Source: an optimization exercise on an open RTL-to-GDS flow (aim: a short achievable clock period and few clock cycles). Production flows keep margins and buffers that such runs may drop. RTL that was checked went through simulation tests only; none was proved equivalent to the original. Not every run is shown, and edits may drop behaviour that the tests do not exercise. The RTL of runs 2 and 3 was laid out without a check of its function. Power figures rest on the tool's default switching activity, not on a simulated workload.

==> flow/design.v <==
`timescale 1ns / 1ps
`timescale 1ns / 1ps
module ALU(
    input [31:0] ReadData1,          
    input [31:0] ReadData2,          
    input [31:0] imm32,              
    input ALUSrc,                    
    input [1:0] ALUOp,               
    input [2:0] funct3,              
    input [6:0] funct7,              
    input [3:0] Ftype,               
    output reg [31:0] ALUResult,     
    output reg zero                      
    );
reg [3:0] ALUControl;
wire [31:0] operand1 = ReadData1;
wire [31:0] operand2 = (ALUSrc==1) ? imm32 : ReadData2;
wire [31:0] fadd_result, product_result;
wire [11:0] com_funct = {1'b0, funct3, 1'b0, funct7};
always @(*) begin
    case(ALUOp)
        2'b00:begin  
            ALUControl = 4'b0100;
        end
        2'b01:begin  
            if (funct3 == 3'h6 || funct3 == 3'h7)
                ALUControl = 4'b1100;
            else
                ALUControl = 4'b0110;
        end
        2'b10:begin  
            if (com_funct == 12'h0_00)
                ALUControl = 4'b0100;
            else if (com_funct == 12'h0_20)
                ALUControl = 4'b0110;
            else if (com_funct == 12'h4_00)
                ALUControl = 4'b1001;
            else if (com_funct == 12'h6_00)
                ALUControl = 4'b1000;
            else if (com_funct == 12'h7_00)
                ALUControl = 4'b0111;
            else if (com_funct == 12'h1_00)
                ALUControl = 4'b0001;
            else if (com_funct == 12'h5_00)
                ALUControl = 4'b0010;
            else if (com_funct == 12'h5_20)
                ALUControl = 4'b0011;
            else if (com_funct == 12'h2_00)
                ALUControl = 4'b1011;
            else if (com_funct == 12'h3_00)
                ALUControl = 4'b1010;
            else if (com_funct == 12'h0_01)
                ALUControl = 4'b1110; 
            else
                ALUControl = 4'b0000;
        end 
        2'b11:begin  
            if (funct3 == 3'h0)
                ALUControl = 4'b0100;
            else if (funct3 == 3'h4)
                ALUControl = 4'b1001;
            else if (funct3 == 3'h6)
                ALUControl = 4'b1000;
            else if (Ftype == 4'b0001)
                ALUControl = 4'b1101;
            else if (funct3 == 3'h7)
                ALUControl = 4'b0111;
            else if (com_funct == 12'h1_00)
                ALUControl = 4'b0001;
            else if (com_funct == 12'h5_00)
                ALUControl = 4'b0010;
            else if (com_funct == 12'h5_20)
                ALUControl = 4'b0011;
            else if (funct3 == 3'h2)
                ALUControl = 4'b1011;
            else if (funct3 == 3'h3)
                ALUControl = 4'b1010;
            else
                ALUControl = 4'b0000;
        end
    endcase
end
always @(*) begin
    case (ALUControl)
        4'b0000:              ALUResult = 0;
        4'b0001:            ALUResult = operand1 << operand2[4:0];
        4'b0010:            ALUResult = operand1 >> operand2[4:0];
        4'b0011:      ALUResult = $signed(operand1) >>> operand2[4:0];
        4'b0100:               ALUResult = $signed(operand1) + $signed(operand2);
        4'b0110:               ALUResult = $signed(operand1) - $signed(operand2);
        4'b0111:               ALUResult = operand1 & operand2;
        4'b1000:                ALUResult = operand1 | operand2;
        4'b1001:               ALUResult = operand1 ^ operand2;
        4'b1010:ALUResult = {31'b0, $unsigned(operand1) < $unsigned(operand2)};
        4'b1011:  ALUResult = {31'b0, $signed(operand1) < $signed(operand2)};
        4'b1100:      ALUResult = $unsigned(operand1) - $unsigned(operand2);
        4'b1101:              ALUResult = fadd_result;
        4'b1110:           ALUResult = product_result;
        default: 
            ALUResult = 0;
    endcase
end
always @(*) begin
    if (ALUOp == 2'b01) begin
        case (funct3)
            3'h0:          zero = (ALUResult == 0);
            3'h1:          zero = (ALUResult != 0);
            3'h4:          zero = ($signed(ALUResult) < 0);
            3'h5:          zero = ($signed(ALUResult) >= 0);
            3'h6:         zero = ($unsigned(operand1) < $unsigned(operand2));
            3'h7:         zero = ($unsigned(operand1) >= $unsigned(operand2));
            default: 
                zero = (ALUResult == 0);
        endcase
    end
    else 
        zero = (ALUResult == 0);
end
Float_Addition fadd(
    .operand1(operand1),
    .operand2(operand2),
    .addition_result(fadd_result)
);
MUL mul(
    .operand1(operand1[15:0]),
    .operand2(operand2[15:0]),
    .product_result(product_result)
);
endmodule
module Float_Addition(
    input [31:0]operand1,
    input [31:0]operand2,
    output reg [31:0]addition_result
);
wire [11:0] float1 = {operand1[7:0], 4'b0};  
wire [11:0] float2 = {operand2[7:0], 4'b0};  
reg  sign1, sign2, final_sign;       
reg  [2:0] exp1, exp2;       
reg  [15:0] m_align1, m_align2;
reg  [15:0] sum_m;        
always @(*) begin
    sign1 = float1[11];
    exp1  = float1[10:8];
    sign2 = float2[11];
    exp2  = float2[10:8];
    m_align1 = {7'b0, 1'b1, float1[7:0]};
    m_align2 = {7'b0, 1'b1, float2[7:0]};
    if (exp1 < 3) begin
        m_align1 = m_align1 >> (3 - exp1);
    end else if (exp1 > 3) begin
        m_align1 = m_align1 << (exp1 - 3);
    end
    if (exp2 < 3) begin
        m_align2 = m_align2 >> (3 - exp2);
    end else if (exp2 > 3) begin
        m_align2 = m_align2 << (exp2 - 3);
    end
    if(sign1 == sign2) begin
        sum_m = m_align1 + m_align2;
        final_sign = sign1;
    end else begin
        if(m_align1 >= m_align2) begin
            sum_m = m_align1 - m_align2;
            final_sign = sign1;
        end else begin
            sum_m = m_align2 - m_align1;
            final_sign = sign2;
        end
    end
    if (final_sign == 1) begin
        addition_result[31:24] = 8'hFF;
    end else begin
        addition_result[31:24] = 8'h00;
    end
    addition_result[23:0] = {16'b0, sum_m[15:8]};
end
endmodule
module MUL(
    input [15:0]operand1,
    input [15:0]operand2,
    output reg [31:0]product_result
);
    wire sign = operand1[15] ^ operand2[15];
    wire [16:0] abs_op1 = operand1[15] ? {1'b0, ~operand1} + 1'b1 : {1'b0, operand1};
    wire [16:0] abs_op2 = operand2[15] ? {1'b0, ~operand2} + 1'b1 : {1'b0, operand2};
    wire [31:0] unsigned_product = abs_op1 * abs_op2;
    always @(*) begin
        product_result = sign ? (~unsigned_product + 1) : unsigned_product;
    end
endmodule
`timescale 1ns / 1ps
module ImmGen(
    input [31:0] inst,
    output reg[31:0] imm32
    );
wire [6:0] opcode;
wire sign;
assign opcode = inst[6:0];
assign sign = inst[31];
always @(*) begin
    case (opcode)
        7'b0110011: imm32 = {32'b0};
        7'b0010011, 7'b0000011, 7'b1100111: imm32 = {{20{sign}},inst[31:20]};
        7'b0100011: imm32 = {{20{sign}}, inst[31:25], inst[11:7]};
        7'b1100011: imm32 = {{19{sign}}, inst[31], inst[7], inst[30:25], inst[11:8], 1'b0};
        7'b0110111, 7'b0010111: imm32 = {inst[31:12], 12'b0};
        7'b1101111: imm32 = {{12{sign}}, inst[31], inst[19:12], inst[20], inst[30:21], 1'b0};
        default:
            imm32 = 0;
    endcase
end
endmodule
`timescale 1ns / 1ps
module RegisterFile(
    input clk,
    input rstn,
    input en,
    input [4:0] raddr1,
    input [4:0] raddr2,
    input [4:0] waddr,
    input [31:0] wdata,
    input regWrite,
    output [31:0] rdata1,
    output [31:0] rdata2
    );
reg [31:0] registers [31:1];
assign rdata1 = (raddr1 == 5'd0) ? 32'b0 : registers[raddr1];
assign rdata2 = (raddr2 == 5'd0) ? 32'b0 : registers[raddr2];
integer i;
always @(posedge clk or negedge rstn) begin
    if (~rstn) begin
        for (i = 1; i < 32; i = i + 1) begin
            registers[i] <= 32'b0;
        end
    end
    else if (en && regWrite && waddr != 5'b0)
        registers[waddr] <= wdata;
end
endmodule
`timescale 1ns / 1ps
module Decoder(
    input clk,
    input rstn,
    input en,
    input [31:0] ALUResult,
    input [31:0] MemData,
    input [31:0] pc4_i,
    input [31:0] pc_i,
    input regWrite,
    input MemtoReg,
    input [31:0] inst,
    output [31:0] rdata1,
    output [31:0] rdata2,
    output [31:0] imm32
    );
wire [6:0] opcode = inst[6:0];
wire [4:0] raddr1 = inst[19:15];
wire [4:0] raddr2 = inst[24:20];
wire [4:0] rd_v = inst[11:7];
wire [2:0] funct3 = inst[14:12];
reg [31:0] wdata;
always @(*) begin
    if (opcode == 7'b1101111 || opcode == 7'b1100111)
        wdata = pc_i + 32'h4;
    else if (opcode == 7'b0110111)
        wdata = imm32;
    else if (opcode == 7'b0010111)
        wdata = pc4_i + imm32 + 32'h003FFFF8;
    else if (MemtoReg == 1) begin
            case (funct3)
            3'h0:
                wdata = {{24{MemData[7]}}, MemData[7:0]};
            3'h1:
                wdata = {{16{MemData[16]}}, MemData[15:0]};
            3'h2:
                wdata = MemData;
            3'h4:
                wdata = {24'b0, MemData[7:0]};
            3'h5:
                wdata = {16'b0, MemData[15:0]};
            default:
                wdata = 0;
            endcase
        end
    else
        wdata = ALUResult;
end
RegisterFile uRegisterFile(
    .clk(clk),
    .rstn(rstn),
    .en(en),
    .raddr1(raddr1),
    .raddr2(raddr2),
    .waddr(rd_v),
    .wdata(wdata),
    .regWrite(regWrite),
    .rdata1(rdata1),
    .rdata2(rdata2)
);
ImmGen uImmGen(
    .inst(inst),
    .imm32(imm32)
);
endmodule
`timescale 1ns / 1ps
module Controller(
    input [31:0] inst,
    input zero,
    output Branch,
    output Jump,
    output Jalr,
    output [3:0] Ftype,
    output [1:0] ALUOp,
    output ALUSrc,
    output MemRead,
    output MemWrite,
    output MemtoReg,
    output RegWrite,
    output eBreak
    );
wire [6:0] opcode = inst[6:0];
wire [11:0] imm12 = inst [31:20];
assign Branch = (opcode == 7'b1100011) && (zero == 1);
assign Jump = (opcode == 7'b1101111);
assign Jalr = (opcode == 7'b1100111);
assign Ftype = {3'b0, opcode == 7'b1010011};
assign ALUOp = {
            {(opcode != 7'b0000011) && (opcode != 7'b0100011) && (opcode != 7'b1100011)},
            {(opcode != 7'b0000011) && (opcode != 7'b0100011) && (opcode != 7'b0110011)}
        };
assign ALUSrc = (opcode == 7'b0010011) || (opcode == 7'b0000011) || (opcode == 7'b0100011) || (opcode == 7'b0110111) ||
            (opcode == 7'b0010111);
assign MemRead = opcode == 7'b0000011;
assign MemWrite = (opcode == 7'b0100011);
assign MemtoReg = (opcode == 7'b0000011);
assign RegWrite = (opcode == 7'b0110011) || (opcode == 7'b0010011) || (opcode == 7'b0000011) || (opcode == 7'b0110111) ||
            (opcode == 7'b0010111) || (opcode == 7'b1101111) || (opcode == 7'b1100111) ||  (opcode == 7'b1010011);
assign eBreak = ( (opcode == 7'b1110011) && (imm12 == 12'h1) );
endmodule
`timescale 1ns / 1ps
module IFetch(
    input clk,
    input rstn,
    input en,
    input [31:0] imm32,
    input Branch,
    input Jump,
    input Jalr,
    input [31:0] ALUResult,
    input [31:0] imem_rdata,
    output [31:0] imem_addr,
    output [31:0] inst,
    output [31:0] pc4_i,
    output [31:0] pc_i
    );
reg [31:0] PC;
wire [31:0] next_PC =   (Branch || Jump) ? PC + imm32 :
                        (Jalr) ? ALUResult :
                        PC + 32'h4;
assign pc_i = PC;
always @(posedge clk or negedge rstn) begin
    if (~rstn) begin
        PC <= 0;
        end
    else if (en) begin
        PC <= next_PC;
        end
end
assign pc4_i = PC + 32'h4;
assign imem_addr = PC;
assign inst = imem_rdata;
endmodule
`timescale 1ns / 1ps
module naive_cpu(
    input         clk,
    input         rst_n,
    output [31:0] imem_addr,
    input  [31:0] imem_rdata,
    output [31:0] dmem_addr,
    output [31:0] dmem_wdata,
    output        dmem_we,
    input  [31:0] dmem_rdata,
    output        halt
);
    wire [31:0] inst;
    wire [31:0] ReadData1, ReadData2;
    wire [31:0] ALUResult;
    wire [31:0] imm32;
    wire zero;
    wire Branch, Jump, Jalr, ALUSrc, MemRead, MemWrite, MemtoReg, RegWrite;
    wire [3:0] Ftype;
    wire eBreak;
    wire [1:0] ALUOp;
    wire [2:0] funct3;
    wire [6:0] funct7;
    wire [31:0] pc4_i;
    wire [31:0] pc_i;
    reg halted;
    always @(posedge clk or negedge rst_n) begin
        if (~rst_n)
            halted <= 1'b0;
        else if (eBreak)
            halted <= 1'b1;
    end
    wire en = ~halted & ~eBreak;
    IFetch ifetch(
        .clk(clk),
        .rstn(rst_n),
        .en(en),
        .imm32(imm32),
        .Branch(Branch),
        .Jump(Jump),
        .Jalr(Jalr),
        .ALUResult(ALUResult),
        .imem_rdata(imem_rdata),
        .imem_addr(imem_addr),
        .inst(inst),
        .pc4_i(pc4_i),
        .pc_i(pc_i)
    );
    Controller controller(
        .inst(inst),
        .zero(zero),
        .Branch(Branch),
        .Jump(Jump),
        .Jalr(Jalr),
        .Ftype(Ftype),
        .ALUOp(ALUOp),
        .ALUSrc(ALUSrc),
        .MemRead(MemRead),
        .MemWrite(MemWrite),
        .MemtoReg(MemtoReg),
        .RegWrite(RegWrite),
        .eBreak(eBreak)
    );
    ALU alu(
        .ReadData1(ReadData1),
        .ReadData2(ReadData2),
        .imm32(imm32),
        .ALUSrc(ALUSrc),
        .ALUOp(ALUOp),
        .funct3(funct3),
        .funct7(funct7),
        .Ftype(Ftype),
        .ALUResult(ALUResult),
        .zero(zero)
    );
    Decoder decoder(
        .clk(clk),
        .rstn(rst_n),
        .en(en),
        .ALUResult(ALUResult),
        .MemData(dmem_rdata),
        .pc4_i(pc4_i),
        .pc_i(pc_i),
        .regWrite(RegWrite),
        .MemtoReg(MemtoReg),
        .inst(inst),
        .rdata1(ReadData1),
        .rdata2(ReadData2),
        .imm32(imm32)
    );
    assign funct3 = inst[14:12];
    assign funct7 = inst[31:25];
    assign dmem_addr  = ALUResult;
    assign dmem_wdata = ReadData2;
    assign dmem_we    = MemWrite & en;
    assign halt       = halted;
endmodule
==> flow/run.sh <==
#!/bin/bash
# synth_recipe.tcl (not shown) runs the flow's synth.tcl, then flattens the netlist and writes it again
# the make line also repeats each setting of config.mk as NAME=value (left out here)
make -C /OpenROAD-flow-scripts/flow DESIGN_CONFIG=/design/flow/config.mk WORK_HOME=/design/flow/orfs CLKGATE_MAP_FILE= SYNTH_SCRIPT=/design/flow/synth_recipe.tcl finish
==> flow/config.mk <==
export PLATFORM = sky130hd
export DESIGN_NAME = naive_cpu
export DESIGN_NICKNAME = naive_cpu
export VERILOG_FILES = /design/flow/design.v
export SDC_FILE = /design/flow/constraint.sdc
export NUM_CORES = 4
export LEC_CHECK = 0
export CAP_MARGIN = 20
export CORE_MARGIN = 2
export CORE_UTILIZATION = 30
export PLACE_DENSITY = 0.5
export SETUP_SLACK_MARGIN = 4
export SLEW_MARGIN = 20
==> flow/constraint.sdc <==
create_clock -name core_clock -period 18.0 [get_ports {clk}]
set_input_delay 3.6000 -clock core_clock [delete_from_list [all_inputs] [get_ports {clk}]]
set_output_delay 3.6000 -clock core_clock [all_outputs]
set_load 0.01 [all_outputs]
==> out/results.ini, run 1 <==
[outcome]
status = no timing/DRC/antenna violations

[worst_setup_path]
cp_common_cell = fa_1
crit_buf_inv = 15
cp.required_ns = 14.40
cp.depth = 46
cp-start-kind = primary input
worstSetupPathType = primary input to output pin
end_kind = output pin
r2r_slack_ns = 6.29
rr_worst_depth = 45
cp_top_family = adder cells

[floorplan]
ios = 164

[clocking]
htree_num_levels = 3
cts-root-buf = clkbuf_16
insertion_delay_ns = 0.78

[timing]
fmax_mhz = 59.29
setup_slack_ns = 1.134

[job]
drv_cap = 0

[synthesis]
synthTopCellsByArea = dfrtp_1 32%, nand2_1 6.8%, o21ai_0 6.5%, fa_1 5.7%, ha_1 5.3%
ys.warnings.count = 9
syn_inst = 10090
synth.distinct_cells = 117

[hold_path]
hold_start = decoder.uRegisterFile.registers[12][11]
hold_depth = 2

[detailed_routing]
drt_iter0_drc = 12430
wl_met2_microns = 234500

[grt]
grt_pass1_vias = 87240

[cells_and_area]
nets = 11440

Testbench counts for the RTL of run 1, summed over its fixed seeds: cycles 203,025.
## run 1: tightest hold or removal path: stages (launching register included)
cell,delay [ns]
dfrtp_1,0.36
nand2_1,0.05
o21ai_0,0.06
## run 1: final cells by class
type	count	area, sq um	area share, %
Antenna cell	26	65.06	0.06315
Multi-Input combinational cell	7744	53790	52.21
Tap cell	3552	4444	4.314
Sequential cell	1025	25650	24.90
Timing Repair Buffer	1392	13170	12.79
Clock inverter	66	760.7	0.7384
Inverter	534	2048	1.988
Clock buffer	138	3093	3.002
## run 1: per-stage QoR
step | cells | TNS [ns] | power, W | hold slack, ns
after CTS | 14370 | 0 | 0.007803 | 0.5070
final | 14480 | 0 | 0.007983 | 0.5081
after floorplan | 10120 | 0 | 0.003897 | 0.4498
after detailed placement | 13920 | 0 | 0.005124 | 0.4855
after global routing | 14460 | 0 | 0.008227 | 0.5303
after global placement | 13920 | -0.1947 | 0.005111 | 0.4690
## run 1: per-layer routing
metal,vias up,track usage [%]
li1,37620,-
met1,45470,47.14
met2,6421,58.89
met3,2172,10.47
met4,22,28.83
met5,-,0
## run 1: Yosys cell counts (all sizes together), types with 32 or more instances
master / number
nand2: 1457
o21ai: 1063
dfrtp: 1025
nand3: 700
nor2: 583
clkbuf: 568
a21oi: 558
inv: 527
a22oi: 429
ha: 340
buf: 260
fa: 228
nand4: 210
and3: 172
nor3: 172
xnor2: 131
mux2i: 108
o211ai: 104
mux2: 87
a31oi: 77
nor4: 77
and2: 76
a21o: 66
nor2b: 64
nand2b: 63
xor2: 59
a211oi: 57
o22ai: 53
a2111oi: 49
a22o: 47
a221oi: 46
a222oi: 36
o2111ai: 35
or3: 33
a221o: 32
o21bai: 32
or2: 32
## run 1: flip-flops by register name (all words and copies together) (netlist names)
register	count
halted	1
decoder.uRegisterFile.registers	992
ifetch.PC	32
## run 1: report_power, final
| group | total, W | internal [W] | switching, W |
|---|---|---|---|
| clock network | 0.00253 | 0.00140 | 0.00113 |
| registers | 0.00259 | 0.00242 | 0.000174 |
| logic | 0.00286 | 0.00109 | 0.00177 |
## run 1: cell families after synthesis
kind of cell / share of synthesized area, %
DFF: 31.85
xor gates and xnor gates: 2.095
and+or+nand+nor: 22.43
buffers and inverters: 6.815
muxes: 2.589
AOI/OAI and AO/OA: 23.26
adders and majority gates: 10.95
other: 0.009327
Run 1, signal wires by layer:
Scale bar: 200 microns.
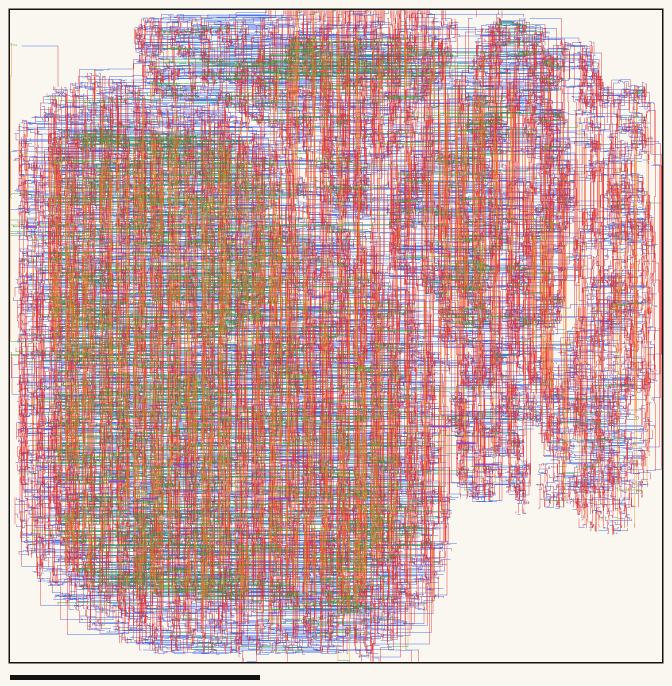
| layer | colour | wire length |
|---|---|---|
| M1 | blue | 204 mm |
| M5 | purple | 140 microns |
| M2 | red | 234 mm |
| M3 | green | 57.0 mm |
| M4 | orange | 51.7 mm |
Routed WL: 547,700 microns
WL/cell: 37.83 microns
vias: 91,710
GRT Overall Usage: 38.84%

Run 1, placement by cell class:
Fill, decap, tap and diode cells in grey.
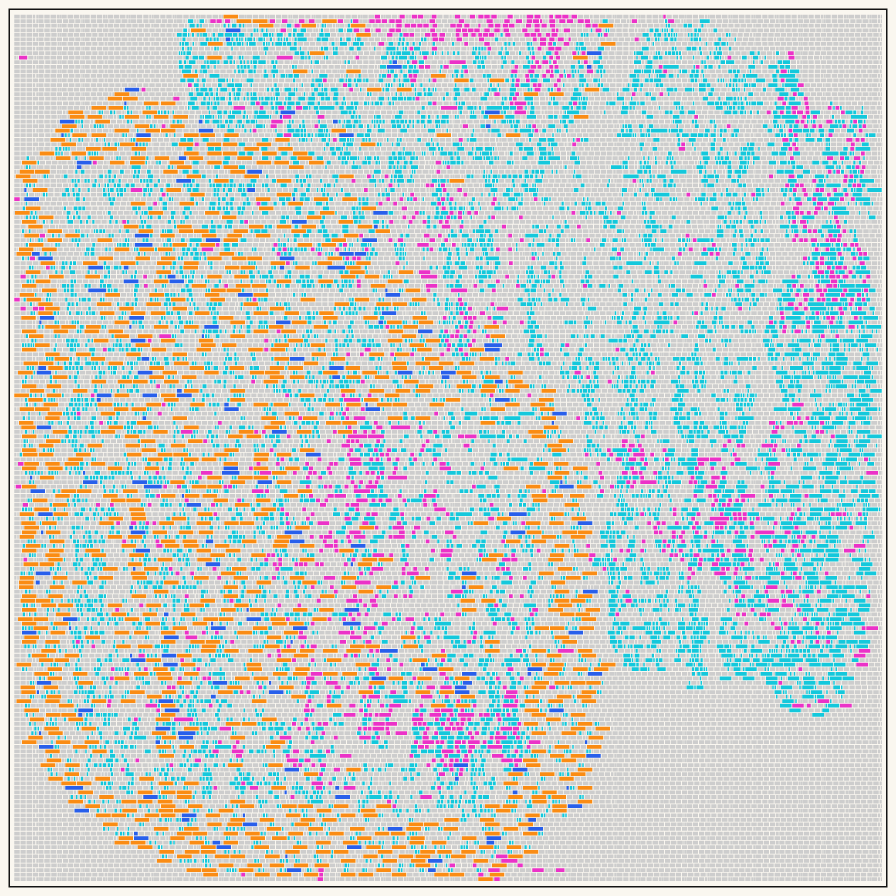
| class | colour | cells | share of their area |
|---|---|---|---|
| remaining buffers and delay cells | magenta | 1,392 | 13% |
| remaining logic cells | cyan | 8,278 | 57% |
| registers | orange | 1,025 | 26% |
| clock drivers and dummy loads | blue | 204 | 3.9% |
fin area: 103,000 sq um
CORE AREA: 267,400 sq um
sequential share of cell area: 24.90%
row count: 190

Run 1, power grid:
Pins as bars on the die edge.
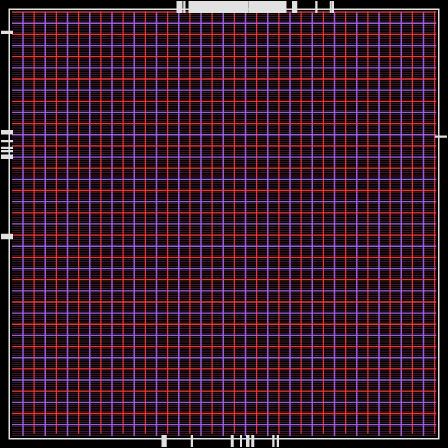
| net | colour |
|---|---|
| VSS | purple |
| VDD | red |
met5 straps: 38
signal pins: 164
met1 rails: 191
chip width: 522.1 microns
VDD IR max: 0.00007887 V
Die Y: 522.1 microns

Run 1, clock wires, drivers and flops:
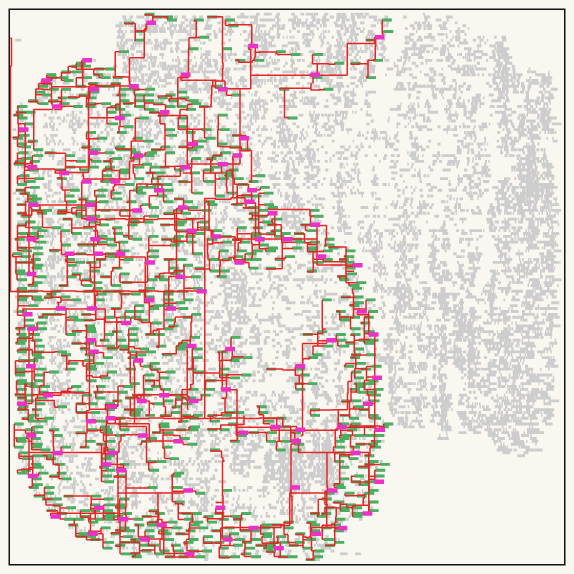
[clock wires] red | length: 16,300 microns
[flip-flops] green | count: 1,025
[clock-net drivers] magenta | count: 112
routed clock nets: 113

--- run 2 (changed files replaced; the others as in run 1) ---
removed: flow/run.sh
==> flow/design.v <==
`timescale 1ns / 1ps
`timescale 1ns / 1ps
module mul16_csa(
    input  [15:0] a,
    input  [15:0] b,
    output [31:0] s,
    output [31:0] c
    );
wire [31:0] r [0:15];
genvar j;
generate
    for (j = 0; j < 15; j = j + 1) begin : g_pp
        wire [15:0] row = {~(a[15] & b[j]), a[14:0] & {15{b[j]}}};
        if (j == 0)
            assign r[j] = {1'b1, 14'b0, 1'b1, row};
        else
            assign r[j] = {{(16-j){1'b0}}, row, {j{1'b0}}};
    end
endgenerate
assign r[15] = {1'b0, a[15] & b[15], ~(a[14:0] & {15{b[15]}}), 15'b0};
wire [31:0] l1_0 = ((r[0]) ^ (r[1]) ^ (r[2]));
wire [31:0] l1_1 = ((((r[0]) & (r[1])) | ((r[0]) & (r[2])) | ((r[1]) & (r[2]))) << 1);
wire [31:0] l1_2 = ((r[3]) ^ (r[4]) ^ (r[5]));
wire [31:0] l1_3 = ((((r[3]) & (r[4])) | ((r[3]) & (r[5])) | ((r[4]) & (r[5]))) << 1);
wire [31:0] l1_4 = ((r[6]) ^ (r[7]) ^ (r[8]));
wire [31:0] l1_5 = ((((r[6]) & (r[7])) | ((r[6]) & (r[8])) | ((r[7]) & (r[8]))) << 1);
wire [31:0] l1_6 = ((r[9]) ^ (r[10]) ^ (r[11]));
wire [31:0] l1_7 = ((((r[9]) & (r[10])) | ((r[9]) & (r[11])) | ((r[10]) & (r[11]))) << 1);
wire [31:0] l1_8 = ((r[12]) ^ (r[13]) ^ (r[14]));
wire [31:0] l1_9 = ((((r[12]) & (r[13])) | ((r[12]) & (r[14])) | ((r[13]) & (r[14]))) << 1);
wire [31:0] l1_10 = r[15];
wire [31:0] l2_0 = ((l1_0) ^ (l1_1) ^ (l1_2));
wire [31:0] l2_1 = ((((l1_0) & (l1_1)) | ((l1_0) & (l1_2)) | ((l1_1) & (l1_2))) << 1);
wire [31:0] l2_2 = ((l1_3) ^ (l1_4) ^ (l1_5));
wire [31:0] l2_3 = ((((l1_3) & (l1_4)) | ((l1_3) & (l1_5)) | ((l1_4) & (l1_5))) << 1);
wire [31:0] l2_4 = ((l1_6) ^ (l1_7) ^ (l1_8));
wire [31:0] l2_5 = ((((l1_6) & (l1_7)) | ((l1_6) & (l1_8)) | ((l1_7) & (l1_8))) << 1);
wire [31:0] l2_6 = l1_9;
wire [31:0] l2_7 = l1_10;
wire [31:0] l3_0 = ((l2_0) ^ (l2_1) ^ (l2_2));
wire [31:0] l3_1 = ((((l2_0) & (l2_1)) | ((l2_0) & (l2_2)) | ((l2_1) & (l2_2))) << 1);
wire [31:0] l3_2 = ((l2_3) ^ (l2_4) ^ (l2_5));
wire [31:0] l3_3 = ((((l2_3) & (l2_4)) | ((l2_3) & (l2_5)) | ((l2_4) & (l2_5))) << 1);
wire [31:0] l3_4 = l2_6;
wire [31:0] l3_5 = l2_7;
wire [31:0] l4_0 = ((l3_0) ^ (l3_1) ^ (l3_2));
wire [31:0] l4_1 = ((((l3_0) & (l3_1)) | ((l3_0) & (l3_2)) | ((l3_1) & (l3_2))) << 1);
wire [31:0] l4_2 = ((l3_3) ^ (l3_4) ^ (l3_5));
wire [31:0] l4_3 = ((((l3_3) & (l3_4)) | ((l3_3) & (l3_5)) | ((l3_4) & (l3_5))) << 1);
wire [31:0] l5_0 = ((l4_0) ^ (l4_1) ^ (l4_2));
wire [31:0] l5_1 = ((((l4_0) & (l4_1)) | ((l4_0) & (l4_2)) | ((l4_1) & (l4_2))) << 1);
wire [31:0] l5_2 = l4_3;
assign s = ((l5_0) ^ (l5_1) ^ (l5_2));
assign c = ((((l5_0) & (l5_1)) | ((l5_0) & (l5_2)) | ((l5_1) & (l5_2))) << 1);
endmodule
module fadd8(
    input  [7:0]  x1,
    input  [7:0]  x2,
    output [31:0] y
    );
function [15:0] align;
    input [7:0] x;
    reg [15:0] m;
    begin
        m = {7'b0, 1'b1, x[3:0], 4'b0};
        case (x[6:4])
            3'd0: align = m >> 3;
            3'd1: align = m >> 2;
            3'd2: align = m >> 1;
            3'd3: align = m;
            3'd4: align = m << 1;
            3'd5: align = m << 2;
            3'd6: align = m << 3;
            default: align = m << 4;
        endcase
    end
endfunction
wire [15:0] m1 = align(x1);
wire [15:0] m2 = align(x2);
wire [16:0] d12 = {1'b0, m1} - {1'b0, m2};
wire [15:0] d21 = m2 - m1;
wire [15:0] sm  = m1 + m2;
wire same = (x1[7] == x2[7]);
wire ge = ~d12[16];
wire [15:0] r = same ? sm : (ge ? d12[15:0] : d21);
wire sg = (same | ge) ? x1[7] : x2[7];
assign y = {{8{sg}}, 16'b0, r[15:8]};
endmodule
`timescale 1ns / 1ps
module naive_cpu(
    input         clk,
    input         rst_n,
    output [31:0] imem_addr,
    input  [31:0] imem_rdata,
    output [31:0] dmem_addr,
    output [31:0] dmem_wdata,
    output        dmem_we,
    input  [31:0] dmem_rdata,
    output        halt
);
    reg        halted;
    reg [31:0] pc_f;
    localparam NB = 16;
    reg [NB-1:0] bv;
    reg [29:0] btag [0:NB-1];
    reg [29:0] btgt [0:NB-1];
    reg [3:0]  rr;
    reg        u_ins, u_inv;
    reg [3:0]  u_idx;
    reg [29:0] u_tag, u_tgt;
    reg        v_d;
    reg [31:0] ir_d;
    reg [31:0] pc_d;
    reg [31:0] pc4_d;
    reg [31:0] nxt_d;
    reg        bp_d;
    reg [3:0]  bi_d;
    reg        v_e;
    reg [31:0] a_e, b_e, r2_e, p_e, t_e;
    reg [4:0]  rd_e;
    reg        we_e, ld_e, st_e, mul_e, br_e, jalr_e, ebrk_e, pred_e;
    reg [2:0]  f3_e;
    reg        sub_e;
    reg        s_add, s_and, s_or, s_xor, s_sll, s_srl, s_sra, s_slt, s_sltu, s_fadd, s_pass;
    reg        fa_m, fa_w, fb_m, fb_w, fs_m, fs_w;
    reg [31:0] nxt_e;
    reg [29:0] pc_e;
    reg        bp_e, tmis_e, jal_e;
    reg [3:0]  bi_e;
    reg        v_m;
    reg [31:0] res_m, sd_m, ms_m, mc_m;
    reg [4:0]  rd_m;
    reg        we_m, ld_m, st_m, mul_m;
    reg [2:0]  f3_m;
    reg        v_w;
    reg [31:0] wb_w;
    reg [4:0]  rd_w;
    reg        we_w;
    reg [31:0] rf [1:31];
    wire [31:0] A  = fa_m ? res_m : fa_w ? wb_w : a_e;
    wire [31:0] B  = fb_m ? res_m : fb_w ? wb_w : b_e;
    wire [31:0] R2 = fs_m ? res_m : fs_w ? wb_w : r2_e;
    wire [31:0] Bx = sub_e ? ~B : B;
    wire [32:0] sum33 = {1'b0, A} + {1'b0, Bx} + {32'b0, sub_e};
    wire [31:0] sum = sum33[31:0];
    wire        cout = sum33[32];            
    wire        eq = (A == B);
    wire        lt_s = (A[31] != B[31]) ? A[31] : sum[31];
    wire        lt_u = ~cout;
    wire [31:0] sll_r = A << B[4:0];
    wire [31:0] srl_r = A >> B[4:0];
    wire [31:0] sra_r = $signed(A) >>> B[4:0];
    wire [31:0] fadd_r;
    fadd8 u_fadd(.x1(A[7:0]), .x2(B[7:0]), .y(fadd_r));
    wire [31:0] res_e =
          ({32{s_add}}  & sum)
        | ({32{s_and}}  & (A & B))
        | ({32{s_or}}   & (A | B))
        | ({32{s_xor}}  & (A ^ B))
        | ({32{s_sll}}  & sll_r)
        | ({32{s_srl}}  & srl_r)
        | ({32{s_sra}}  & sra_r)
        | ({32{s_slt}}  & {31'b0, lt_s})
        | ({32{s_sltu}} & {31'b0, lt_u})
        | ({32{s_fadd}} & fadd_r)
        | ({32{s_pass}} & p_e);
    wire [31:0] mul_s, mul_c;
    mul16_csa u_mul(.a(A[15:0]), .b(B[15:0]), .s(mul_s), .c(mul_c));
    reg cond;
    always @(*) begin
        case (f3_e)
            3'd1:    cond = ~eq;
            3'd4:    cond = sum[31];
            3'd5:    cond = ~sum[31];
            3'd6:    cond = lt_u;
            3'd7:    cond = cout;
            default: cond = eq;
        endcase
    end
    wire [31:0] jx = A ^ B ^ ~nxt_e;
    wire [31:0] jc = {(A[30:0] & B[30:0]) | ((A[30:0] | B[30:0]) & ~nxt_e[30:0]), 1'b0};
    wire        jeq = &(jx ^ jc);
    wire taken_e    = br_e & cond;
    wire redirect_e = v_e & ((br_e & ((cond ^ pred_e) | (cond & bp_e & tmis_e)))
                           | (jal_e & bp_e & tmis_e)
                           | (jalr_e & ~(bp_e & jeq))
                           | ebrk_e);
    wire [31:0] target_e = jalr_e ? sum : ((br_e & ~cond) ? p_e : t_e);
    wire ins_e = v_e & (taken_e | jal_e | jalr_e) & (~bp_e | redirect_e);
    wire inv_e = v_e & br_e & ~cond & bp_e;
    reg [NB-1:0] hv;
    reg [29:0]   ptgt;
    reg [3:0]    pidx;
    integer k;
    always @(*) begin
        ptgt = 30'b0;
        pidx = 4'b0;
        for (k = 0; k < NB; k = k + 1) begin
            hv[k] = bv[k] & (btag[k] == pc_f[31:2]);
            ptgt = ptgt | ({30{hv[k]}} & btgt[k]);
            pidx = pidx | ({4{hv[k]}} & k[3:0]);
        end
    end
    wire        phit = |hv;
    wire [31:0] pc4_f = pc_f + 32'd4;
    wire [31:0] npc_f = phit ? {ptgt, 2'b00} : pc4_f;
    wire [6:0] op_d  = ir_d[6:0];
    wire [2:0] f3_d  = ir_d[14:12];
    wire [6:0] f7_d  = ir_d[31:25];
    wire [4:0] rs1_d = ir_d[19:15];
    wire [4:0] rs2_d = ir_d[24:20];
    wire [4:0] rd_d  = ir_d[11:7];
    wire is_r    = (op_d == 7'b0110011);
    wire is_i    = (op_d == 7'b0010011);
    wire is_l    = (op_d == 7'b0000011);
    wire is_s    = (op_d == 7'b0100011);
    wire is_b    = (op_d == 7'b1100011);
    wire is_lui  = (op_d == 7'b0110111);
    wire is_aui  = (op_d == 7'b0010111);
    wire is_jal  = (op_d == 7'b1101111);
    wire is_jalr = (op_d == 7'b1100111);
    wire is_f    = (op_d == 7'b1010011);
    wire is_ebrk = (op_d == 7'b1110011) && (ir_d[31:20] == 12'h1);
    wire use1 = is_r | is_i | is_l | is_s | is_b | is_jalr | is_f;
    wire use2 = is_r | is_s | is_b | is_jalr | is_f;
    wire wr_d = (is_r | is_i | is_l | is_lui | is_aui | is_jal | is_jalr | is_f) & (rd_d != 5'd0);
    wire imm_b = is_i | is_l | is_s;         
    wire [31:0] imm_i = {{20{ir_d[31]}}, ir_d[31:20]};
    wire [31:0] imm_s = {{20{ir_d[31]}}, ir_d[31:25], ir_d[11:7]};
    wire [31:0] imm_bb = {{19{ir_d[31]}}, ir_d[31], ir_d[7], ir_d[30:25], ir_d[11:8], 1'b0};
    wire [31:0] imm_j = {{12{ir_d[31]}}, ir_d[19:12], ir_d[20], ir_d[30:21], 1'b0};
    wire [31:0] imm_u = {ir_d[31:12], 12'b0};
    wire [31:0] tgt_d = pc_d + (is_jal ? imm_j : imm_bb);
    wire [31:0] aui_d = pc4_d + imm_u + 32'h003FFFF8;
    wire r_add  = is_r & (f3_d == 3'd0) & (f7_d == 7'h00);
    wire r_sub  = is_r & (f3_d == 3'd0) & (f7_d == 7'h20);
    wire r_mul  = is_r & (f3_d == 3'd0) & (f7_d == 7'h01);
    wire r_sll  = is_r & (f3_d == 3'd1) & (f7_d == 7'h00);
    wire r_slt  = is_r & (f3_d == 3'd2) & (f7_d == 7'h00);
    wire r_sltu = is_r & (f3_d == 3'd3) & (f7_d == 7'h00);
    wire r_xor  = is_r & (f3_d == 3'd4) & (f7_d == 7'h00);
    wire r_srl  = is_r & (f3_d == 3'd5) & (f7_d == 7'h00);
    wire r_sra  = is_r & (f3_d == 3'd5) & (f7_d == 7'h20);
    wire r_or   = is_r & (f3_d == 3'd6) & (f7_d == 7'h00);
    wire r_and  = is_r & (f3_d == 3'd7) & (f7_d == 7'h00);
    wire i_add  = is_i & (f3_d == 3'd0);
    wire i_sll  = is_i & (f3_d == 3'd1) & (f7_d == 7'h00);
    wire i_slt  = is_i & (f3_d == 3'd2);
    wire i_sltu = is_i & (f3_d == 3'd3);
    wire i_xor  = is_i & (f3_d == 3'd4);
    wire i_srl  = is_i & (f3_d == 3'd5) & (f7_d == 7'h00);
    wire i_sra  = is_i & (f3_d == 3'd5) & (f7_d == 7'h20);
    wire i_or   = is_i & (f3_d == 3'd6);
    wire i_and  = is_i & (f3_d == 3'd7);
    wire f_add  = is_f & (f3_d == 3'd0);
    wire f_xor  = is_f & (f3_d == 3'd4);
    wire f_or   = is_f & (f3_d == 3'd6);
    wire f_fadd = is_f & ~f_add & ~f_xor & ~f_or;
    wire [31:0] rf1 = (rs1_d == 5'd0) ? 32'b0 : rf[rs1_d];
    wire [31:0] rf2 = (rs2_d == 5'd0) ? 32'b0 : rf[rs2_d];
    wire byp1 = v_w & we_w & (rd_w == rs1_d);
    wire byp2 = v_w & we_w & (rd_w == rs2_d);
    wire [31:0] rv1 = byp1 ? wb_w : rf1;
    wire [31:0] rv2 = byp2 ? wb_w : rf2;
    wire m1e = v_e & we_e & (rd_e == rs1_d);
    wire m2e = v_e & we_e & (rd_e == rs2_d);
    wire m1m = v_m & we_m & (rd_m == rs1_d);
    wire m2m = v_m & we_m & (rd_m == rs2_d);
    wire stall_d = v_d & (ld_e | mul_e) & ((use1 & m1e) | (use2 & m2e));
    wire is_ctl = is_b | is_jal | is_jalr;
    wire pred_d = is_b & (bp_d | ir_d[31]);
    wire rd_seq = bp_d & ~is_ctl;            
    wire rd_tgt = ~bp_d & (is_jal | (is_b & ir_d[31]));
    wire redirect_d = v_d & ~stall_d & (rd_seq | rd_tgt);
    wire [31:0] rtgt_d = rd_seq ? pc4_d : tgt_d;
    always @(posedge clk or negedge rst_n) begin
        if (~rst_n) begin
            halted <= 1'b0;
            pc_f   <= 32'b0;
            v_d    <= 1'b0;
            v_e    <= 1'b0;
            v_m    <= 1'b0;
            v_w    <= 1'b0;
        end else begin
            if (v_e & ebrk_e)
                halted <= 1'b1;
            if (halted)
                pc_f <= pc_f;
            else if (redirect_e)
                pc_f <= target_e;
            else if (stall_d)
                pc_f <= pc_f;
            else if (redirect_d)
                pc_f <= rtgt_d;
            else
                pc_f <= npc_f;
            if (halted | redirect_e | redirect_d)
                v_d <= 1'b0;
            else if (~stall_d)
                v_d <= 1'b1;
            v_e <= v_d & ~stall_d & ~redirect_e & ~halted;
            v_m <= v_e;
            v_w <= v_m;
        end
    end
    always @(posedge clk) begin
        if (~stall_d) begin
            ir_d  <= imem_rdata;
            pc_d  <= pc_f;
            pc4_d <= pc4_f;
            nxt_d <= npc_f;
            bp_d  <= phit;
            bi_d  <= pidx;
        end
    end
    always @(posedge clk) begin
        a_e    <= rv1;
        b_e    <= imm_b ? (is_s ? imm_s : imm_i) : rv2;
        r2_e   <= rv2;
        p_e    <= is_lui ? imm_u : is_aui ? aui_d : pc4_d;
        t_e    <= tgt_d;
        rd_e   <= rd_d;
        we_e   <= wr_d;
        ld_e   <= is_l;
        st_e   <= is_s;
        mul_e  <= r_mul;
        br_e   <= is_b;
        jalr_e <= is_jalr;
        ebrk_e <= is_ebrk;
        pred_e <= pred_d;
        f3_e   <= f3_d;
        sub_e  <= r_sub | r_slt | r_sltu | i_slt | i_sltu | is_b;
        s_add  <= r_add | r_sub | i_add | f_add | is_l | is_s;
        s_and  <= r_and | i_and;
        s_or   <= r_or | i_or | f_or;
        s_xor  <= r_xor | i_xor | f_xor;
        s_sll  <= r_sll | i_sll;
        s_srl  <= r_srl | i_srl;
        s_sra  <= r_sra | i_sra;
        s_slt  <= r_slt | i_slt;
        s_sltu <= r_sltu | i_sltu;
        s_fadd <= f_fadd;
        s_pass <= is_lui | is_aui | is_jal | is_jalr;
        fa_m   <= m1e;
        fa_w   <= ~m1e & m1m;
        fb_m   <= ~imm_b & m2e;
        fb_w   <= ~imm_b & ~m2e & m2m;
        fs_m   <= m2e;
        fs_w   <= ~m2e & m2m;
        nxt_e  <= nxt_d;
        pc_e   <= pc_d[31:2];
        bp_e   <= bp_d;
        bi_e   <= bi_d;
        jal_e  <= is_jal;
        tmis_e <= (tgt_d != nxt_d);
    end
    always @(posedge clk or negedge rst_n) begin
        if (~rst_n) begin
            bv    <= {NB{1'b0}};
            rr    <= 4'b0;
            u_ins <= 1'b0;
            u_inv <= 1'b0;
        end else begin
            u_ins <= ins_e;
            u_inv <= inv_e;
            if (u_ins) begin
                bv[u_idx] <= 1'b1;
            end else if (u_inv) begin
                bv[u_idx] <= 1'b0;
            end
            if (ins_e & ~bp_e)
                rr <= rr + 4'd1;
        end
    end
    always @(posedge clk) begin
        u_idx <= bp_e ? bi_e : rr;
        u_tag <= pc_e;
        u_tgt <= target_e[31:2];
        if (u_ins) begin
            btag[u_idx] <= u_tag;
            btgt[u_idx] <= u_tgt;
        end
    end
    always @(posedge clk) begin
        res_m <= res_e;
        sd_m  <= R2;
        ms_m  <= mul_s;
        mc_m  <= mul_c;
        rd_m  <= rd_e;
        we_m  <= we_e;
        ld_m  <= ld_e;
        st_m  <= st_e;
        mul_m <= mul_e;
        f3_m  <= f3_e;
    end
    reg [31:0] ld_val;
    always @(*) begin
        case (f3_m)
            3'd0:    ld_val = {{24{dmem_rdata[7]}}, dmem_rdata[7:0]};
            3'd1:    ld_val = {{16{dmem_rdata[16]}}, dmem_rdata[15:0]};
            3'd2:    ld_val = dmem_rdata;
            3'd4:    ld_val = {24'b0, dmem_rdata[7:0]};
            3'd5:    ld_val = {16'b0, dmem_rdata[15:0]};
            default: ld_val = 32'b0;
        endcase
    end
    wire [31:0] mul_r = ms_m + mc_m;
    always @(posedge clk) begin
        wb_w <= ld_m ? ld_val : mul_m ? mul_r : res_m;
        rd_w <= rd_m;
        we_w <= we_m;
    end
    integer i;
    always @(posedge clk or negedge rst_n) begin
        if (~rst_n) begin
            for (i = 1; i < 32; i = i + 1)
                rf[i] <= 32'b0;
        end else if (v_w & we_w) begin
            rf[rd_w] <= wb_w;
        end
    end
    assign imem_addr  = pc_f;
    assign dmem_addr  = res_m;
    assign dmem_wdata = sd_m;
    assign dmem_we    = v_m & st_m;
    assign halt       = halted;
endmodule
==> flow/flow/run.sh <==
#!/bin/bash
# Standard ORFS layout (standard.sh) with a larger setup repair
# margin so that repair_timing works on paths well below the 18 ns period.
set -euo pipefail
bash standard.sh SETUP_SLACK_MARGIN=13 finish > flow_make.log 2>&1
==> flow/standard.sh <==
#!/bin/bash
# synth_recipe.tcl (not shown) runs the flow's synth.tcl, then flattens the netlist and writes it again
# the make line also repeats each setting of config.mk as NAME=value (left out here)
make -C /OpenROAD-flow-scripts/flow DESIGN_CONFIG=/design/flow/config.mk WORK_HOME=/design/flow/orfs CLKGATE_MAP_FILE= SYNTH_SCRIPT=/design/flow/synth_recipe.tcl "${@:-finish}"
Run 2, clock wires, drivers and flops:
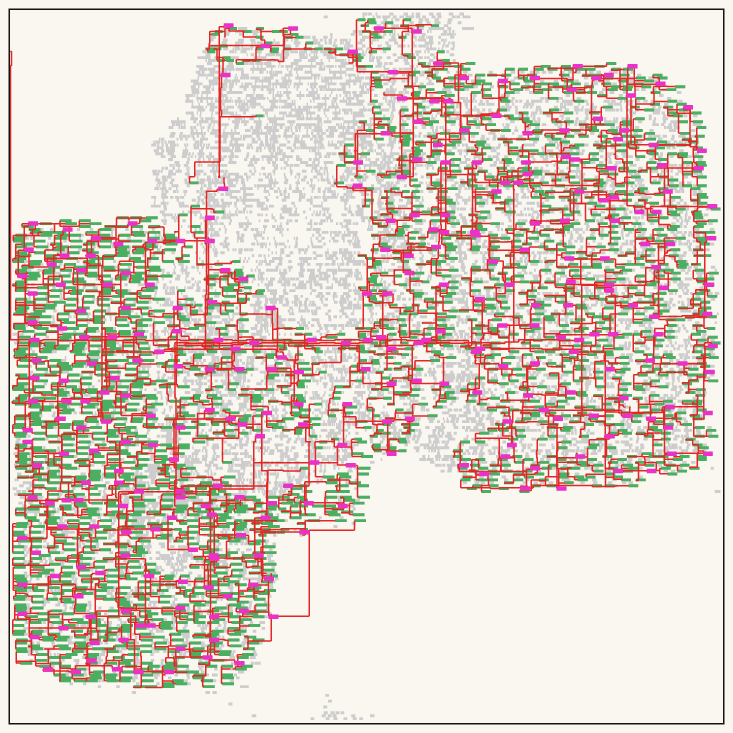
[clock-net drivers] magenta | count: 301
[clock wires] red | length: 36.7 mm
[flip-flops] green | count: 2,639
routed clock nets: 302
flops lie: all over the die
Clock group: 0.00628 W
clk_skew: 0.07739 ns
clock latency (worst-skew pair): 0.98 ns
Clock power frac: 33.4%

Run 2, placement by cell class:
Fill, decap, tap and diode cells in grey.
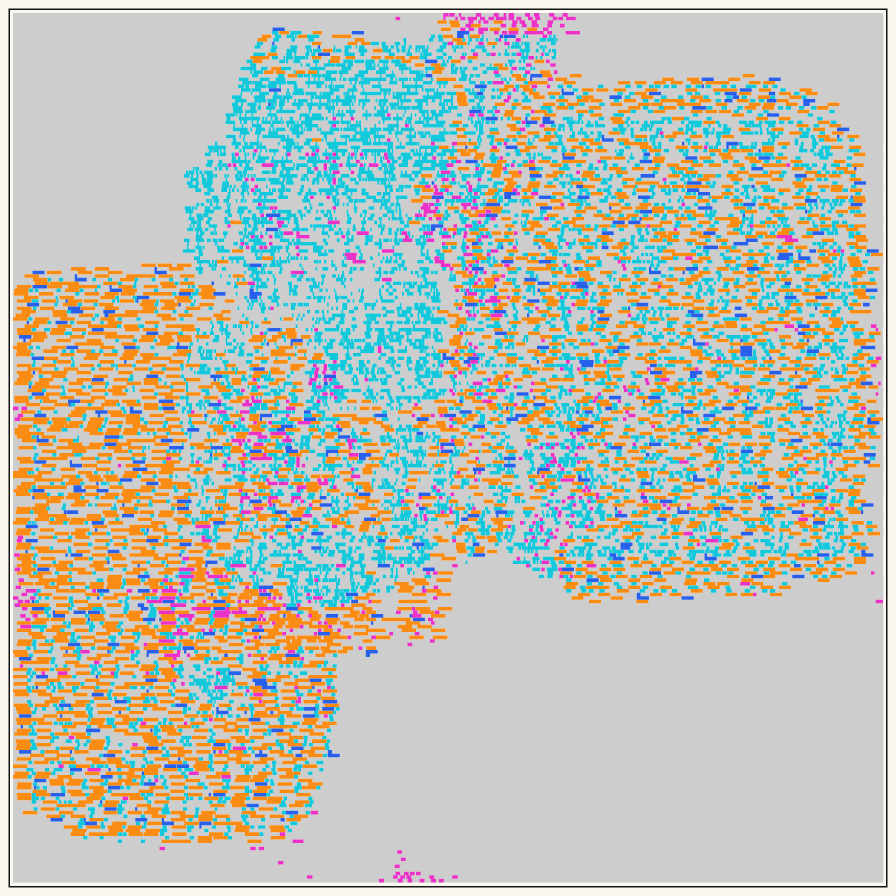
| class | colour | cells | share of their area |
|---|---|---|---|
| clock drivers and dummy loads | blue | 548 | 6.7% |
| registers | orange | 2,639 | 47% |
| remaining buffers and delay cells | magenta | 796 | 5.6% |
| remaining logic cells | cyan | 7,667 | 41% |

==> out/results.ini, run 2 <==
[detailed_routing]
routed_wl_microns = 640800  ; +17%
vias = 105200  ; +15%
wl_per_cell_microns = 36.75  ; -2.9%
drt_iter0_drc = 16610  ; +34%
ant_nets = 0

[placed_design]
dpl-instance-area_sq_um = 140700
place_hpwl_microns = 377600
dp_cells = 16580  ; +19%

[synthesis]
ys_ff_latch = 2639
ys.warnings.count = 4  ; -5
syn_inst = 11150  ; +11%
synthArstFlopShare_pct = 39.83
synth.most_common_cell = edfxtp_1
synth.distinct_cells = 109  ; -6.8%
yosysTopAreaCellShare_pct = 24.92
synthTopCellsByArea = edfxtp_1 25%, dfrtp_1 20%, mux2_2 9.0%, dfxtp_1 7.6%, xnor2_1 4.0%
synthTopCellsByCount = 1,091 x edfxtp_1, 1,052 x mux2_2, 1,051 x dfrtp_1, 633 x clkbuf_1, 631 x nor2_1

[worst_setup_path]
cp-start-kind = flop
worstSetupPathType = flop to output pin
end_kind = output pin
worstPathCellList = buf_12 -> buf_6
cp.required_ns = 14.40  ; about the same

[grt]
grt_pass1_vias = 99280  ; +14%
grt_max_degree = 86
grt_usage_pct = 27.81  ; -11 points

[power_and_ir_drop]
total_power_w = 0.01880  ; +140%
p_seq_share_pct = 41.7  ; +9.2 points
combinationalPowerShare_pct = 24.9  ; -11 points
intPower_w = 0.01231  ; +150%
vdd.ir_drop.worst_v = 0.0001001  ; +27%
swShare_pct = 34.53  ; -4.0 points
switching_power_w = 0.006492  ; +110%

[hold_path]
min_path_type = flop to flop

[floorplan]
coreArea_sq_um = 437200  ; +63%
die_h_microns = 666.0  ; +28%
ios = 164  ; unchanged
die_w_microns = 666.0  ; +28%
rows = 243  ; +28%

[cells_and_area]
fin_cells = 17440  ; +20%
nets = 12000  ; +4.8%
fillers = 42970
top_regs = rf (992), btag (480), btgt (480)
largest_reg_flops = 992  ; unchanged
layout-drive-gt1-share_pct = 23.62
fin_area_sq_um = 156000  ; +51%
top_register = rf

[timing]
timing.hold.ws_ns = 0.3141  ; -0.1940 ns
tns_ns = 0  ; unchanged
relSlewSlack_pct = 7.973
setup_slack_ns = 12.57  ; +11.44 ns
rsz0062_at_grt = true
finalMaxSlewViolations = 0
fmax_mhz = 184.3  ; +210%

[outcome]
status = no timing/DRC/antenna violations

[job]
drv_cap = 0  ; unchanged

[clocking]
cts-root-buf = clkbuf_16
htree_num_levels = 5  ; +2

run 2: power by group through the flow:
stage | sequential (W) | combinational, W | clock (W)
2_1_floorplan | 0.00745 | 0.00218 | 0
3_3_place_gp | 0.00792 | 0.00378 | 0
3_5_place_dp | 0.00791 | 0.00378 | 0
4_1_cts | 0.00780 | 0.00451 | 0.00633
5_1_grt | 0.00783 | 0.00484 | 0.00657
6_report | 0.00785 | 0.00468 | 0.00628
run 2: path summary, 6_finish.rpt:
path | start | to | slack [ns] | cells after the start
worst max register to register | ir_d[4] | tmis_e | 12.96 | 19
max in group asynchronous | rst_n | rf[25][31] | 13.33 | 4
min in group asynchronous | rst_n | rf[18][23] | 2.67 | 1
worst min-delay path | pc_e[4] | u_tag[4] | 0.31 | 0
worst max-delay path | pc_f[28] | imem_addr[28] | 12.57 | 2
worst min register to register | pc_e[4] | u_tag[4] | 0.31 | 0
run 2: logic make-up (layout without fill, tap and decap cells):
group / Yosys count / after routing / synth area share [%]
AOI/OAI and AO/OA: 2556 / 2564 / 14.17
xor gates and xnor gates: 739 / 739 / 4.997
adders and majority gates: 524 / 524 / 6.328
buffers and inverters: 1344 / 1831 / 3.999
DFF: 2639 / 2639 / 52.49
muxes: 1217 / 1217 / 10.28
other: 0 / 33 / 0
and+or+nand+nor: 2135 / 2136 / 7.735
run 2: area by class of cell:
cell class              instances  area, sq um  share of cell area (%)
flip-flops and latches       2639        69220                   44.39
clock inverters               133         1354                  0.8681
diodes                         33        82.58                 0.05295
inverters                     484         1899                   1.218
clock buffers                 415         8552                   5.483
repair inverters                3        17.52                 0.01123
repair buffers                796         8312                   5.329
well taps                    5757         7203                   4.619
multi-input cells            7180        59320                   38.03
run 2: worst max-delay path: cells and delay by family (launching register included):
kind | cells | cell delay, ns
buffers and inverters | 2 | 0.31
DFF | 1 | 0.52
run 2: routing by layer:
layer | up-vias | part of all wire (%) | track usage, %
li1 | 42020 | - | -
met1 | 53730 | 38 | 35.25
met2 | 7335 | 43 | 41.89
met3 | 2025 | 11 | 8.113
met4 | 48 | 7.5 | 16.63
met5 | - | 0.048 | 0
run 2: timing repair:
item / 4_1_cts / 5_1_grt
gates resized for setup: 902 / 213
gates cloned: 29 / 13
pin swaps: 26 / 29
setup buffers: 165 / 68
setup endpoints to repair: 555 / 555
## Run 3: files that changed since run 2, shown whole
==> flow/design.v <==
`timescale 1ns / 1ps
`timescale 1ns / 1ps
module mul16_csa(
    input  [15:0] a,
    input  [15:0] b,
    output [31:0] r0,
    output [31:0] r1,
    output [31:0] r2,
    output [31:0] r3
    );
wire [31:0] r [0:15];
genvar j;
generate
    for (j = 0; j < 15; j = j + 1) begin : g_pp
        wire [15:0] row = {~(a[15] & b[j]), a[14:0] & {15{b[j]}}};
        if (j == 0)
            assign r[j] = {1'b1, 14'b0, 1'b1, row};
        else
            assign r[j] = {{(16-j){1'b0}}, row, {j{1'b0}}};
    end
endgenerate
assign r[15] = {1'b0, a[15] & b[15], ~(a[14:0] & {15{b[15]}}), 15'b0};
wire [31:0] l1_0 = ((r[0]) ^ (r[1]) ^ (r[2]));
wire [31:0] l1_1 = ((((r[0]) & (r[1])) | ((r[0]) & (r[2])) | ((r[1]) & (r[2]))) << 1);
wire [31:0] l1_2 = ((r[3]) ^ (r[4]) ^ (r[5]));
wire [31:0] l1_3 = ((((r[3]) & (r[4])) | ((r[3]) & (r[5])) | ((r[4]) & (r[5]))) << 1);
wire [31:0] l1_4 = ((r[6]) ^ (r[7]) ^ (r[8]));
wire [31:0] l1_5 = ((((r[6]) & (r[7])) | ((r[6]) & (r[8])) | ((r[7]) & (r[8]))) << 1);
wire [31:0] l1_6 = ((r[9]) ^ (r[10]) ^ (r[11]));
wire [31:0] l1_7 = ((((r[9]) & (r[10])) | ((r[9]) & (r[11])) | ((r[10]) & (r[11]))) << 1);
wire [31:0] l1_8 = ((r[12]) ^ (r[13]) ^ (r[14]));
wire [31:0] l1_9 = ((((r[12]) & (r[13])) | ((r[12]) & (r[14])) | ((r[13]) & (r[14]))) << 1);
wire [31:0] l1_10 = r[15];
wire [31:0] l2_0 = ((l1_0) ^ (l1_1) ^ (l1_2));
wire [31:0] l2_1 = ((((l1_0) & (l1_1)) | ((l1_0) & (l1_2)) | ((l1_1) & (l1_2))) << 1);
wire [31:0] l2_2 = ((l1_3) ^ (l1_4) ^ (l1_5));
wire [31:0] l2_3 = ((((l1_3) & (l1_4)) | ((l1_3) & (l1_5)) | ((l1_4) & (l1_5))) << 1);
wire [31:0] l2_4 = ((l1_6) ^ (l1_7) ^ (l1_8));
wire [31:0] l2_5 = ((((l1_6) & (l1_7)) | ((l1_6) & (l1_8)) | ((l1_7) & (l1_8))) << 1);
wire [31:0] l2_6 = l1_9;
wire [31:0] l2_7 = l1_10;
wire [31:0] l3_0 = ((l2_0) ^ (l2_1) ^ (l2_2));
wire [31:0] l3_1 = ((((l2_0) & (l2_1)) | ((l2_0) & (l2_2)) | ((l2_1) & (l2_2))) << 1);
wire [31:0] l3_2 = ((l2_3) ^ (l2_4) ^ (l2_5));
wire [31:0] l3_3 = ((((l2_3) & (l2_4)) | ((l2_3) & (l2_5)) | ((l2_4) & (l2_5))) << 1);
wire [31:0] l3_4 = l2_6;
wire [31:0] l3_5 = l2_7;
wire [31:0] l4_0 = ((l3_0) ^ (l3_1) ^ (l3_2));
wire [31:0] l4_1 = ((((l3_0) & (l3_1)) | ((l3_0) & (l3_2)) | ((l3_1) & (l3_2))) << 1);
wire [31:0] l4_2 = ((l3_3) ^ (l3_4) ^ (l3_5));
wire [31:0] l4_3 = ((((l3_3) & (l3_4)) | ((l3_3) & (l3_5)) | ((l3_4) & (l3_5))) << 1);
assign r0 = l4_0;
assign r1 = l4_1;
assign r2 = l4_2;
assign r3 = l4_3;
endmodule
module fadd8(
    input  [7:0]  x1,
    input  [7:0]  x2,
    output [31:0] y
    );
function [15:0] align;
    input [7:0] x;
    reg [15:0] m;
    begin
        m = {7'b0, 1'b1, x[3:0], 4'b0};
        case (x[6:4])
            3'd0: align = m >> 3;
            3'd1: align = m >> 2;
            3'd2: align = m >> 1;
            3'd3: align = m;
            3'd4: align = m << 1;
            3'd5: align = m << 2;
            3'd6: align = m << 3;
            default: align = m << 4;
        endcase
    end
endfunction
wire [15:0] m1 = align(x1);
wire [15:0] m2 = align(x2);
wire [16:0] d12 = {1'b0, m1} - {1'b0, m2};
wire [15:0] d21 = m2 - m1;
wire [15:0] sm  = m1 + m2;
wire same = (x1[7] == x2[7]);
wire ge = ~d12[16];
wire [15:0] r = same ? sm : (ge ? d12[15:0] : d21);
wire sg = (same | ge) ? x1[7] : x2[7];
assign y = {{8{sg}}, 16'b0, r[15:8]};
endmodule
module csa32(
    input  [31:0] x,
    input  [31:0] y,
    input  [31:0] z,
    output [31:0] s,
    output [31:0] c
    );
assign s = x ^ y ^ z;
assign c = {(x[30:0] & y[30:0]) | (x[30:0] & z[30:0]) | (y[30:0] & z[30:0]), 1'b0};
endmodule
module ks_add32(
    input  [31:0] a,
    input  [31:0] b,
    input         ci,
    output [31:0] s,
    output        co
    );
wire [31:0] p0 = a ^ b;
wire [31:0] g0 = (a & b) | {31'b0, p0[0] & ci};
wire [31:0] pp0 = {p0[31:1], 1'b0};
wire [31:0] g1 = g0 | (pp0 & {g0[30:0], 1'b0});
wire [31:0] p1 = pp0 & {pp0[30:0], 1'b0};
wire [31:0] g2 = g1 | (p1 & {g1[29:0], 2'b0});
wire [31:0] p2 = p1 & {p1[29:0], 2'b0};
wire [31:0] g3 = g2 | (p2 & {g2[27:0], 4'b0});
wire [31:0] p3 = p2 & {p2[27:0], 4'b0};
wire [31:0] g4 = g3 | (p3 & {g3[23:0], 8'b0});
wire [31:0] p4 = p3 & {p3[23:0], 8'b0};
wire [31:0] g5 = g4 | (p4 & {g4[15:0], 16'b0});
assign s  = p0 ^ {g5[30:0], ci};
assign co = g5[31];
endmodule
`timescale 1ns / 1ps
module naive_cpu(
    input         clk,
    input         rst_n,
    output [31:0] imem_addr,
    input  [31:0] imem_rdata,
    output [31:0] dmem_addr,
    output [31:0] dmem_wdata,
    output        dmem_we,
    input  [31:0] dmem_rdata,
    output        halt
);
    reg        halted;
    reg        halt_o;
    reg [31:0] pc_f;
    reg [31:0] pc_o;                         
    localparam NB = 8;
    localparam IW = 3;                       
    reg [NB-1:0] bv;
    reg [13:0] btag [0:NB-1];
    reg [29:0] btgt [0:NB-1];
    reg [IW-1:0] rr;
    reg        u_ins, u_inv;
    reg [IW-1:0] u_idx;
    reg [13:0] u_tag;
    reg [29:0] u_tgt;
    reg        v_d;
    reg [31:0] ir_d;
    reg [31:0] s1_d, s2_d;                   
    reg [31:0] pc_d;
    reg [31:0] pc4_d;
    reg [31:0] nxt_d;
    reg        bp_d;
    reg [IW-1:0] bi_d;
    reg        v_e;
    reg [31:0] a_e, b_e, r2_e, p_e, t_e;
    reg [4:0]  rd_e;
    reg        we_e, ld_e, st_e, mul_e, br_e, jal_e, jalr_e, ebrk_e, pred_e;
    reg [2:0]  f3_e;
    reg        sub_e;
    reg        s_add, s_and, s_or, s_xor, s_sll, s_srl, s_sra, s_slt, s_sltu, s_fadd, s_pass;
    reg        fa_m, fb_m, fs_m;
    reg [31:0] nxt_e;
    reg [29:0] pc_e;
    reg        bp_e, tmis_e;
    reg [IW-1:0] bi_e;
    reg        v_m;
    reg [31:0] res_m, addr_m, sd_m;
    reg [31:0] mr0_m, mr1_m, mr2_m, mr3_m;
    reg [4:0]  rd_m;
    reg        we_m, ld_m, mul_m, we_o;
    reg [2:0]  f3_m;
    reg        v_w;
    reg [31:0] wb_w;
    reg [4:0]  rd_w;
    reg        we_w;
    reg [31:0] rf [1:31];
    wire [31:0] A  = fa_m ? res_m : a_e;
    wire [31:0] B  = fb_m ? res_m : b_e;
    wire [31:0] R2 = fs_m ? res_m : r2_e;
    wire [31:0] sum;
    wire        cout;                        
    ks_add32 u_add(.a(A), .b(sub_e ? ~B : B), .ci(sub_e), .s(sum), .co(cout));
    wire        eq = (A == B);
    wire        lt_s = (A[31] != B[31]) ? A[31] : sum[31];
    wire        lt_u = ~cout;
    wire [31:0] sll_r = A << B[4:0];
    wire [31:0] srl_r = A >> B[4:0];
    wire [31:0] sra_r = $signed(A) >>> B[4:0];
    wire [31:0] fadd_r;
    fadd8 u_fadd(.x1(A[7:0]), .x2(B[7:0]), .y(fadd_r));
    wire [31:0] res_e =
          ({32{s_add}}  & sum)
        | ({32{s_and}}  & (A & B))
        | ({32{s_or}}   & (A | B))
        | ({32{s_xor}}  & (A ^ B))
        | ({32{s_sll}}  & sll_r)
        | ({32{s_srl}}  & srl_r)
        | ({32{s_sra}}  & sra_r)
        | ({32{s_slt}}  & {31'b0, lt_s})
        | ({32{s_sltu}} & {31'b0, lt_u})
        | ({32{s_fadd}} & fadd_r)
        | ({32{s_pass}} & p_e);
    wire [31:0] mr0, mr1, mr2, mr3;
    mul16_csa u_mul(.a(A[15:0]), .b(B[15:0]), .r0(mr0), .r1(mr1), .r2(mr2), .r3(mr3));
    reg cond;
    always @(*) begin
        case (f3_e)
            3'd1:    cond = ~eq;
            3'd4:    cond = sum[31];
            3'd5:    cond = ~sum[31];
            3'd6:    cond = lt_u;
            3'd7:    cond = cout;
            default: cond = eq;
        endcase
    end
    wire [31:0] jx = A ^ B ^ ~nxt_e;
    wire [31:0] jc = {(A[30:0] & B[30:0]) | ((A[30:0] | B[30:0]) & ~nxt_e[30:0]), 1'b0};
    wire        jeq = &(jx ^ jc);
    wire taken_e    = br_e & cond;
    wire redirect_e = v_e & ((br_e & ((cond ^ pred_e) | (cond & bp_e & tmis_e)))
                           | (jal_e & bp_e & tmis_e)
                           | (jalr_e & ~(bp_e & jeq))
                           | ebrk_e);
    wire [31:0] target_e = jalr_e ? sum : ((br_e & ~cond) ? p_e : t_e);
    wire ins_e = v_e & (taken_e | jal_e | jalr_e) & (~bp_e | redirect_e);
    wire inv_e = v_e & br_e & ~cond & bp_e;
    reg [31:0] ld_val;
    always @(*) begin
        case (f3_m)
            3'd0:    ld_val = {{24{dmem_rdata[7]}}, dmem_rdata[7:0]};
            3'd1:    ld_val = {{16{dmem_rdata[16]}}, dmem_rdata[15:0]};
            3'd2:    ld_val = dmem_rdata;
            3'd4:    ld_val = {24'b0, dmem_rdata[7:0]};
            3'd5:    ld_val = {16'b0, dmem_rdata[15:0]};
            default: ld_val = 32'b0;
        endcase
    end
    wire [31:0] m5s, m5c, m6s, m6c, mul_r;
    csa32 u_m5(.x(mr0_m), .y(mr1_m), .z(mr2_m), .s(m5s), .c(m5c));
    csa32 u_m6(.x(m5s), .y(m5c), .z(mr3_m), .s(m6s), .c(m6c));
    ks_add32 u_madd(.a(m6s), .b(m6c), .ci(1'b0), .s(mul_r), .co());
    wire [31:0] m_val = ld_m ? ld_val : mul_m ? mul_r : res_m;
    reg [NB-1:0] hv;
    reg [29:0]   ptgt;
    reg [IW-1:0] pidx;
    integer k;
    always @(*) begin
        ptgt = 30'b0;
        pidx = {IW{1'b0}};
        for (k = 0; k < NB; k = k + 1) begin
            hv[k] = bv[k] & (btag[k] == pc_f[15:2]);
            ptgt = ptgt | ({30{hv[k]}} & btgt[k]);
            pidx = pidx | ({IW{hv[k]}} & k[IW-1:0]);
        end
    end
    wire        phit = |hv;
    wire [31:0] pc4_f = pc_f + 32'd4;
    wire [31:0] npc_f = phit ? {ptgt, 2'b00} : pc4_f;
    wire [31:0] s1_f = 32'b1 << imem_rdata[19:15];
    wire [31:0] s2_f = 32'b1 << imem_rdata[24:20];
    wire [6:0] op_d  = ir_d[6:0];
    wire [2:0] f3_d  = ir_d[14:12];
    wire [6:0] f7_d  = ir_d[31:25];
    wire [4:0] rs1_d = ir_d[19:15];
    wire [4:0] rs2_d = ir_d[24:20];
    wire [4:0] rd_d  = ir_d[11:7];
    wire is_r    = (op_d == 7'b0110011);
    wire is_i    = (op_d == 7'b0010011);
    wire is_l    = (op_d == 7'b0000011);
    wire is_s    = (op_d == 7'b0100011);
    wire is_b    = (op_d == 7'b1100011);
    wire is_lui  = (op_d == 7'b0110111);
    wire is_aui  = (op_d == 7'b0010111);
    wire is_jal  = (op_d == 7'b1101111);
    wire is_jalr = (op_d == 7'b1100111);
    wire is_f    = (op_d == 7'b1010011);
    wire is_ebrk = (op_d == 7'b1110011) && (ir_d[31:20] == 12'h1);
    wire use1 = is_r | is_i | is_l | is_s | is_b | is_jalr | is_f;
    wire use2 = is_r | is_s | is_b | is_jalr | is_f;
    wire wr_d = (is_r | is_i | is_l | is_lui | is_aui | is_jal | is_jalr | is_f) & (rd_d != 5'd0);
    wire imm_b = is_i | is_l | is_s;         
    wire [31:0] imm_i = {{20{ir_d[31]}}, ir_d[31:20]};
    wire [31:0] imm_s = {{20{ir_d[31]}}, ir_d[31:25], ir_d[11:7]};
    wire [31:0] imm_bb = {{19{ir_d[31]}}, ir_d[31], ir_d[7], ir_d[30:25], ir_d[11:8], 1'b0};
    wire [31:0] imm_j = {{12{ir_d[31]}}, ir_d[19:12], ir_d[20], ir_d[30:21], 1'b0};
    wire [31:0] imm_u = {ir_d[31:12], 12'b0};
    wire [31:0] imm_t = is_jal ? imm_j : imm_bb;
    wire [31:0] tgt_d = pc_d + imm_t;
    wire [31:0] aui_d = pc4_d + imm_u + 32'h003FFFF8;
    wire [31:0] tx = pc_d ^ imm_t ^ ~nxt_d;
    wire [31:0] tc = {(pc_d[30:0] & imm_t[30:0]) | ((pc_d[30:0] | imm_t[30:0]) & ~nxt_d[30:0]), 1'b0};
    wire        tmis_d = ~&(tx ^ tc);
    wire r_add  = is_r & (f3_d == 3'd0) & (f7_d == 7'h00);
    wire r_sub  = is_r & (f3_d == 3'd0) & (f7_d == 7'h20);
    wire r_mul  = is_r & (f3_d == 3'd0) & (f7_d == 7'h01);
    wire r_sll  = is_r & (f3_d == 3'd1) & (f7_d == 7'h00);
    wire r_slt  = is_r & (f3_d == 3'd2) & (f7_d == 7'h00);
    wire r_sltu = is_r & (f3_d == 3'd3) & (f7_d == 7'h00);
    wire r_xor  = is_r & (f3_d == 3'd4) & (f7_d == 7'h00);
    wire r_srl  = is_r & (f3_d == 3'd5) & (f7_d == 7'h00);
    wire r_sra  = is_r & (f3_d == 3'd5) & (f7_d == 7'h20);
    wire r_or   = is_r & (f3_d == 3'd6) & (f7_d == 7'h00);
    wire r_and  = is_r & (f3_d == 3'd7) & (f7_d == 7'h00);
    wire i_add  = is_i & (f3_d == 3'd0);
    wire i_sll  = is_i & (f3_d == 3'd1) & (f7_d == 7'h00);
    wire i_slt  = is_i & (f3_d == 3'd2);
    wire i_sltu = is_i & (f3_d == 3'd3);
    wire i_xor  = is_i & (f3_d == 3'd4);
    wire i_srl  = is_i & (f3_d == 3'd5) & (f7_d == 7'h00);
    wire i_sra  = is_i & (f3_d == 3'd5) & (f7_d == 7'h20);
    wire i_or   = is_i & (f3_d == 3'd6);
    wire i_and  = is_i & (f3_d == 3'd7);
    wire f_add  = is_f & (f3_d == 3'd0);
    wire f_xor  = is_f & (f3_d == 3'd4);
    wire f_or   = is_f & (f3_d == 3'd6);
    wire f_fadd = is_f & ~f_add & ~f_xor & ~f_or;
    reg [31:0] rf1, rf2;
    integer n;
    always @(*) begin
        rf1 = 32'b0;
        rf2 = 32'b0;
        for (n = 1; n < 32; n = n + 1) begin
            rf1 = rf1 | ({32{s1_d[n]}} & rf[n]);
            rf2 = rf2 | ({32{s2_d[n]}} & rf[n]);
        end
    end
    wire m1e = v_e & we_e & (rd_e == rs1_d);
    wire m2e = v_e & we_e & (rd_e == rs2_d);
    wire m1m = v_m & we_m & (rd_m == rs1_d);
    wire m2m = v_m & we_m & (rd_m == rs2_d);
    wire m1w = v_w & we_w & (rd_w == rs1_d);
    wire m2w = v_w & we_w & (rd_w == rs2_d);
    wire [31:0] rv1 = m1m ? m_val : m1w ? wb_w : rf1;
    wire [31:0] rv2 = m2m ? m_val : m2w ? wb_w : rf2;
    wire stall_d = v_d & (ld_e | mul_e) & ((use1 & m1e) | (use2 & m2e));
    wire is_ctl = is_b | is_jal | is_jalr;
    wire same_rs = (rs1_d == rs2_d);
    wire pred_s = is_b & (same_rs ? (f3_d == 3'd0 || f3_d == 3'd2 || f3_d == 3'd3 || f3_d == 3'd5 || f3_d == 3'd7)
                                  : (f3_d == 3'd1 || ir_d[31]));
    wire pred_d = is_b & (bp_d | pred_s);
    wire rd_seq = bp_d & ~is_ctl;            
    wire rd_tgt = ~bp_d & (is_jal | pred_s);
    wire redirect_d = v_d & ~stall_d & (rd_seq | rd_tgt);
    wire [31:0] rtgt_d = rd_seq ? pc4_d : tgt_d;
    wire        hold_f = halted | stall_d;
    wire [31:0] pc_n   = redirect_e ? target_e :
                         hold_f ? pc_f :
                         redirect_d ? rtgt_d : npc_f;
    wire [31:0] pco_n  = redirect_e ? target_e :
                         hold_f ? pc_o :
                         redirect_d ? rtgt_d : npc_f;
    always @(posedge clk or negedge rst_n) begin
        if (~rst_n) begin
            halted <= 1'b0;
            halt_o <= 1'b0;
            pc_f   <= 32'b0;
            pc_o   <= 32'b0;
            v_d    <= 1'b0;
            v_e    <= 1'b0;
            v_m    <= 1'b0;
            v_w    <= 1'b0;
            we_o   <= 1'b0;
        end else begin
            if (v_e & ebrk_e) begin
                halted <= 1'b1;
                halt_o <= 1'b1;
            end
            pc_f <= pc_n;
            pc_o <= pco_n;
            if (halted | redirect_e | redirect_d)
                v_d <= 1'b0;
            else if (~stall_d)
                v_d <= 1'b1;
            v_e  <= v_d & ~stall_d & ~redirect_e & ~halted;
            v_m  <= v_e;
            v_w  <= v_m;
            we_o <= v_e & st_e;
        end
    end
    always @(posedge clk) begin
        if (~stall_d) begin
            ir_d  <= imem_rdata;
            s1_d  <= s1_f;
            s2_d  <= s2_f;
            pc_d  <= pc_f;
            pc4_d <= pc4_f;
            nxt_d <= npc_f;
            bp_d  <= phit;
            bi_d  <= pidx;
        end
    end
    always @(posedge clk) begin
        a_e    <= rv1;
        b_e    <= imm_b ? (is_s ? imm_s : imm_i) : rv2;
        r2_e   <= rv2;
        p_e    <= is_lui ? imm_u : is_aui ? aui_d : pc4_d;
        t_e    <= tgt_d;
        rd_e   <= rd_d;
        we_e   <= wr_d;
        ld_e   <= is_l;
        st_e   <= is_s;
        mul_e  <= r_mul;
        br_e   <= is_b;
        jal_e  <= is_jal;
        jalr_e <= is_jalr;
        ebrk_e <= is_ebrk;
        pred_e <= pred_d;
        f3_e   <= f3_d;
        sub_e  <= r_sub | r_slt | r_sltu | i_slt | i_sltu | is_b;
        s_add  <= r_add | r_sub | i_add | f_add | is_l | is_s;
        s_and  <= r_and | i_and;
        s_or   <= r_or | i_or | f_or;
        s_xor  <= r_xor | i_xor | f_xor;
        s_sll  <= r_sll | i_sll;
        s_srl  <= r_srl | i_srl;
        s_sra  <= r_sra | i_sra;
        s_slt  <= r_slt | i_slt;
        s_sltu <= r_sltu | i_sltu;
        s_fadd <= f_fadd;
        s_pass <= is_lui | is_aui | is_jal | is_jalr;
        fa_m   <= m1e;
        fb_m   <= ~imm_b & m2e;
        fs_m   <= m2e;
        nxt_e  <= nxt_d;
        pc_e   <= pc_d[31:2];
        bp_e   <= bp_d;
        bi_e   <= bi_d;
        tmis_e <= tmis_d;
    end
    always @(posedge clk or negedge rst_n) begin
        if (~rst_n) begin
            bv    <= {NB{1'b0}};
            rr    <= {IW{1'b0}};
            u_ins <= 1'b0;
            u_inv <= 1'b0;
        end else begin
            u_ins <= ins_e;
            u_inv <= inv_e;
            if (u_ins) begin
                bv[u_idx] <= 1'b1;
            end else if (u_inv) begin
                bv[u_idx] <= 1'b0;
            end
            if (ins_e & ~bp_e)
                rr <= rr + 1'b1;
        end
    end
    always @(posedge clk) begin
        u_idx <= bp_e ? bi_e : rr;
        u_tag <= pc_e[13:0];
        u_tgt <= target_e[31:2];
        if (u_ins) begin
            btag[u_idx] <= u_tag;
            btgt[u_idx] <= u_tgt;
        end
    end
    always @(posedge clk) begin
        res_m  <= res_e;
        addr_m <= sum;
        sd_m   <= R2;
        mr0_m  <= mr0;
        mr1_m  <= mr1;
        mr2_m  <= mr2;
        mr3_m  <= mr3;
        rd_m   <= rd_e;
        we_m   <= we_e;
        ld_m   <= ld_e;
        mul_m  <= mul_e;
        f3_m   <= f3_e;
    end
    always @(posedge clk) begin
        wb_w <= m_val;
        rd_w <= rd_m;
        we_w <= we_m;
    end
    integer i;
    always @(posedge clk or negedge rst_n) begin
        if (~rst_n) begin
            for (i = 1; i < 32; i = i + 1)
                rf[i] <= 32'b0;
        end else if (v_w & we_w) begin
            rf[rd_w] <= wb_w;
        end
    end
    assign imem_addr  = pc_o;
    assign dmem_addr  = addr_m;
    assign dmem_wdata = sd_m;
    assign dmem_we    = we_o;
    assign halt       = halt_o;
endmodule
==> flow/flow/run.sh <==
#!/bin/bash
# Standard ORFS layout (standard.sh) with a larger setup repair
# margin so that repair_timing works on paths well below the 18 ns period.
set -euo pipefail
bash standard.sh SETUP_SLACK_MARGIN=13.5 finish > flow_make.log 2>&1
Run 3, placement view:
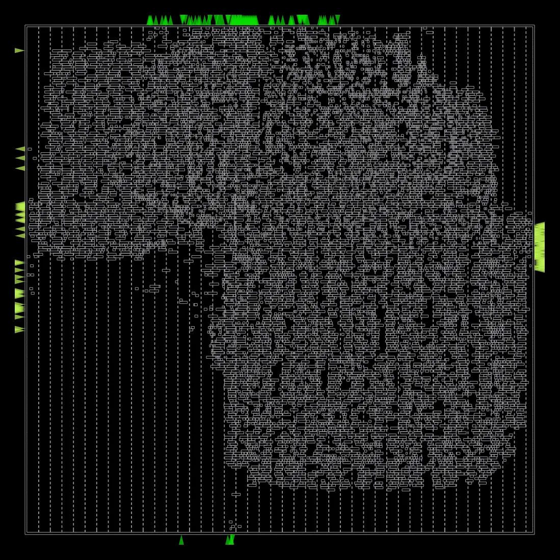
sequential cell count: 2,109
Well Taps: 4,794

Run 3, placement by cell class:
Fill, decap, tap and diode cells in grey.
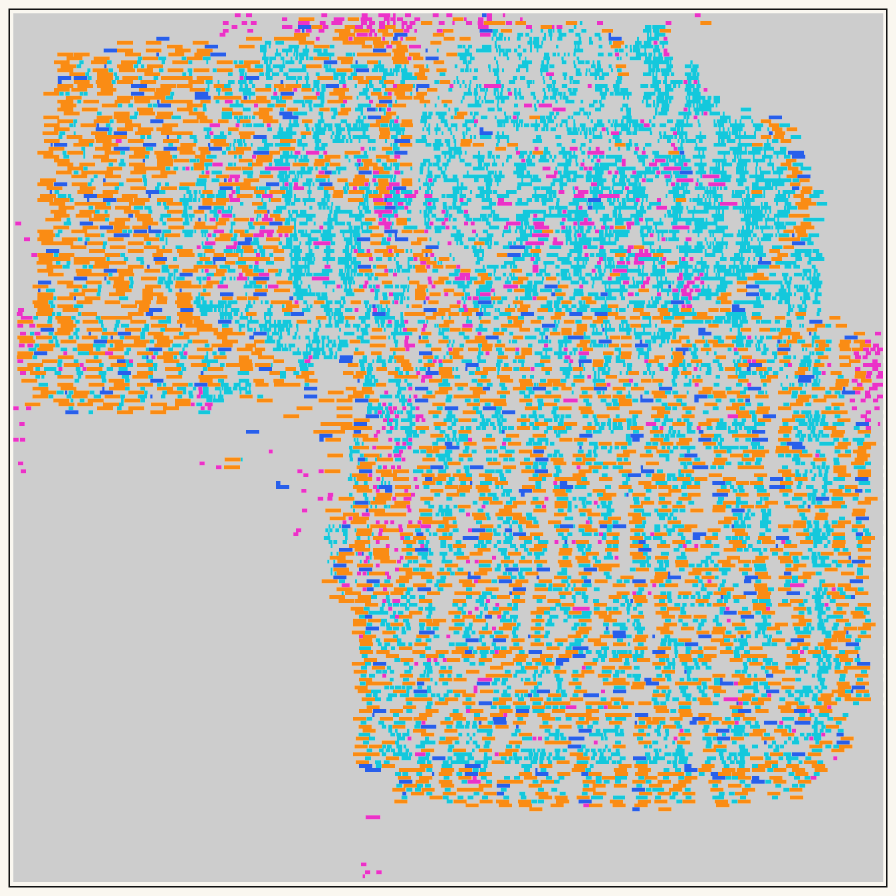
| class | colour | cells | share of their area |
|---|---|---|---|
| remaining buffers and delay cells | magenta | 711 | 5.8% |
| clock drivers and dummy loads | blue | 436 | 6.6% |
| registers | orange | 2,109 | 43% |
| remaining logic cells | cyan | 6,775 | 45% |

==> out/results.ini, run 3 <==
[detailed_routing]
wl_per_cell_microns = 36.10  ; -1.8%
routed_wl_microns = 536700  ; -16%
met1Wirelength_microns = 212800  ; -13%
drt_iter0_drc = 14420  ; -13%
wl_met3_microns = 68770  ; -4.5%

[power_and_ir_drop]
intPower_w = 0.009512  ; -23%
p_seq_share_pct = 43.5  ; +1.8 points
combinationalPowerShare_pct = 19.8  ; -5.1 points
swShare_pct = 31.94  ; -2.6 points
power.share.clock_pct = 36.7  ; +3.3 points

[floorplan]
coreArea_sq_um = 361700  ; -17%
rows = 221  ; -9.1%
die_w_microns = 606.1  ; -9.0%
ios = 164  ; unchanged

[job]
drv_cap = 0  ; unchanged

[grt]
use_met3_pct = 9.339  ; +1.2 points
grt_pass1_vias = 87640  ; -12%
use_met2_pct = 39.29  ; -2.6 points
grt_max_degree = 105  ; +22%

[worst_setup_path]
end_kind = output pin
r2r_start = fa_m
worstSetupPathType = flop to output pin
r2r_slack_ns = 12.97  ; about the same
endpoint = imem_addr[14]
rr_worst_depth = 18  ; -1

[synthesis]
synthMuxAreaShare_pct = 12.52  ; +2.2 points
yosysTopAreaCellShare_pct = 24.00  ; -0.92 points
synth_compound_area_share_pct = 15.31  ; +1.1 points
synthArstFlopShare_pct = 49.45  ; +9.6 points
synth_top_family_by_area = compound AO/OA/AOI/OAI gates
synth_xor_xnor_area_share_pct = 2.972  ; -2.0 points
synth.most_common_cell = mux2_2
ys_ff_latch = 2109  ; -20%
synthSimpleGateAreaFrac_pct = 7.800  ; +0.065 points

[cells_and_area]
multiInputGateArea_sq_um = 53700  ; -9.5%
nets = 10480  ; -13%
largest_reg_flops = 992  ; unchanged
layout-drive-gt1-share_pct = 25.92  ; +2.3 points
fin_area_sq_um = 130100  ; -17%
top_register = rf

[outcome]
status = no timing/DRC/antenna violations

[timing]
rsz0062_at_grt = true
fmax_mhz = 192.2  ; +4.3%

[placed_design]
dpl-instance-area_sq_um = 117000  ; -17%

## run 3: kinds of logic (layout without fill, tap and decap cells)
| group | count (synthesis) | count (layout) |
|---|---|---|
| AO/OA/AOI/OAI | 2260 | 2264 |
| flip-flops | 2109 | 2109 |
| AND/OR/NAND/NOR | 1823 | 1823 |
| multiplexers | 1223 | 1225 |
| buffers and inverters | 1210 | 1658 |
| adder cells (fa/ha/maj) | 583 | 583 |
| XOR/XNOR | 369 | 369 |
| other | 0 | 45 |
## run 3: area by class of cell
cell class	count	share of cell area (%)
multi-input cells	6264	41.27
flip-flops and latches	2109	40.74
diodes	45	0.08654
repair buffers	711	5.509
clock buffers	327	5.255
well taps	4794	4.610
inverters	511	1.537
clock inverters	109	0.9923
## run 3: what timing repair did
action                                  in CTS  in global routing
pin swaps                                   11                 76
buffers inserted                           145                 60
hold buffers                                 0                  0
endpoints found under the setup margin     916                547
gates cloned                                22                  8
resized for setup                          831                257
## run 3: stage by stage
stage	hold slack, ns	utilization, %	power [W]	cells
after floorplan	0.3096	-	0.007230	9577
after global placement	0.3152	32.33	0.008453	14150
after detailed placement	0.3121	32.35	0.008481	14150
after CTS	0.3274	35.46	0.01378	14760
after global routing	0.3311	35.96	0.01436	14840
final	0.3256	35.98	0.01398	14870
## run 3: worst max-delay path, stage by stage (launching register included)
cell and delay, ns:
dfrtp_1 0.40, buf_12 0.15, buf_6 0.12
## run 3: how the worst min path moves through the flow
stage                        from        to  cells after the start
after global routing      pc_e[9]  u_tag[9]                      0
after floorplan           pc_e[0]  u_tag[0]                      0
after CTS                 pc_e[9]  u_tag[9]                      0
final                     pc_e[9]  u_tag[9]                      0
after global placement    pc_e[4]  u_tag[4]                      0
after detailed placement  pc_e[0]  u_tag[0]                      0
## run 3: power groups by stage
| stage | Clock (W) | Combinational (W) | Sequential [W] |
|---|---|---|---|
| 2_1_floorplan | 0 | 0.00150 | 0.00573 |
| 6_report | 0.00513 | 0.00276 | 0.00608 |
| 4_1_cts | 0.00517 | 0.00259 | 0.00602 |
| 3_3_place_gp | 0 | 0.00235 | 0.00611 |
| 3_5_place_dp | 0 | 0.00237 | 0.00611 |
| 5_1_grt | 0.00536 | 0.00293 | 0.00608 |
==> run 4: changes to the inputs <==
--- a/flow/design.v
+++ b/flow/design.v
@@ -121,2 +121,20 @@
 endmodule
+module ks_add13(
+    input  [12:0] a,
+    input  [12:0] b,
+    output [12:0] s,
+    output        co
+    );
+wire [12:0] p0 = a ^ b;
+wire [12:0] g0 = a & b;
+wire [12:0] g1 = g0 | (p0 & {g0[11:0], 1'b0});
+wire [12:0] p1 = p0 & {p0[11:0], 1'b0};
+wire [12:0] g2 = g1 | (p1 & {g1[10:0], 2'b0});
+wire [12:0] p2 = p1 & {p1[10:0], 2'b0};
+wire [12:0] g3 = g2 | (p2 & {g2[8:0], 4'b0});
+wire [12:0] p3 = p2 & {p2[8:0], 4'b0};
+wire [12:0] g4 = g3 | (p3 & {g3[4:0], 8'b0});
+assign s  = p0 ^ {g4[11:0], 1'b0};
+assign co = g4[12];
+endmodule
 `timescale 1ns / 1ps
@@ -140,2 +158,3 @@
     reg [NB-1:0] bv;
+    reg [NB-1:0] btk;                        
     reg [13:0] btag [0:NB-1];
@@ -143,3 +162,3 @@
     reg [IW-1:0] rr;
-    reg        u_ins, u_inv;
+    reg        u_ins, u_tk;
     reg [IW-1:0] u_idx;
@@ -153,8 +172,11 @@
     reg [31:0] nxt_d;
-    reg        bp_d;
+    reg        pt_d;                         
+    reg        bh_d;                         
     reg [IW-1:0] bi_d;
     reg        v_e;
-    reg [31:0] a_e, b_e, r2_e, p_e, t_e;
+    reg [31:0] a_e, b_e, p_e, t_e;
+    reg [31:0] ea_e, sd_e;                   
+    reg        we_e;                         
     reg [4:0]  rd_e;
-    reg        we_e, ld_e, st_e, mul_e, br_e, jal_e, jalr_e, ebrk_e, pred_e;
+    reg        wr_e, ld_e, st_e, mul_e, br_e, jal_e, jalr_e, ebrk_e;
     reg [2:0]  f3_e;
@@ -162,13 +184,11 @@
     reg        s_add, s_and, s_or, s_xor, s_sll, s_srl, s_sra, s_slt, s_sltu, s_fadd, s_pass;
-    reg        fa_m, fb_m, fs_m;
     reg [31:0] nxt_e;
     reg [29:0] pc_e;
-    reg        bp_e, tmis_e;
+    reg        bh_e, ctl_e, tmis_e, nmis_e;
     reg [IW-1:0] bi_e;
     reg        v_m;
-    reg [31:0] res_m, addr_m, sd_m;
+    reg [31:0] res_m;
     reg [31:0] mr0_m, mr1_m, mr2_m, mr3_m;
     reg [4:0]  rd_m;
-    reg        we_m, ld_m, mul_m, we_o;
-    reg [2:0]  f3_m;
+    reg        we_m, mul_m;
     reg        v_w;
@@ -178,5 +198,4 @@
     reg [31:0] rf [1:31];
-    wire [31:0] A  = fa_m ? res_m : a_e;
-    wire [31:0] B  = fb_m ? res_m : b_e;
-    wire [31:0] R2 = fs_m ? res_m : r2_e;
+    wire [31:0] A  = a_e;
+    wire [31:0] B  = b_e;
     wire [31:0] sum;
@@ -221,12 +240,12 @@
     wire taken_e    = br_e & cond;
-    wire redirect_e = v_e & ((br_e & ((cond ^ pred_e) | (cond & bp_e & tmis_e)))
-                           | (jal_e & bp_e & tmis_e)
-                           | (jalr_e & ~(bp_e & jeq))
+    wire redirect_e = v_e & ((br_e & (cond ? tmis_e : nmis_e))
+                           | (jal_e & tmis_e)
+                           | (jalr_e & ~jeq)
+                           | (~ctl_e & nmis_e)
                            | ebrk_e);
     wire [31:0] target_e = jalr_e ? sum : ((br_e & ~cond) ? p_e : t_e);
-    wire ins_e = v_e & (taken_e | jal_e | jalr_e) & (~bp_e | redirect_e);
-    wire inv_e = v_e & br_e & ~cond & bp_e;
+    wire ins_e = v_e & ctl_e & redirect_e;
     reg [31:0] ld_val;
     always @(*) begin
-        case (f3_m)
+        case (f3_e)
             3'd0:    ld_val = {{24{dmem_rdata[7]}}, dmem_rdata[7:0]};
@@ -243,3 +262,3 @@
     ks_add32 u_madd(.a(m6s), .b(m6c), .ci(1'b0), .s(mul_r), .co());
-    wire [31:0] m_val = ld_m ? ld_val : mul_m ? mul_r : res_m;
+    wire [31:0] m_val = mul_m ? mul_r : res_m;
     reg [NB-1:0] hv;
@@ -247,2 +266,3 @@
     reg [IW-1:0] pidx;
+    reg          ptk;
     integer k;
@@ -251,2 +271,3 @@
         pidx = {IW{1'b0}};
+        ptk  = 1'b0;
         for (k = 0; k < NB; k = k + 1) begin
@@ -255,2 +276,3 @@
             pidx = pidx | ({IW{hv[k]}} & k[IW-1:0]);
+            ptk  = ptk | (hv[k] & btk[k]);
         end
@@ -259,3 +281,25 @@
     wire [31:0] pc4_f = pc_f + 32'd4;
-    wire [31:0] npc_f = phit ? {ptgt, 2'b00} : pc4_f;
+    wire [31:0] w_f = imem_rdata;
+    wire        jal_f = (w_f[6:0] == 7'b1101111);
+    wire        br_f  = (w_f[6:0] == 7'b1100011);
+    wire [2:0]  f3_f  = w_f[14:12];
+    wire        same_f = (w_f[19:15] == w_f[24:20]);
+    wire        jfar_f = (w_f[19:13] != {7{w_f[31]}});
+    wire        sgs_f = (jal_f & ~jfar_f) | (br_f & (same_f ? (f3_f == 3'd0 || f3_f == 3'd2 || f3_f == 3'd3 || f3_f == 3'd5 || f3_f == 3'd7)
+                                                : (f3_f == 3'd1 || w_f[31])));
+    wire [12:0] immj_f = {w_f[12], w_f[20], w_f[30:21], 1'b0};
+    wire [12:0] immb_f = {w_f[31], w_f[7], w_f[30:25], w_f[11:8], 1'b0};
+    wire [12:0] loj_f, lob_f;
+    wire        cj_f, cb_f;
+    ks_add13 u_tj(.a(pc_f[12:0]), .b(immj_f), .s(loj_f), .co(cj_f));
+    ks_add13 u_tb(.a(pc_f[12:0]), .b(immb_f), .s(lob_f), .co(cb_f));
+    wire [18:0] hi_f   = pc_f[31:13];
+    wire [18:0] hip1_f = pc_f[31:13] + 19'd1;
+    wire [18:0] him1_f = pc_f[31:13] - 19'd1;
+    wire        c13_f  = jal_f ? cj_f : cb_f;
+    wire [18:0] shi_f  = w_f[31] ? (c13_f ? hi_f : him1_f) : (c13_f ? hip1_f : hi_f);
+    wire [31:0] stgt_f = {shi_f, jal_f ? loj_f : lob_f};
+    wire        pt_f  = phit ? ptk : sgs_f;
+    wire [31:0] dyn_f = (phit & ptk) ? {ptgt, 2'b00} : pc4_f;
+    wire [31:0] npc_f = (~phit & sgs_f) ? stgt_f : dyn_f;
     wire [31:0] s1_f = 32'b1 << imem_rdata[19:15];
@@ -294,2 +338,3 @@
     wire        tmis_d = ~&(tx ^ tc);
+    wire        nmis_d = (pc4_d != nxt_d);
     wire r_add  = is_r & (f3_d == 3'd0) & (f7_d == 7'h00);
@@ -328,4 +373,4 @@
     end
-    wire m1e = v_e & we_e & (rd_e == rs1_d);
-    wire m2e = v_e & we_e & (rd_e == rs2_d);
+    wire m1e = v_e & wr_e & (rd_e == rs1_d);
+    wire m2e = v_e & wr_e & (rd_e == rs2_d);
     wire m1m = v_m & we_m & (rd_m == rs1_d);
@@ -334,21 +379,29 @@
     wire m2w = v_w & we_w & (rd_w == rs2_d);
-    wire [31:0] rv1 = m1m ? m_val : m1w ? wb_w : rf1;
-    wire [31:0] rv2 = m2m ? m_val : m2w ? wb_w : rf2;
-    wire stall_d = v_d & (ld_e | mul_e) & ((use1 & m1e) | (use2 & m2e));
+    wire [31:0] e_val = ld_e ? ld_val : res_e;
+    wire [31:0] ra1 = m1m ? m_val : m1w ? wb_w : rf1;
+    wire [31:0] ra2 = m2m ? m_val : m2w ? wb_w : rf2;
+    wire [31:0] rv1 = m1e ? e_val : ra1;
+    wire [31:0] rb1 = m1m ? res_m : m1w ? wb_w : rf1;     
+    wire [31:0] rv2 = m2e ? e_val : ra2;
+    wire stall_d = v_d & ((mul_e & ((use1 & m1e) | (use2 & m2e)))
+                        | ((is_l | is_s) & (m1e | (m1m & mul_m))));
+    wire [31:0] ea_d;
+    ks_add32 u_eadd(.a(rb1), .b(is_s ? imm_s : imm_i), .ci(1'b0), .s(ea_d), .co());
     wire is_ctl = is_b | is_jal | is_jalr;
-    wire same_rs = (rs1_d == rs2_d);
-    wire pred_s = is_b & (same_rs ? (f3_d == 3'd0 || f3_d == 3'd2 || f3_d == 3'd3 || f3_d == 3'd5 || f3_d == 3'd7)
-                                  : (f3_d == 3'd1 || ir_d[31]));
-    wire pred_d = is_b & (bp_d | pred_s);
-    wire rd_seq = bp_d & ~is_ctl;            
-    wire rd_tgt = ~bp_d & (is_jal | pred_s);
-    wire redirect_d = v_d & ~stall_d & (rd_seq | rd_tgt);
-    wire [31:0] rtgt_d = rd_seq ? pc4_d : tgt_d;
     wire        hold_f = halted | stall_d;
-    wire [31:0] pc_n   = redirect_e ? target_e :
-                         hold_f ? pc_f :
-                         redirect_d ? rtgt_d : npc_f;
-    wire [31:0] pco_n  = redirect_e ? target_e :
-                         hold_f ? pc_o :
-                         redirect_d ? rtgt_d : npc_f;
+    wire        rd_nb  = v_e & ((jal_e & tmis_e) | (~ctl_e & nmis_e) | ebrk_e);
+    wire        rd_t   = v_e & br_e & tmis_e;
+    wire        rd_n   = v_e & br_e & nmis_e;
+    wire        rd_j   = v_e & jalr_e & ~jeq;
+    wire [31:0] nrm_f  = hold_f ? pc_f : dyn_f;
+    wire [31:0] nrm_o  = hold_f ? pc_o : dyn_f;
+    wire [31:0] x1_f   = (rd_t | rd_nb) ? t_e : nrm_f;
+    wire [31:0] x0_f   = rd_n ? p_e : rd_nb ? t_e : nrm_f;
+    wire [31:0] x1_o   = (rd_t | rd_nb) ? t_e : nrm_o;
+    wire [31:0] x0_o   = rd_n ? p_e : rd_nb ? t_e : nrm_o;
+    wire        use_s  = ~redirect_e & ~hold_f & ~phit & sgs_f;
+    wire [31:0] rst_f  = rd_j ? sum : cond ? x1_f : x0_f;
+    wire [31:0] rst_o  = rd_j ? sum : cond ? x1_o : x0_o;
+    wire [31:0] pc_n   = use_s ? stgt_f : rst_f;
+    wire [31:0] pco_n  = use_s ? stgt_f : rst_o;
     always @(posedge clk or negedge rst_n) begin
@@ -363,3 +416,3 @@
             v_w    <= 1'b0;
-            we_o   <= 1'b0;
+            we_e   <= 1'b0;
         end else begin
@@ -371,3 +424,3 @@
             pc_o <= pco_n;
-            if (halted | redirect_e | redirect_d)
+            if (halted | redirect_e)
                 v_d <= 1'b0;
@@ -378,3 +431,3 @@
             v_w  <= v_m;
-            we_o <= v_e & st_e;
+            we_e <= is_s & v_d & ~stall_d & ~redirect_e & ~halted;
         end
@@ -389,3 +442,4 @@
             nxt_d <= npc_f;
-            bp_d  <= phit;
+            pt_d  <= pt_f;
+            bh_d  <= phit;
             bi_d  <= pidx;
@@ -396,7 +450,8 @@
         b_e    <= imm_b ? (is_s ? imm_s : imm_i) : rv2;
-        r2_e   <= rv2;
+        ea_e   <= ea_d;
+        sd_e   <= rv2;
         p_e    <= is_lui ? imm_u : is_aui ? aui_d : pc4_d;
-        t_e    <= tgt_d;
+        t_e    <= is_ctl ? tgt_d : pc4_d;
         rd_e   <= rd_d;
-        we_e   <= wr_d;
+        wr_e   <= wr_d;
         ld_e   <= is_l;
@@ -408,6 +463,5 @@
         ebrk_e <= is_ebrk;
-        pred_e <= pred_d;
         f3_e   <= f3_d;
         sub_e  <= r_sub | r_slt | r_sltu | i_slt | i_sltu | is_b;
-        s_add  <= r_add | r_sub | i_add | f_add | is_l | is_s;
+        s_add  <= r_add | r_sub | i_add | f_add;
         s_and  <= r_and | i_and;
@@ -422,8 +476,7 @@
         s_pass <= is_lui | is_aui | is_jal | is_jalr;
-        fa_m   <= m1e;
-        fb_m   <= ~imm_b & m2e;
-        fs_m   <= m2e;
         nxt_e  <= nxt_d;
         pc_e   <= pc_d[31:2];
-        bp_e   <= bp_d;
+        nmis_e <= nmis_d;
+        bh_e   <= bh_d;
+        ctl_e  <= is_ctl;
         bi_e   <= bi_d;
@@ -436,12 +489,7 @@
             u_ins <= 1'b0;
-            u_inv <= 1'b0;
         end else begin
             u_ins <= ins_e;
-            u_inv <= inv_e;
-            if (u_ins) begin
+            if (u_ins)
                 bv[u_idx] <= 1'b1;
-            end else if (u_inv) begin
-                bv[u_idx] <= 1'b0;
-            end
-            if (ins_e & ~bp_e)
+            if (ins_e & ~bh_e)
                 rr <= rr + 1'b1;
@@ -450,5 +498,6 @@
     always @(posedge clk) begin
-        u_idx <= bp_e ? bi_e : rr;
+        u_idx <= bh_e ? bi_e : rr;
         u_tag <= pc_e[13:0];
         u_tgt <= target_e[31:2];
+        u_tk  <= taken_e | jal_e | jalr_e;
         if (u_ins) begin
@@ -456,2 +505,3 @@
             btgt[u_idx] <= u_tgt;
+            btk[u_idx]  <= u_tk;
         end
@@ -459,5 +509,3 @@
     always @(posedge clk) begin
-        res_m  <= res_e;
-        addr_m <= sum;
-        sd_m   <= R2;
+        res_m  <= ld_e ? ld_val : res_e;
         mr0_m  <= mr0;
@@ -467,6 +515,4 @@
         rd_m   <= rd_e;
-        we_m   <= we_e;
-        ld_m   <= ld_e;
+        we_m   <= wr_e;
         mul_m  <= mul_e;
-        f3_m   <= f3_e;
     end
@@ -487,5 +533,5 @@
     assign imem_addr  = pc_o;
-    assign dmem_addr  = addr_m;
-    assign dmem_wdata = sd_m;
-    assign dmem_we    = we_o;
+    assign dmem_addr  = ea_e;
+    assign dmem_wdata = sd_e;
+    assign dmem_we    = we_e;
     assign halt       = halt_o;
Run 4, placement by cell class:
Fill, decap, tap and diode cells in grey.
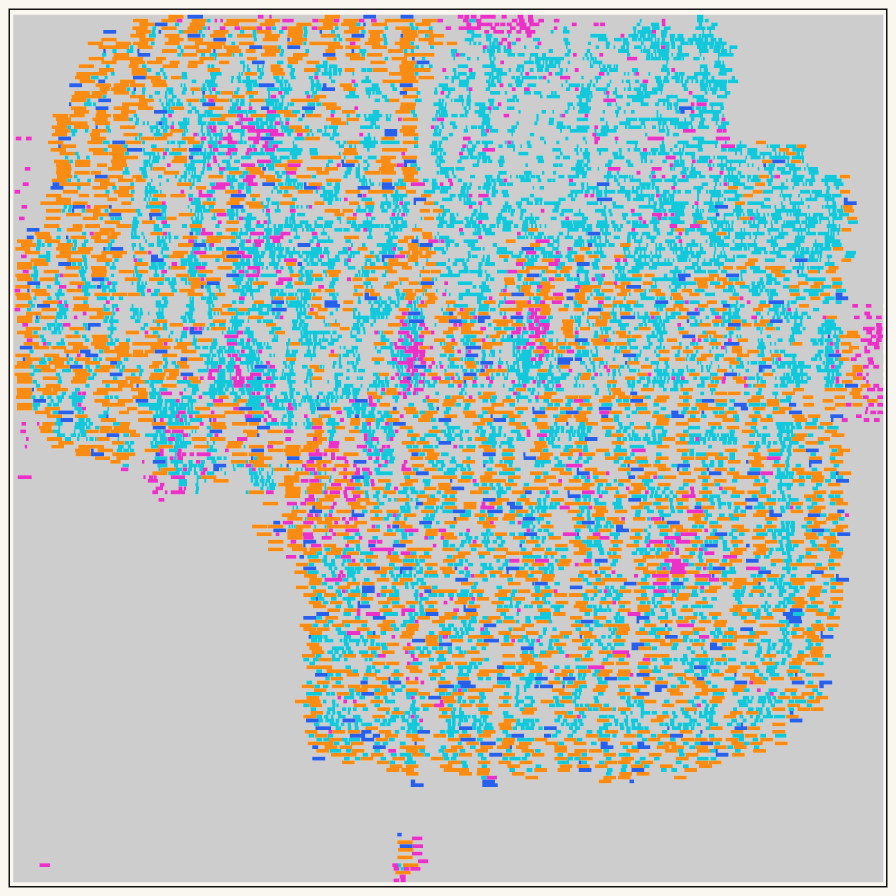
| class | colour | cells | share of their area |
|---|---|---|---|
| remaining buffers and delay cells | magenta | 978 | 7.9% |
| registers | orange | 2,110 | 39% |
| remaining logic cells | cyan | 7,719 | 47% |
| clock drivers and dummy loads | blue | 458 | 6.1% |

Run 4, signal wires by layer:
Scale bar: 200 microns.
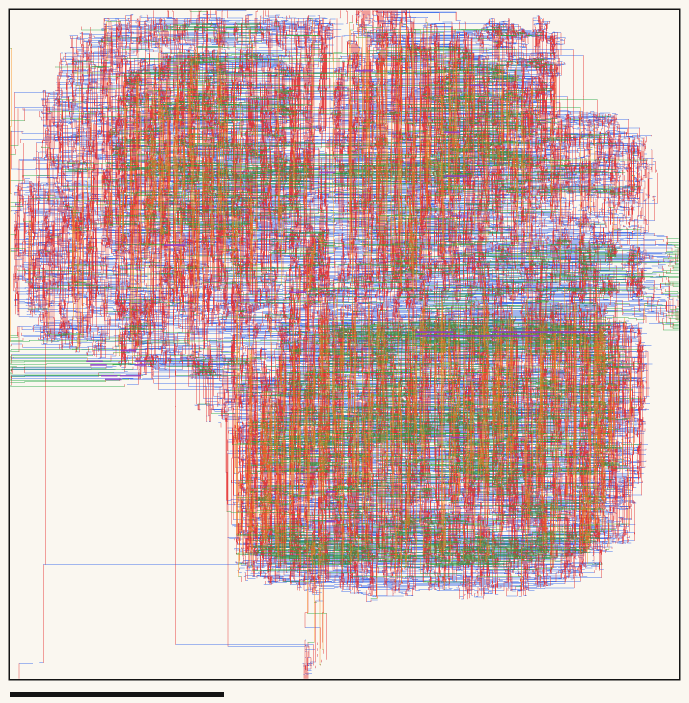
| layer | colour | wire length |
|---|---|---|
| M1 | blue | 236 mm |
| M4 | orange | 45.3 mm |
| M5 | purple | 498 microns |
| M3 | green | 80.9 mm |
| M2 | red | 246 mm |
vias: 103,000
Routed WL: 608,600 microns
GRT Overall Usage: 29.58%
WL/cell: 36.94 microns

==> out/results.ini, run 4 <==
[cells_and_area]
post-route-util_pct = 37.06  ; +1.1 points
layout-drive-gt1-share_pct = 28.45  ; +2.5 points
largest_reg_flops = 992  ; unchanged
fin_cells = 16470  ; +11%
layout_commonest_cell = dfrtp_1
multiInputGateArea_sq_um = 61650  ; +15%
top_regs = rf (992), btgt (240), btag (112)
nets = 11760  ; +12%
top_register = rf
fillers = 37700
areaGrowthSynthToFinish_pct = 23.01

[detailed_routing]
drt_iter0_drc = 17200  ; +19%
drt-pass1-iter-count = 10
vias_per_cell = 6.255
drc = 0

[hold_path]
hold_depth = 0  ; unchanged

[clocking]
clk_path_buf_depth = 4
htree_num_levels = 4
postCtsHoldBufs = 0  ; unchanged

[worst_setup_path]
worstPathCellList = buf_8 -> ha_4 -> inv_2 -> fa_2 -> nor2b_4 -> o21ai_2 -> a21oi_2 -> o21ai_2 -> a31oi_4 -> or3_4 -> a2111oi_4 -> a41oi_2 -> xor2_1 -> nand2b_4 -> nand2_2
end_kind = flop
slowest_stage = or3_4
rr_worst_depth = 22  ; +4
cp_common_cell = o21ai_2
cpPeakStageDelay_ns = 0.45  ; +0.05 ns
cp_top_family = compound AO/OA/AOI/OAI gates
crit_buf_inv = 2  ; unchanged
worstSetupPathType = primary input to flop
cp.depth = 15  ; +13

[synthesis]
synthArstFlopShare_pct = 50.90  ; +1.4 points
synth_edf_count = 552
synth.distinct_cells = 113
yosysTopAreaCellShare_pct = 23.13  ; -0.87 points
synth.most_common_cell = dfrtp_1
yosysSeqAreaShare_pct = 45.73
ys_ff_latch = 2110  ; +0.047%
synthTopCellsByArea = dfrtp_1 23%, edfxtp_1 14%, mux2_2 10%, dfxtp_1 8.3%, fa_1 4.6%

[timing]
finalCritPeriodShare_pct = 30.05
rsz0062_at_grt = true
fmax_mhz = 184.9  ; -3.8%

[grt]
busiest_layer = met2
use_met3_pct = 10.65  ; +1.3 points
grt_use_met1_pct = 38.75
grt_pass1_vias = 98200  ; +12%
grt_max_degree = 84  ; -20%
use_met2_pct = 41.64  ; +2.4 points

[placed_design]
post-place-ws_ns = 10.19
dp_cells = 15520  ; +9.6%
place_hpwl_microns = 379700

[floorplan]
die_w_microns = 626.4  ; +3.3%
ios = 164  ; unchanged
coreArea_sq_um = 385700  ; +6.6%
die_h_microns = 626.4
rows = 228  ; +3.2%

[outcome]
status = no timing/DRC/antenna violations

[job]
drv_cap = 0  ; unchanged

Testbench counts for the RTL of run 4, summed over its fixed seeds: cycles 213,115.
==> run 4: changes by cell type after synthesis, moves of 50 or more <==
cell | before | now
mux2_2 | 1101 | 1049
a31oi_1 | 17 | 83
o21ai_0 | 301 | 352
ha_1 | 318 | 369
nand2_1 | 451 | 617
a21oi_1 | 310 | 369
mux4_2 | 0 | 62
a22oi_1 | 471 | 521
==> run 4: cell families (layout without fill, tap and decap cells) <==
| logic type | Yosys count | after routing | synth area share (%) |
|---|---|---|---|
| other cells | 0 | 34 | 0 |
| fa+ha+maj | 637 | 637 | 8.591 |
| buf+inv | 1325 | 1984 | 4.446 |
| flops | 2110 | 2110 | 45.73 |
| simple gates | 2221 | 2228 | 8.995 |
| compound gates | 2610 | 2610 | 16.31 |
| mux | 1241 | 1241 | 12.49 |
| xor+xnor | 455 | 455 | 3.430 |
==> run 4: path summary, 6_finish.rpt <==
check                         startpoint         end  slack (ns)
min reg2reg                      pc_e[3]    u_tag[3]        0.33
max reg2reg                     s1_d[27]    ea_e[30]       13.09
min                              pc_e[3]    u_tag[3]        0.33
min in group asynchronous          rst_n       bv[7]        2.53
max in group asynchronous          rst_n  rf[20][13]       13.66
max                        imem_rdata[8]    pc_f[31]       12.59
==> run 4: repair_timing <==
item                                     CTS  global route
setup buffers                            275           137
pin swaps                                155           183
resized for setup                       1364           427
endpoints found under the setup margin   923           760
cloned                                    29            22
==> run 4: per-stage QoR <==
stage	power (W)	hold slack, ns	instance area, sq um
2_1_floorplan	0.007667	0.3096	116800
3_3_place_gp	0.009134	0.3147	124900
3_5_place_dp	0.009153	0.3135	125000
4_1_cts	0.01467	0.3261	139500
5_1_grt	0.01543	0.3401	142900
6_report	0.01502	0.3270	142900
==> run 4: metal layers <==
layer	vias up	routed length, microns	part of all wire (%)
met3	2110	80890	13
met2	7929	245700	40
met5	-	497	0.082
met1	52630	236200	39
li1	40320	-	-
met4	45	45260	7.4
==> run 4: area by class of cell <==
type | count | area share [%]
inverters | 548 | 1.523
flip-flops and latches | 2110 | 37.36
multi-input cells | 7171 | 43.13
repair buffers | 978 | 7.541
clock inverters | 125 | 0.9944
well taps | 5175 | 4.530
diodes | 34 | 0.05952
clock buffers | 333 | 4.867
==> run 4: report_power, final <==
group          total [W]  switching [W]  internal [W]  leakage (nW)
registers        0.00626       0.000873       0.00539          24.0
logic            0.00347        0.00206       0.00141          32.4
clock network    0.00528        0.00225       0.00303          4.14
==> run 5: changes to the inputs <==
--- a/flow/design.v
+++ b/flow/design.v
@@ -169,6 +169,6 @@
     reg [31:0] s1_d, s2_d;                   
+    reg        h1e, h2e, h1m, h2m, h1w, h2w;
+    reg        pu1_d, pu2_d, pls_d;
     reg [31:0] pc_d;
     reg [31:0] pc4_d;
-    reg [31:0] nxt_d;
-    reg        pt_d;                         
     reg        bh_d;                         
@@ -284,7 +284,3 @@
     wire        br_f  = (w_f[6:0] == 7'b1100011);
-    wire [2:0]  f3_f  = w_f[14:12];
-    wire        same_f = (w_f[19:15] == w_f[24:20]);
-    wire        jfar_f = (w_f[19:13] != {7{w_f[31]}});
-    wire        sgs_f = (jal_f & ~jfar_f) | (br_f & (same_f ? (f3_f == 3'd0 || f3_f == 3'd2 || f3_f == 3'd3 || f3_f == 3'd5 || f3_f == 3'd7)
-                                                : (f3_f == 3'd1 || w_f[31])));
+    wire        sgb_f = br_f & ((w_f[14:12] == 3'd1) | w_f[31]);
     wire [12:0] immj_f = {w_f[12], w_f[20], w_f[30:21], 1'b0};
@@ -295,11 +291,3 @@
     ks_add13 u_tb(.a(pc_f[12:0]), .b(immb_f), .s(lob_f), .co(cb_f));
-    wire [18:0] hi_f   = pc_f[31:13];
-    wire [18:0] hip1_f = pc_f[31:13] + 19'd1;
-    wire [18:0] him1_f = pc_f[31:13] - 19'd1;
-    wire        c13_f  = jal_f ? cj_f : cb_f;
-    wire [18:0] shi_f  = w_f[31] ? (c13_f ? hi_f : him1_f) : (c13_f ? hip1_f : hi_f);
-    wire [31:0] stgt_f = {shi_f, jal_f ? loj_f : lob_f};
-    wire        pt_f  = phit ? ptk : sgs_f;
     wire [31:0] dyn_f = (phit & ptk) ? {ptgt, 2'b00} : pc4_f;
-    wire [31:0] npc_f = (~phit & sgs_f) ? stgt_f : dyn_f;
     wire [31:0] s1_f = 32'b1 << imem_rdata[19:15];
@@ -335,2 +323,3 @@
     wire [31:0] aui_d = pc4_d + imm_u + 32'h003FFFF8;
+    wire [31:0] nxt_d = pc_f;
     wire [31:0] tx = pc_d ^ imm_t ^ ~nxt_d;
@@ -373,8 +362,8 @@
     end
-    wire m1e = v_e & wr_e & (rd_e == rs1_d);
-    wire m2e = v_e & wr_e & (rd_e == rs2_d);
-    wire m1m = v_m & we_m & (rd_m == rs1_d);
-    wire m2m = v_m & we_m & (rd_m == rs2_d);
-    wire m1w = v_w & we_w & (rd_w == rs1_d);
-    wire m2w = v_w & we_w & (rd_w == rs2_d);
+    wire m1e = h1e;
+    wire m2e = h2e;
+    wire m1m = h1m;
+    wire m2m = h2m;
+    wire m1w = h1w;
+    wire m2w = h2w;
     wire [31:0] e_val = ld_e ? ld_val : res_e;
@@ -385,4 +374,4 @@
     wire [31:0] rv2 = m2e ? e_val : ra2;
-    wire stall_d = v_d & ((mul_e & ((use1 & m1e) | (use2 & m2e)))
-                        | ((is_l | is_s) & (m1e | (m1m & mul_m))));
+    wire stall_d = v_d & ((mul_e & ((pu1_d & m1e) | (pu2_d & m2e)))
+                        | (pls_d & (m1e | (m1m & mul_m))));
     wire [31:0] ea_d;
@@ -391,17 +380,12 @@
     wire        hold_f = halted | stall_d;
-    wire        rd_nb  = v_e & ((jal_e & tmis_e) | (~ctl_e & nmis_e) | ebrk_e);
-    wire        rd_t   = v_e & br_e & tmis_e;
-    wire        rd_n   = v_e & br_e & nmis_e;
-    wire        rd_j   = v_e & jalr_e & ~jeq;
     wire [31:0] nrm_f  = hold_f ? pc_f : dyn_f;
     wire [31:0] nrm_o  = hold_f ? pc_o : dyn_f;
-    wire [31:0] x1_f   = (rd_t | rd_nb) ? t_e : nrm_f;
-    wire [31:0] x0_f   = rd_n ? p_e : rd_nb ? t_e : nrm_f;
-    wire [31:0] x1_o   = (rd_t | rd_nb) ? t_e : nrm_o;
-    wire [31:0] x0_o   = rd_n ? p_e : rd_nb ? t_e : nrm_o;
-    wire        use_s  = ~redirect_e & ~hold_f & ~phit & sgs_f;
-    wire [31:0] rst_f  = rd_j ? sum : cond ? x1_f : x0_f;
-    wire [31:0] rst_o  = rd_j ? sum : cond ? x1_o : x0_o;
-    wire [31:0] pc_n   = use_s ? stgt_f : rst_f;
-    wire [31:0] pco_n  = use_s ? stgt_f : rst_o;
+    wire        use_j  = ~hold_f & ~phit & jal_f;
+    wire        use_b  = ~hold_f & ~phit & sgb_f;
+    wire        use_n  = ~use_j & ~use_b;
+    wire [12:0] slo_f  = ({13{use_j}} & loj_f) | ({13{use_b}} & lob_f);
+    wire [31:0] sel_f  = {use_n ? nrm_f[31:13] : pc_f[31:13], slo_f | ({13{use_n}} & nrm_f[12:0])};
+    wire [31:0] sel_o  = {use_n ? nrm_o[31:13] : pc_f[31:13], slo_f | ({13{use_n}} & nrm_o[12:0])};
+    wire [31:0] pc_n   = redirect_e ? target_e : sel_f;
+    wire [31:0] pco_n  = redirect_e ? target_e : sel_o;
     always @(posedge clk or negedge rst_n) begin
@@ -434,2 +418,29 @@
     end
+    wire [4:0] rs1_f = imem_rdata[19:15];
+    wire [4:0] rs2_f = imem_rdata[24:20];
+    wire [6:0] op_f  = imem_rdata[6:0];
+    wire       ls_f  = (op_f == 7'b0000011) | (op_f == 7'b0100011);
+    wire       u2_f  = (op_f == 7'b0110011) | (op_f == 7'b0100011) | (op_f == 7'b1100011) |
+                       (op_f == 7'b1100111) | (op_f == 7'b1010011);
+    wire       u1_f  = u2_f | (op_f == 7'b0010011) | (op_f == 7'b0000011);
+    always @(posedge clk) begin
+        if (~stall_d) begin
+            pu1_d <= u1_f;
+            pu2_d <= u2_f;
+            pls_d <= ls_f;
+            h1e <= v_d & wr_d & (rd_d == rs1_f);
+            h2e <= v_d & wr_d & (rd_d == rs2_f);
+            h1m <= v_e & wr_e & (rd_e == rs1_f);
+            h2m <= v_e & wr_e & (rd_e == rs2_f);
+            h1w <= v_m & we_m & (rd_m == rs1_f);
+            h2w <= v_m & we_m & (rd_m == rs2_f);
+        end else begin
+            h1e <= 1'b0;
+            h2e <= 1'b0;
+            h1m <= h1e;
+            h2m <= h2e;
+            h1w <= h1m;
+            h2w <= h2m;
+        end
+    end
     always @(posedge clk) begin
@@ -441,4 +452,2 @@
             pc4_d <= pc4_f;
-            nxt_d <= npc_f;
-            pt_d  <= pt_f;
             bh_d  <= phit;
--- a/flow/config.mk
+++ b/flow/config.mk
@@ -9,4 +9,4 @@
 export CORE_MARGIN = 2
-export CORE_UTILIZATION = 30
-export PLACE_DENSITY = 0.5
+export CORE_UTILIZATION = 40
+export PLACE_DENSITY = 0.6
 export SETUP_SLACK_MARGIN = 4
Run 5, placement view:
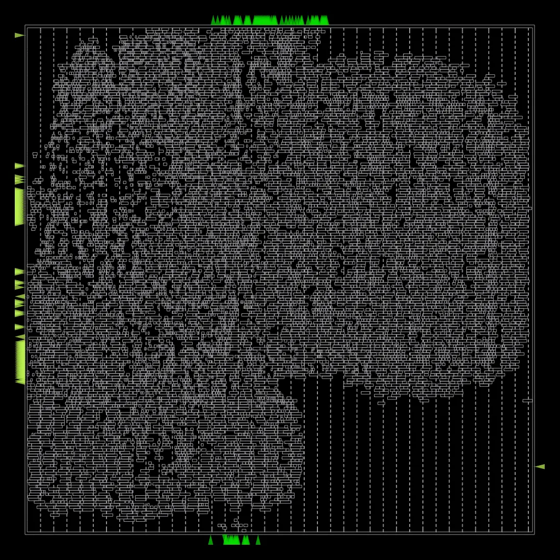
Well Taps: 3,724
fin util: 47.48%
sequential cell count: 2,087

Run 5, power grid:
Pins as bars on the die edge.
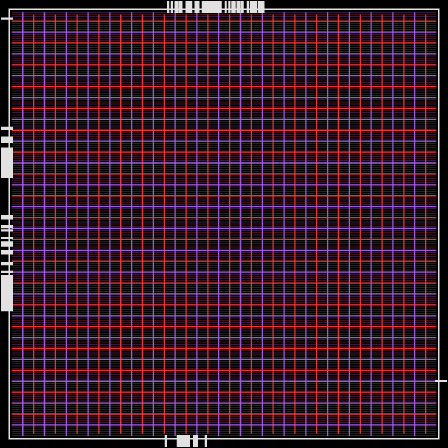
| net | colour |
|---|---|
| VSS | purple |
| VDD | red |
signal pins: 164
rows: 194
met4 straps: 38
CORE AREA: 279,100 sq um
VDD IR max: 0.00009687 V
chip width: 533.4 microns
Die Y: 533.4 microns

==> out/results.ini, run 5 <==
[worst_setup_path]
cpPeakStageDelay_ns = 0.49  ; +0.04 ns
r2r_start = s1_d[23]
critPathLaunch = pc_o[4]
cp_top_family = flip-flops
end_kind = output pin
worstPathCellList = buf_6
endpoint = imem_addr[4]
crit_buf_inv = 1  ; -1
r2r-end = ea_e[30]
slowest_stage = dfrtp_2
worstSetupPathType = flop to output pin
cp.depth = 1  ; -14
r2r_slack_ns = 13.32  ; +0.23 ns

[power_and_ir_drop]
total_power_w = 0.01344  ; -11%

[detailed_routing]
drt_iter0_drc = 15850  ; -7.8%
routed_wl_microns = 532100  ; -13%
wl_per_cell_microns = 37.49  ; +1.5%
drt-pass1-iter-count = 10  ; unchanged
drc = 0  ; unchanged
vias = 95820  ; -7.0%

[outcome]
status = no timing/DRC/antenna violations

[synthesis]
synth.most_common_cell = dfrtp_1
ys_ff_latch = 2087  ; -1.1%
synth_edf_count = 523  ; -5.3%
synthArstFlopShare_pct = 51.46  ; +0.56 points
yosysSeqAreaShare_pct = 46.73  ; +1.0 points

[clocking]
cts_resized = 1144  ; -16%
htree_num_levels = 4  ; unchanged
postCtsHoldBufs = 0  ; unchanged
clk_path_buf_depth = 4  ; unchanged

[placed_design]
place_hpwl_microns = 337600  ; -11%
dpl-instance-area_sq_um = 118700  ; -5.0%

[job]
drv_cap = 0  ; unchanged

[timing]
fmax_mhz = 192.6  ; +4.2%
rsz0062_at_grt = true

[hold_path]
hold_start = pc_e[3]

[floorplan]
ios = 164  ; unchanged

[cells_and_area]
layout-drive-gt1-share_pct = 26.18  ; -2.3 points
nets = 10940  ; -6.9%
largest_reg_flops = 992  ; unchanged
top_register = rf
areaGrowthSynthToFinish_pct = 18.22

[grt]
grt_pass1_vias = 91560  ; -6.8%
grt_max_degree = 159  ; +89%

Testbench counts for the RTL of run 5, summed over its fixed seeds: cycles 213,573.
==> run 5: changes by cell type after synthesis, moves of 55 or more <==
cell / previous run / this run
a22oi_1: 521 / 717
a222oi_1: 64 / 1
a21o_1: 73 / 132
nor2_1: 655 / 589
a21oi_1: 369 / 431
nand2_1: 617 / 439
nor3_1: 165 / 110
o21ai_0: 352 / 231
o211ai_1: 102 / 27
==> run 5: logic make-up after synthesis <==
group,share of synthesized area [%]
AND/OR/NAND/NOR,8.077
flip-flops,46.73
XOR/XNOR,3.375
AO/OA/AOI/OAI,15.84
adder cells (fa/ha/maj),8.860
multiplexers,12.63
buffers and inverters,4.485
==> run 5: report_power, final <==
| part | internal, W | total (W) | leakage [nW] | switching (W) |
|---|---|---|---|---|
| combinational | 0.00107 | 0.00271 | 29.5 | 0.00165 |
| clock | 0.00276 | 0.00486 | 3.75 | 0.00210 |
| sequential | 0.00527 | 0.00587 | 23.8 | 0.000597 |
==> run 5: routing by layer <==
metal / GRT usage [%] / vias to the layer above / routed length [microns]
met1: 44.84 / 48170 / 193700
met5: 0.5829 / - / 360
li1: - / 37400 / -
met3: 13.14 / 2451 / 72210
met2: 51.35 / 7773 / 218500
met4: 24.87 / 38 / 47370
==> run 5: worst register-to-register path, cell delays in order, from the launching register on <==
cell      delay [ns]
edfxtp_1        0.34
buf_4           0.40
buf_8           0.39
a22o_1          0.25
a221oi_1        0.05
nand3_1         0.13
nor4_2          0.08
nor3_2          0.98
a21o_1          0.31
ha_1            0.37
a21o_1          0.19
a211oi_1        0.25
o22a_1          0.20
o21ai_2         0.07
and4_1          0.19
o31ai_2         0.17
nand2b_1        0.09
xor2_1          0.14
==> run 5: area by class of cell <==
cell class | count | area (sq um) | area share, %
inverter | 555 | 2202 | 1.662
clock inverter | 88 | 937.1 | 0.7071
antenna | 26 | 65.06 | 0.04909
timing repair inverter | 4 | 38.79 | 0.02927
tap | 3724 | 4659 | 3.516
multi-input combinational | 6650 | 57630 | 43.48
clock buffer | 338 | 6748 | 5.091
timing repair buffer | 719 | 7642 | 5.766
sequential | 2087 | 52610 | 39.70
==> run 5: stage by stage <==
step                      std cells  setup WS [ns]
final                         14190          12.81
after global routing          14170          12.79
after CTS                     14050          12.76
after detailed placement      13500          10.87
after global placement        13500          10.92
after floorplan               10020          12.38

==> gallery <==
Clock wires, drivers and flops.
picture 1
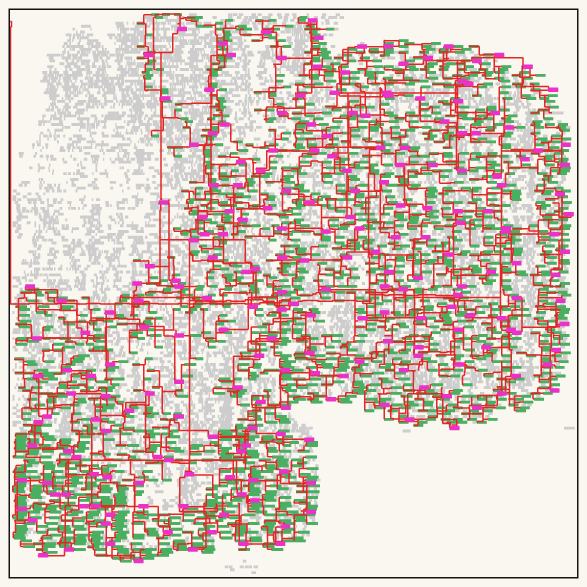
picture 2
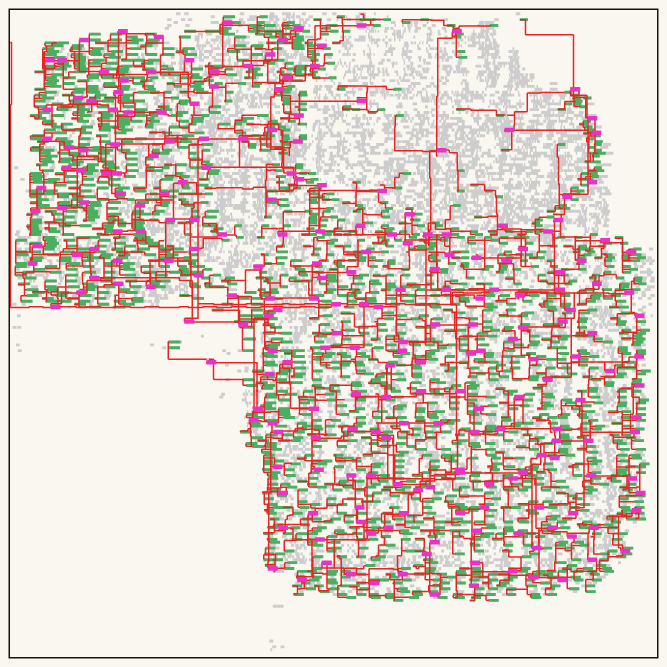
| picture | from |
|---|---|
| picture 2 | run 3 |
| picture 1 | run 5 |


==> gallery <==
Signal wires by layer.
Scale bar: 200 microns.
(a)
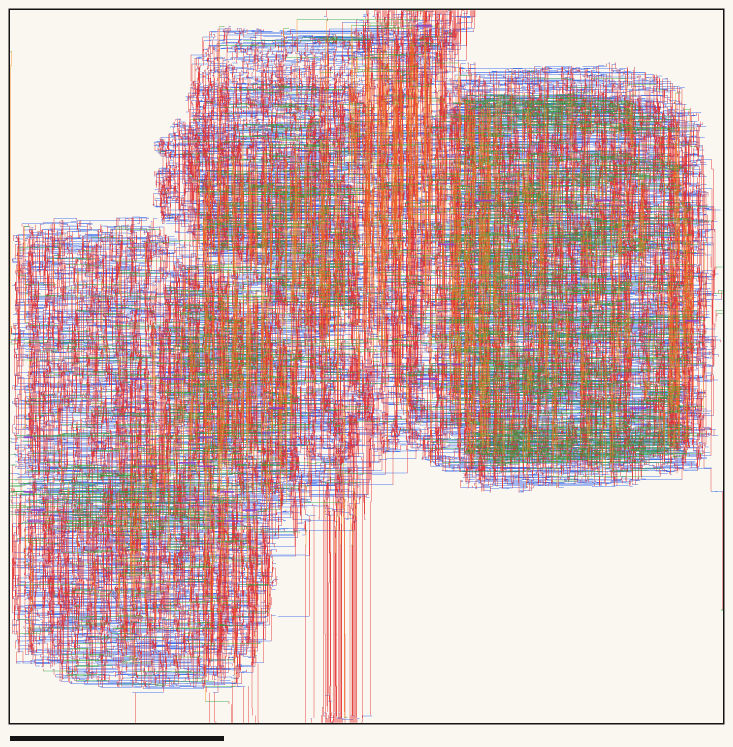
(b)
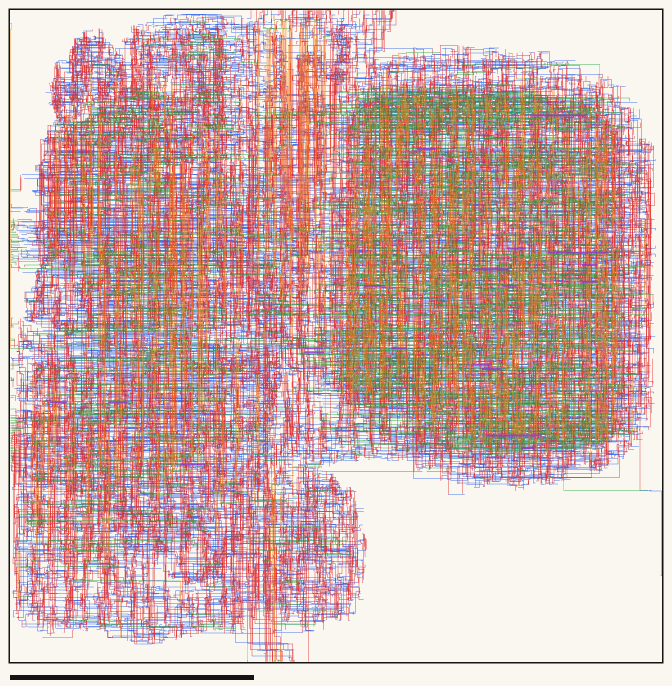
(c)
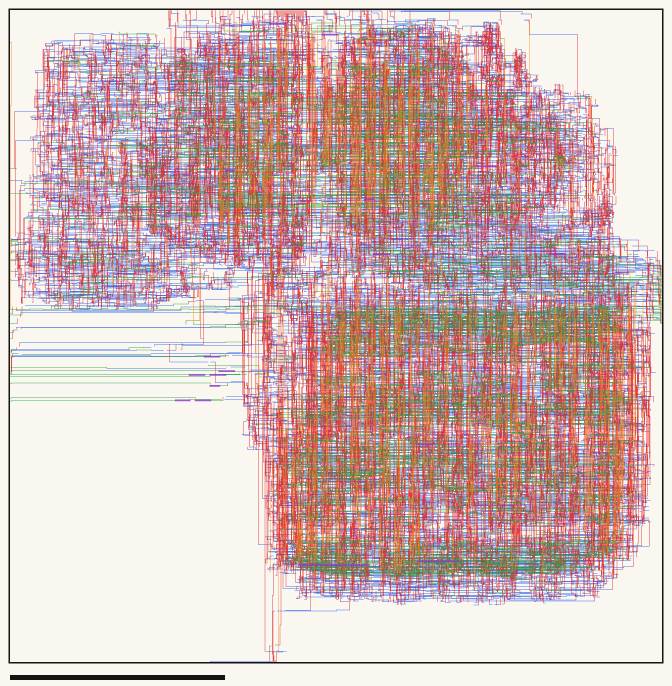
- (c) = run 3
- (a) = run 2
- (b) = run 5
The one with the most wire is (a).
The one with the largest die is (a).

==> separate check: timing with driven ports <==
Ports are ideal in the flow. The routed layouts listed here were re-timed in OpenROAD.
Step 1, drivers: a clkbuf_16 drives clk and a buf_2 each remaining input, both assumed.
Step 2 also shifts input and output timing later by t, the mid clock arrival at the registers, as if the neighbouring blocks saw the same clock.
Slacks: ideal ports / drivers / drivers and shift; pairs: ideal ports / drivers.
run	t (ns)	setup WS [ns]	worst setup path after step 2	latest minus earliest clock arrival (ns)
run 1	0.845	1.134 / 0.840 / 0.840	input to output	0.037 / 0.037
run 2	1.051	12.574 / 12.463 / 12.163	input to register	0.080 / 0.081
run 3	0.998	12.797 / 12.701 / 12.542	input to register	0.183 / 0.183
run 4	1.067	12.591 / 12.587 / 11.519	input to register	0.119 / 0.119
run 5	1.026	12.808 / 12.706 / 11.969	input to register	0.150 / 0.149
After both steps every run listed still meets setup and hold. For run 4, which loses most, drivers alone change the setup slack by -0.004 ns; drivers and shift together by -1.072 ns.
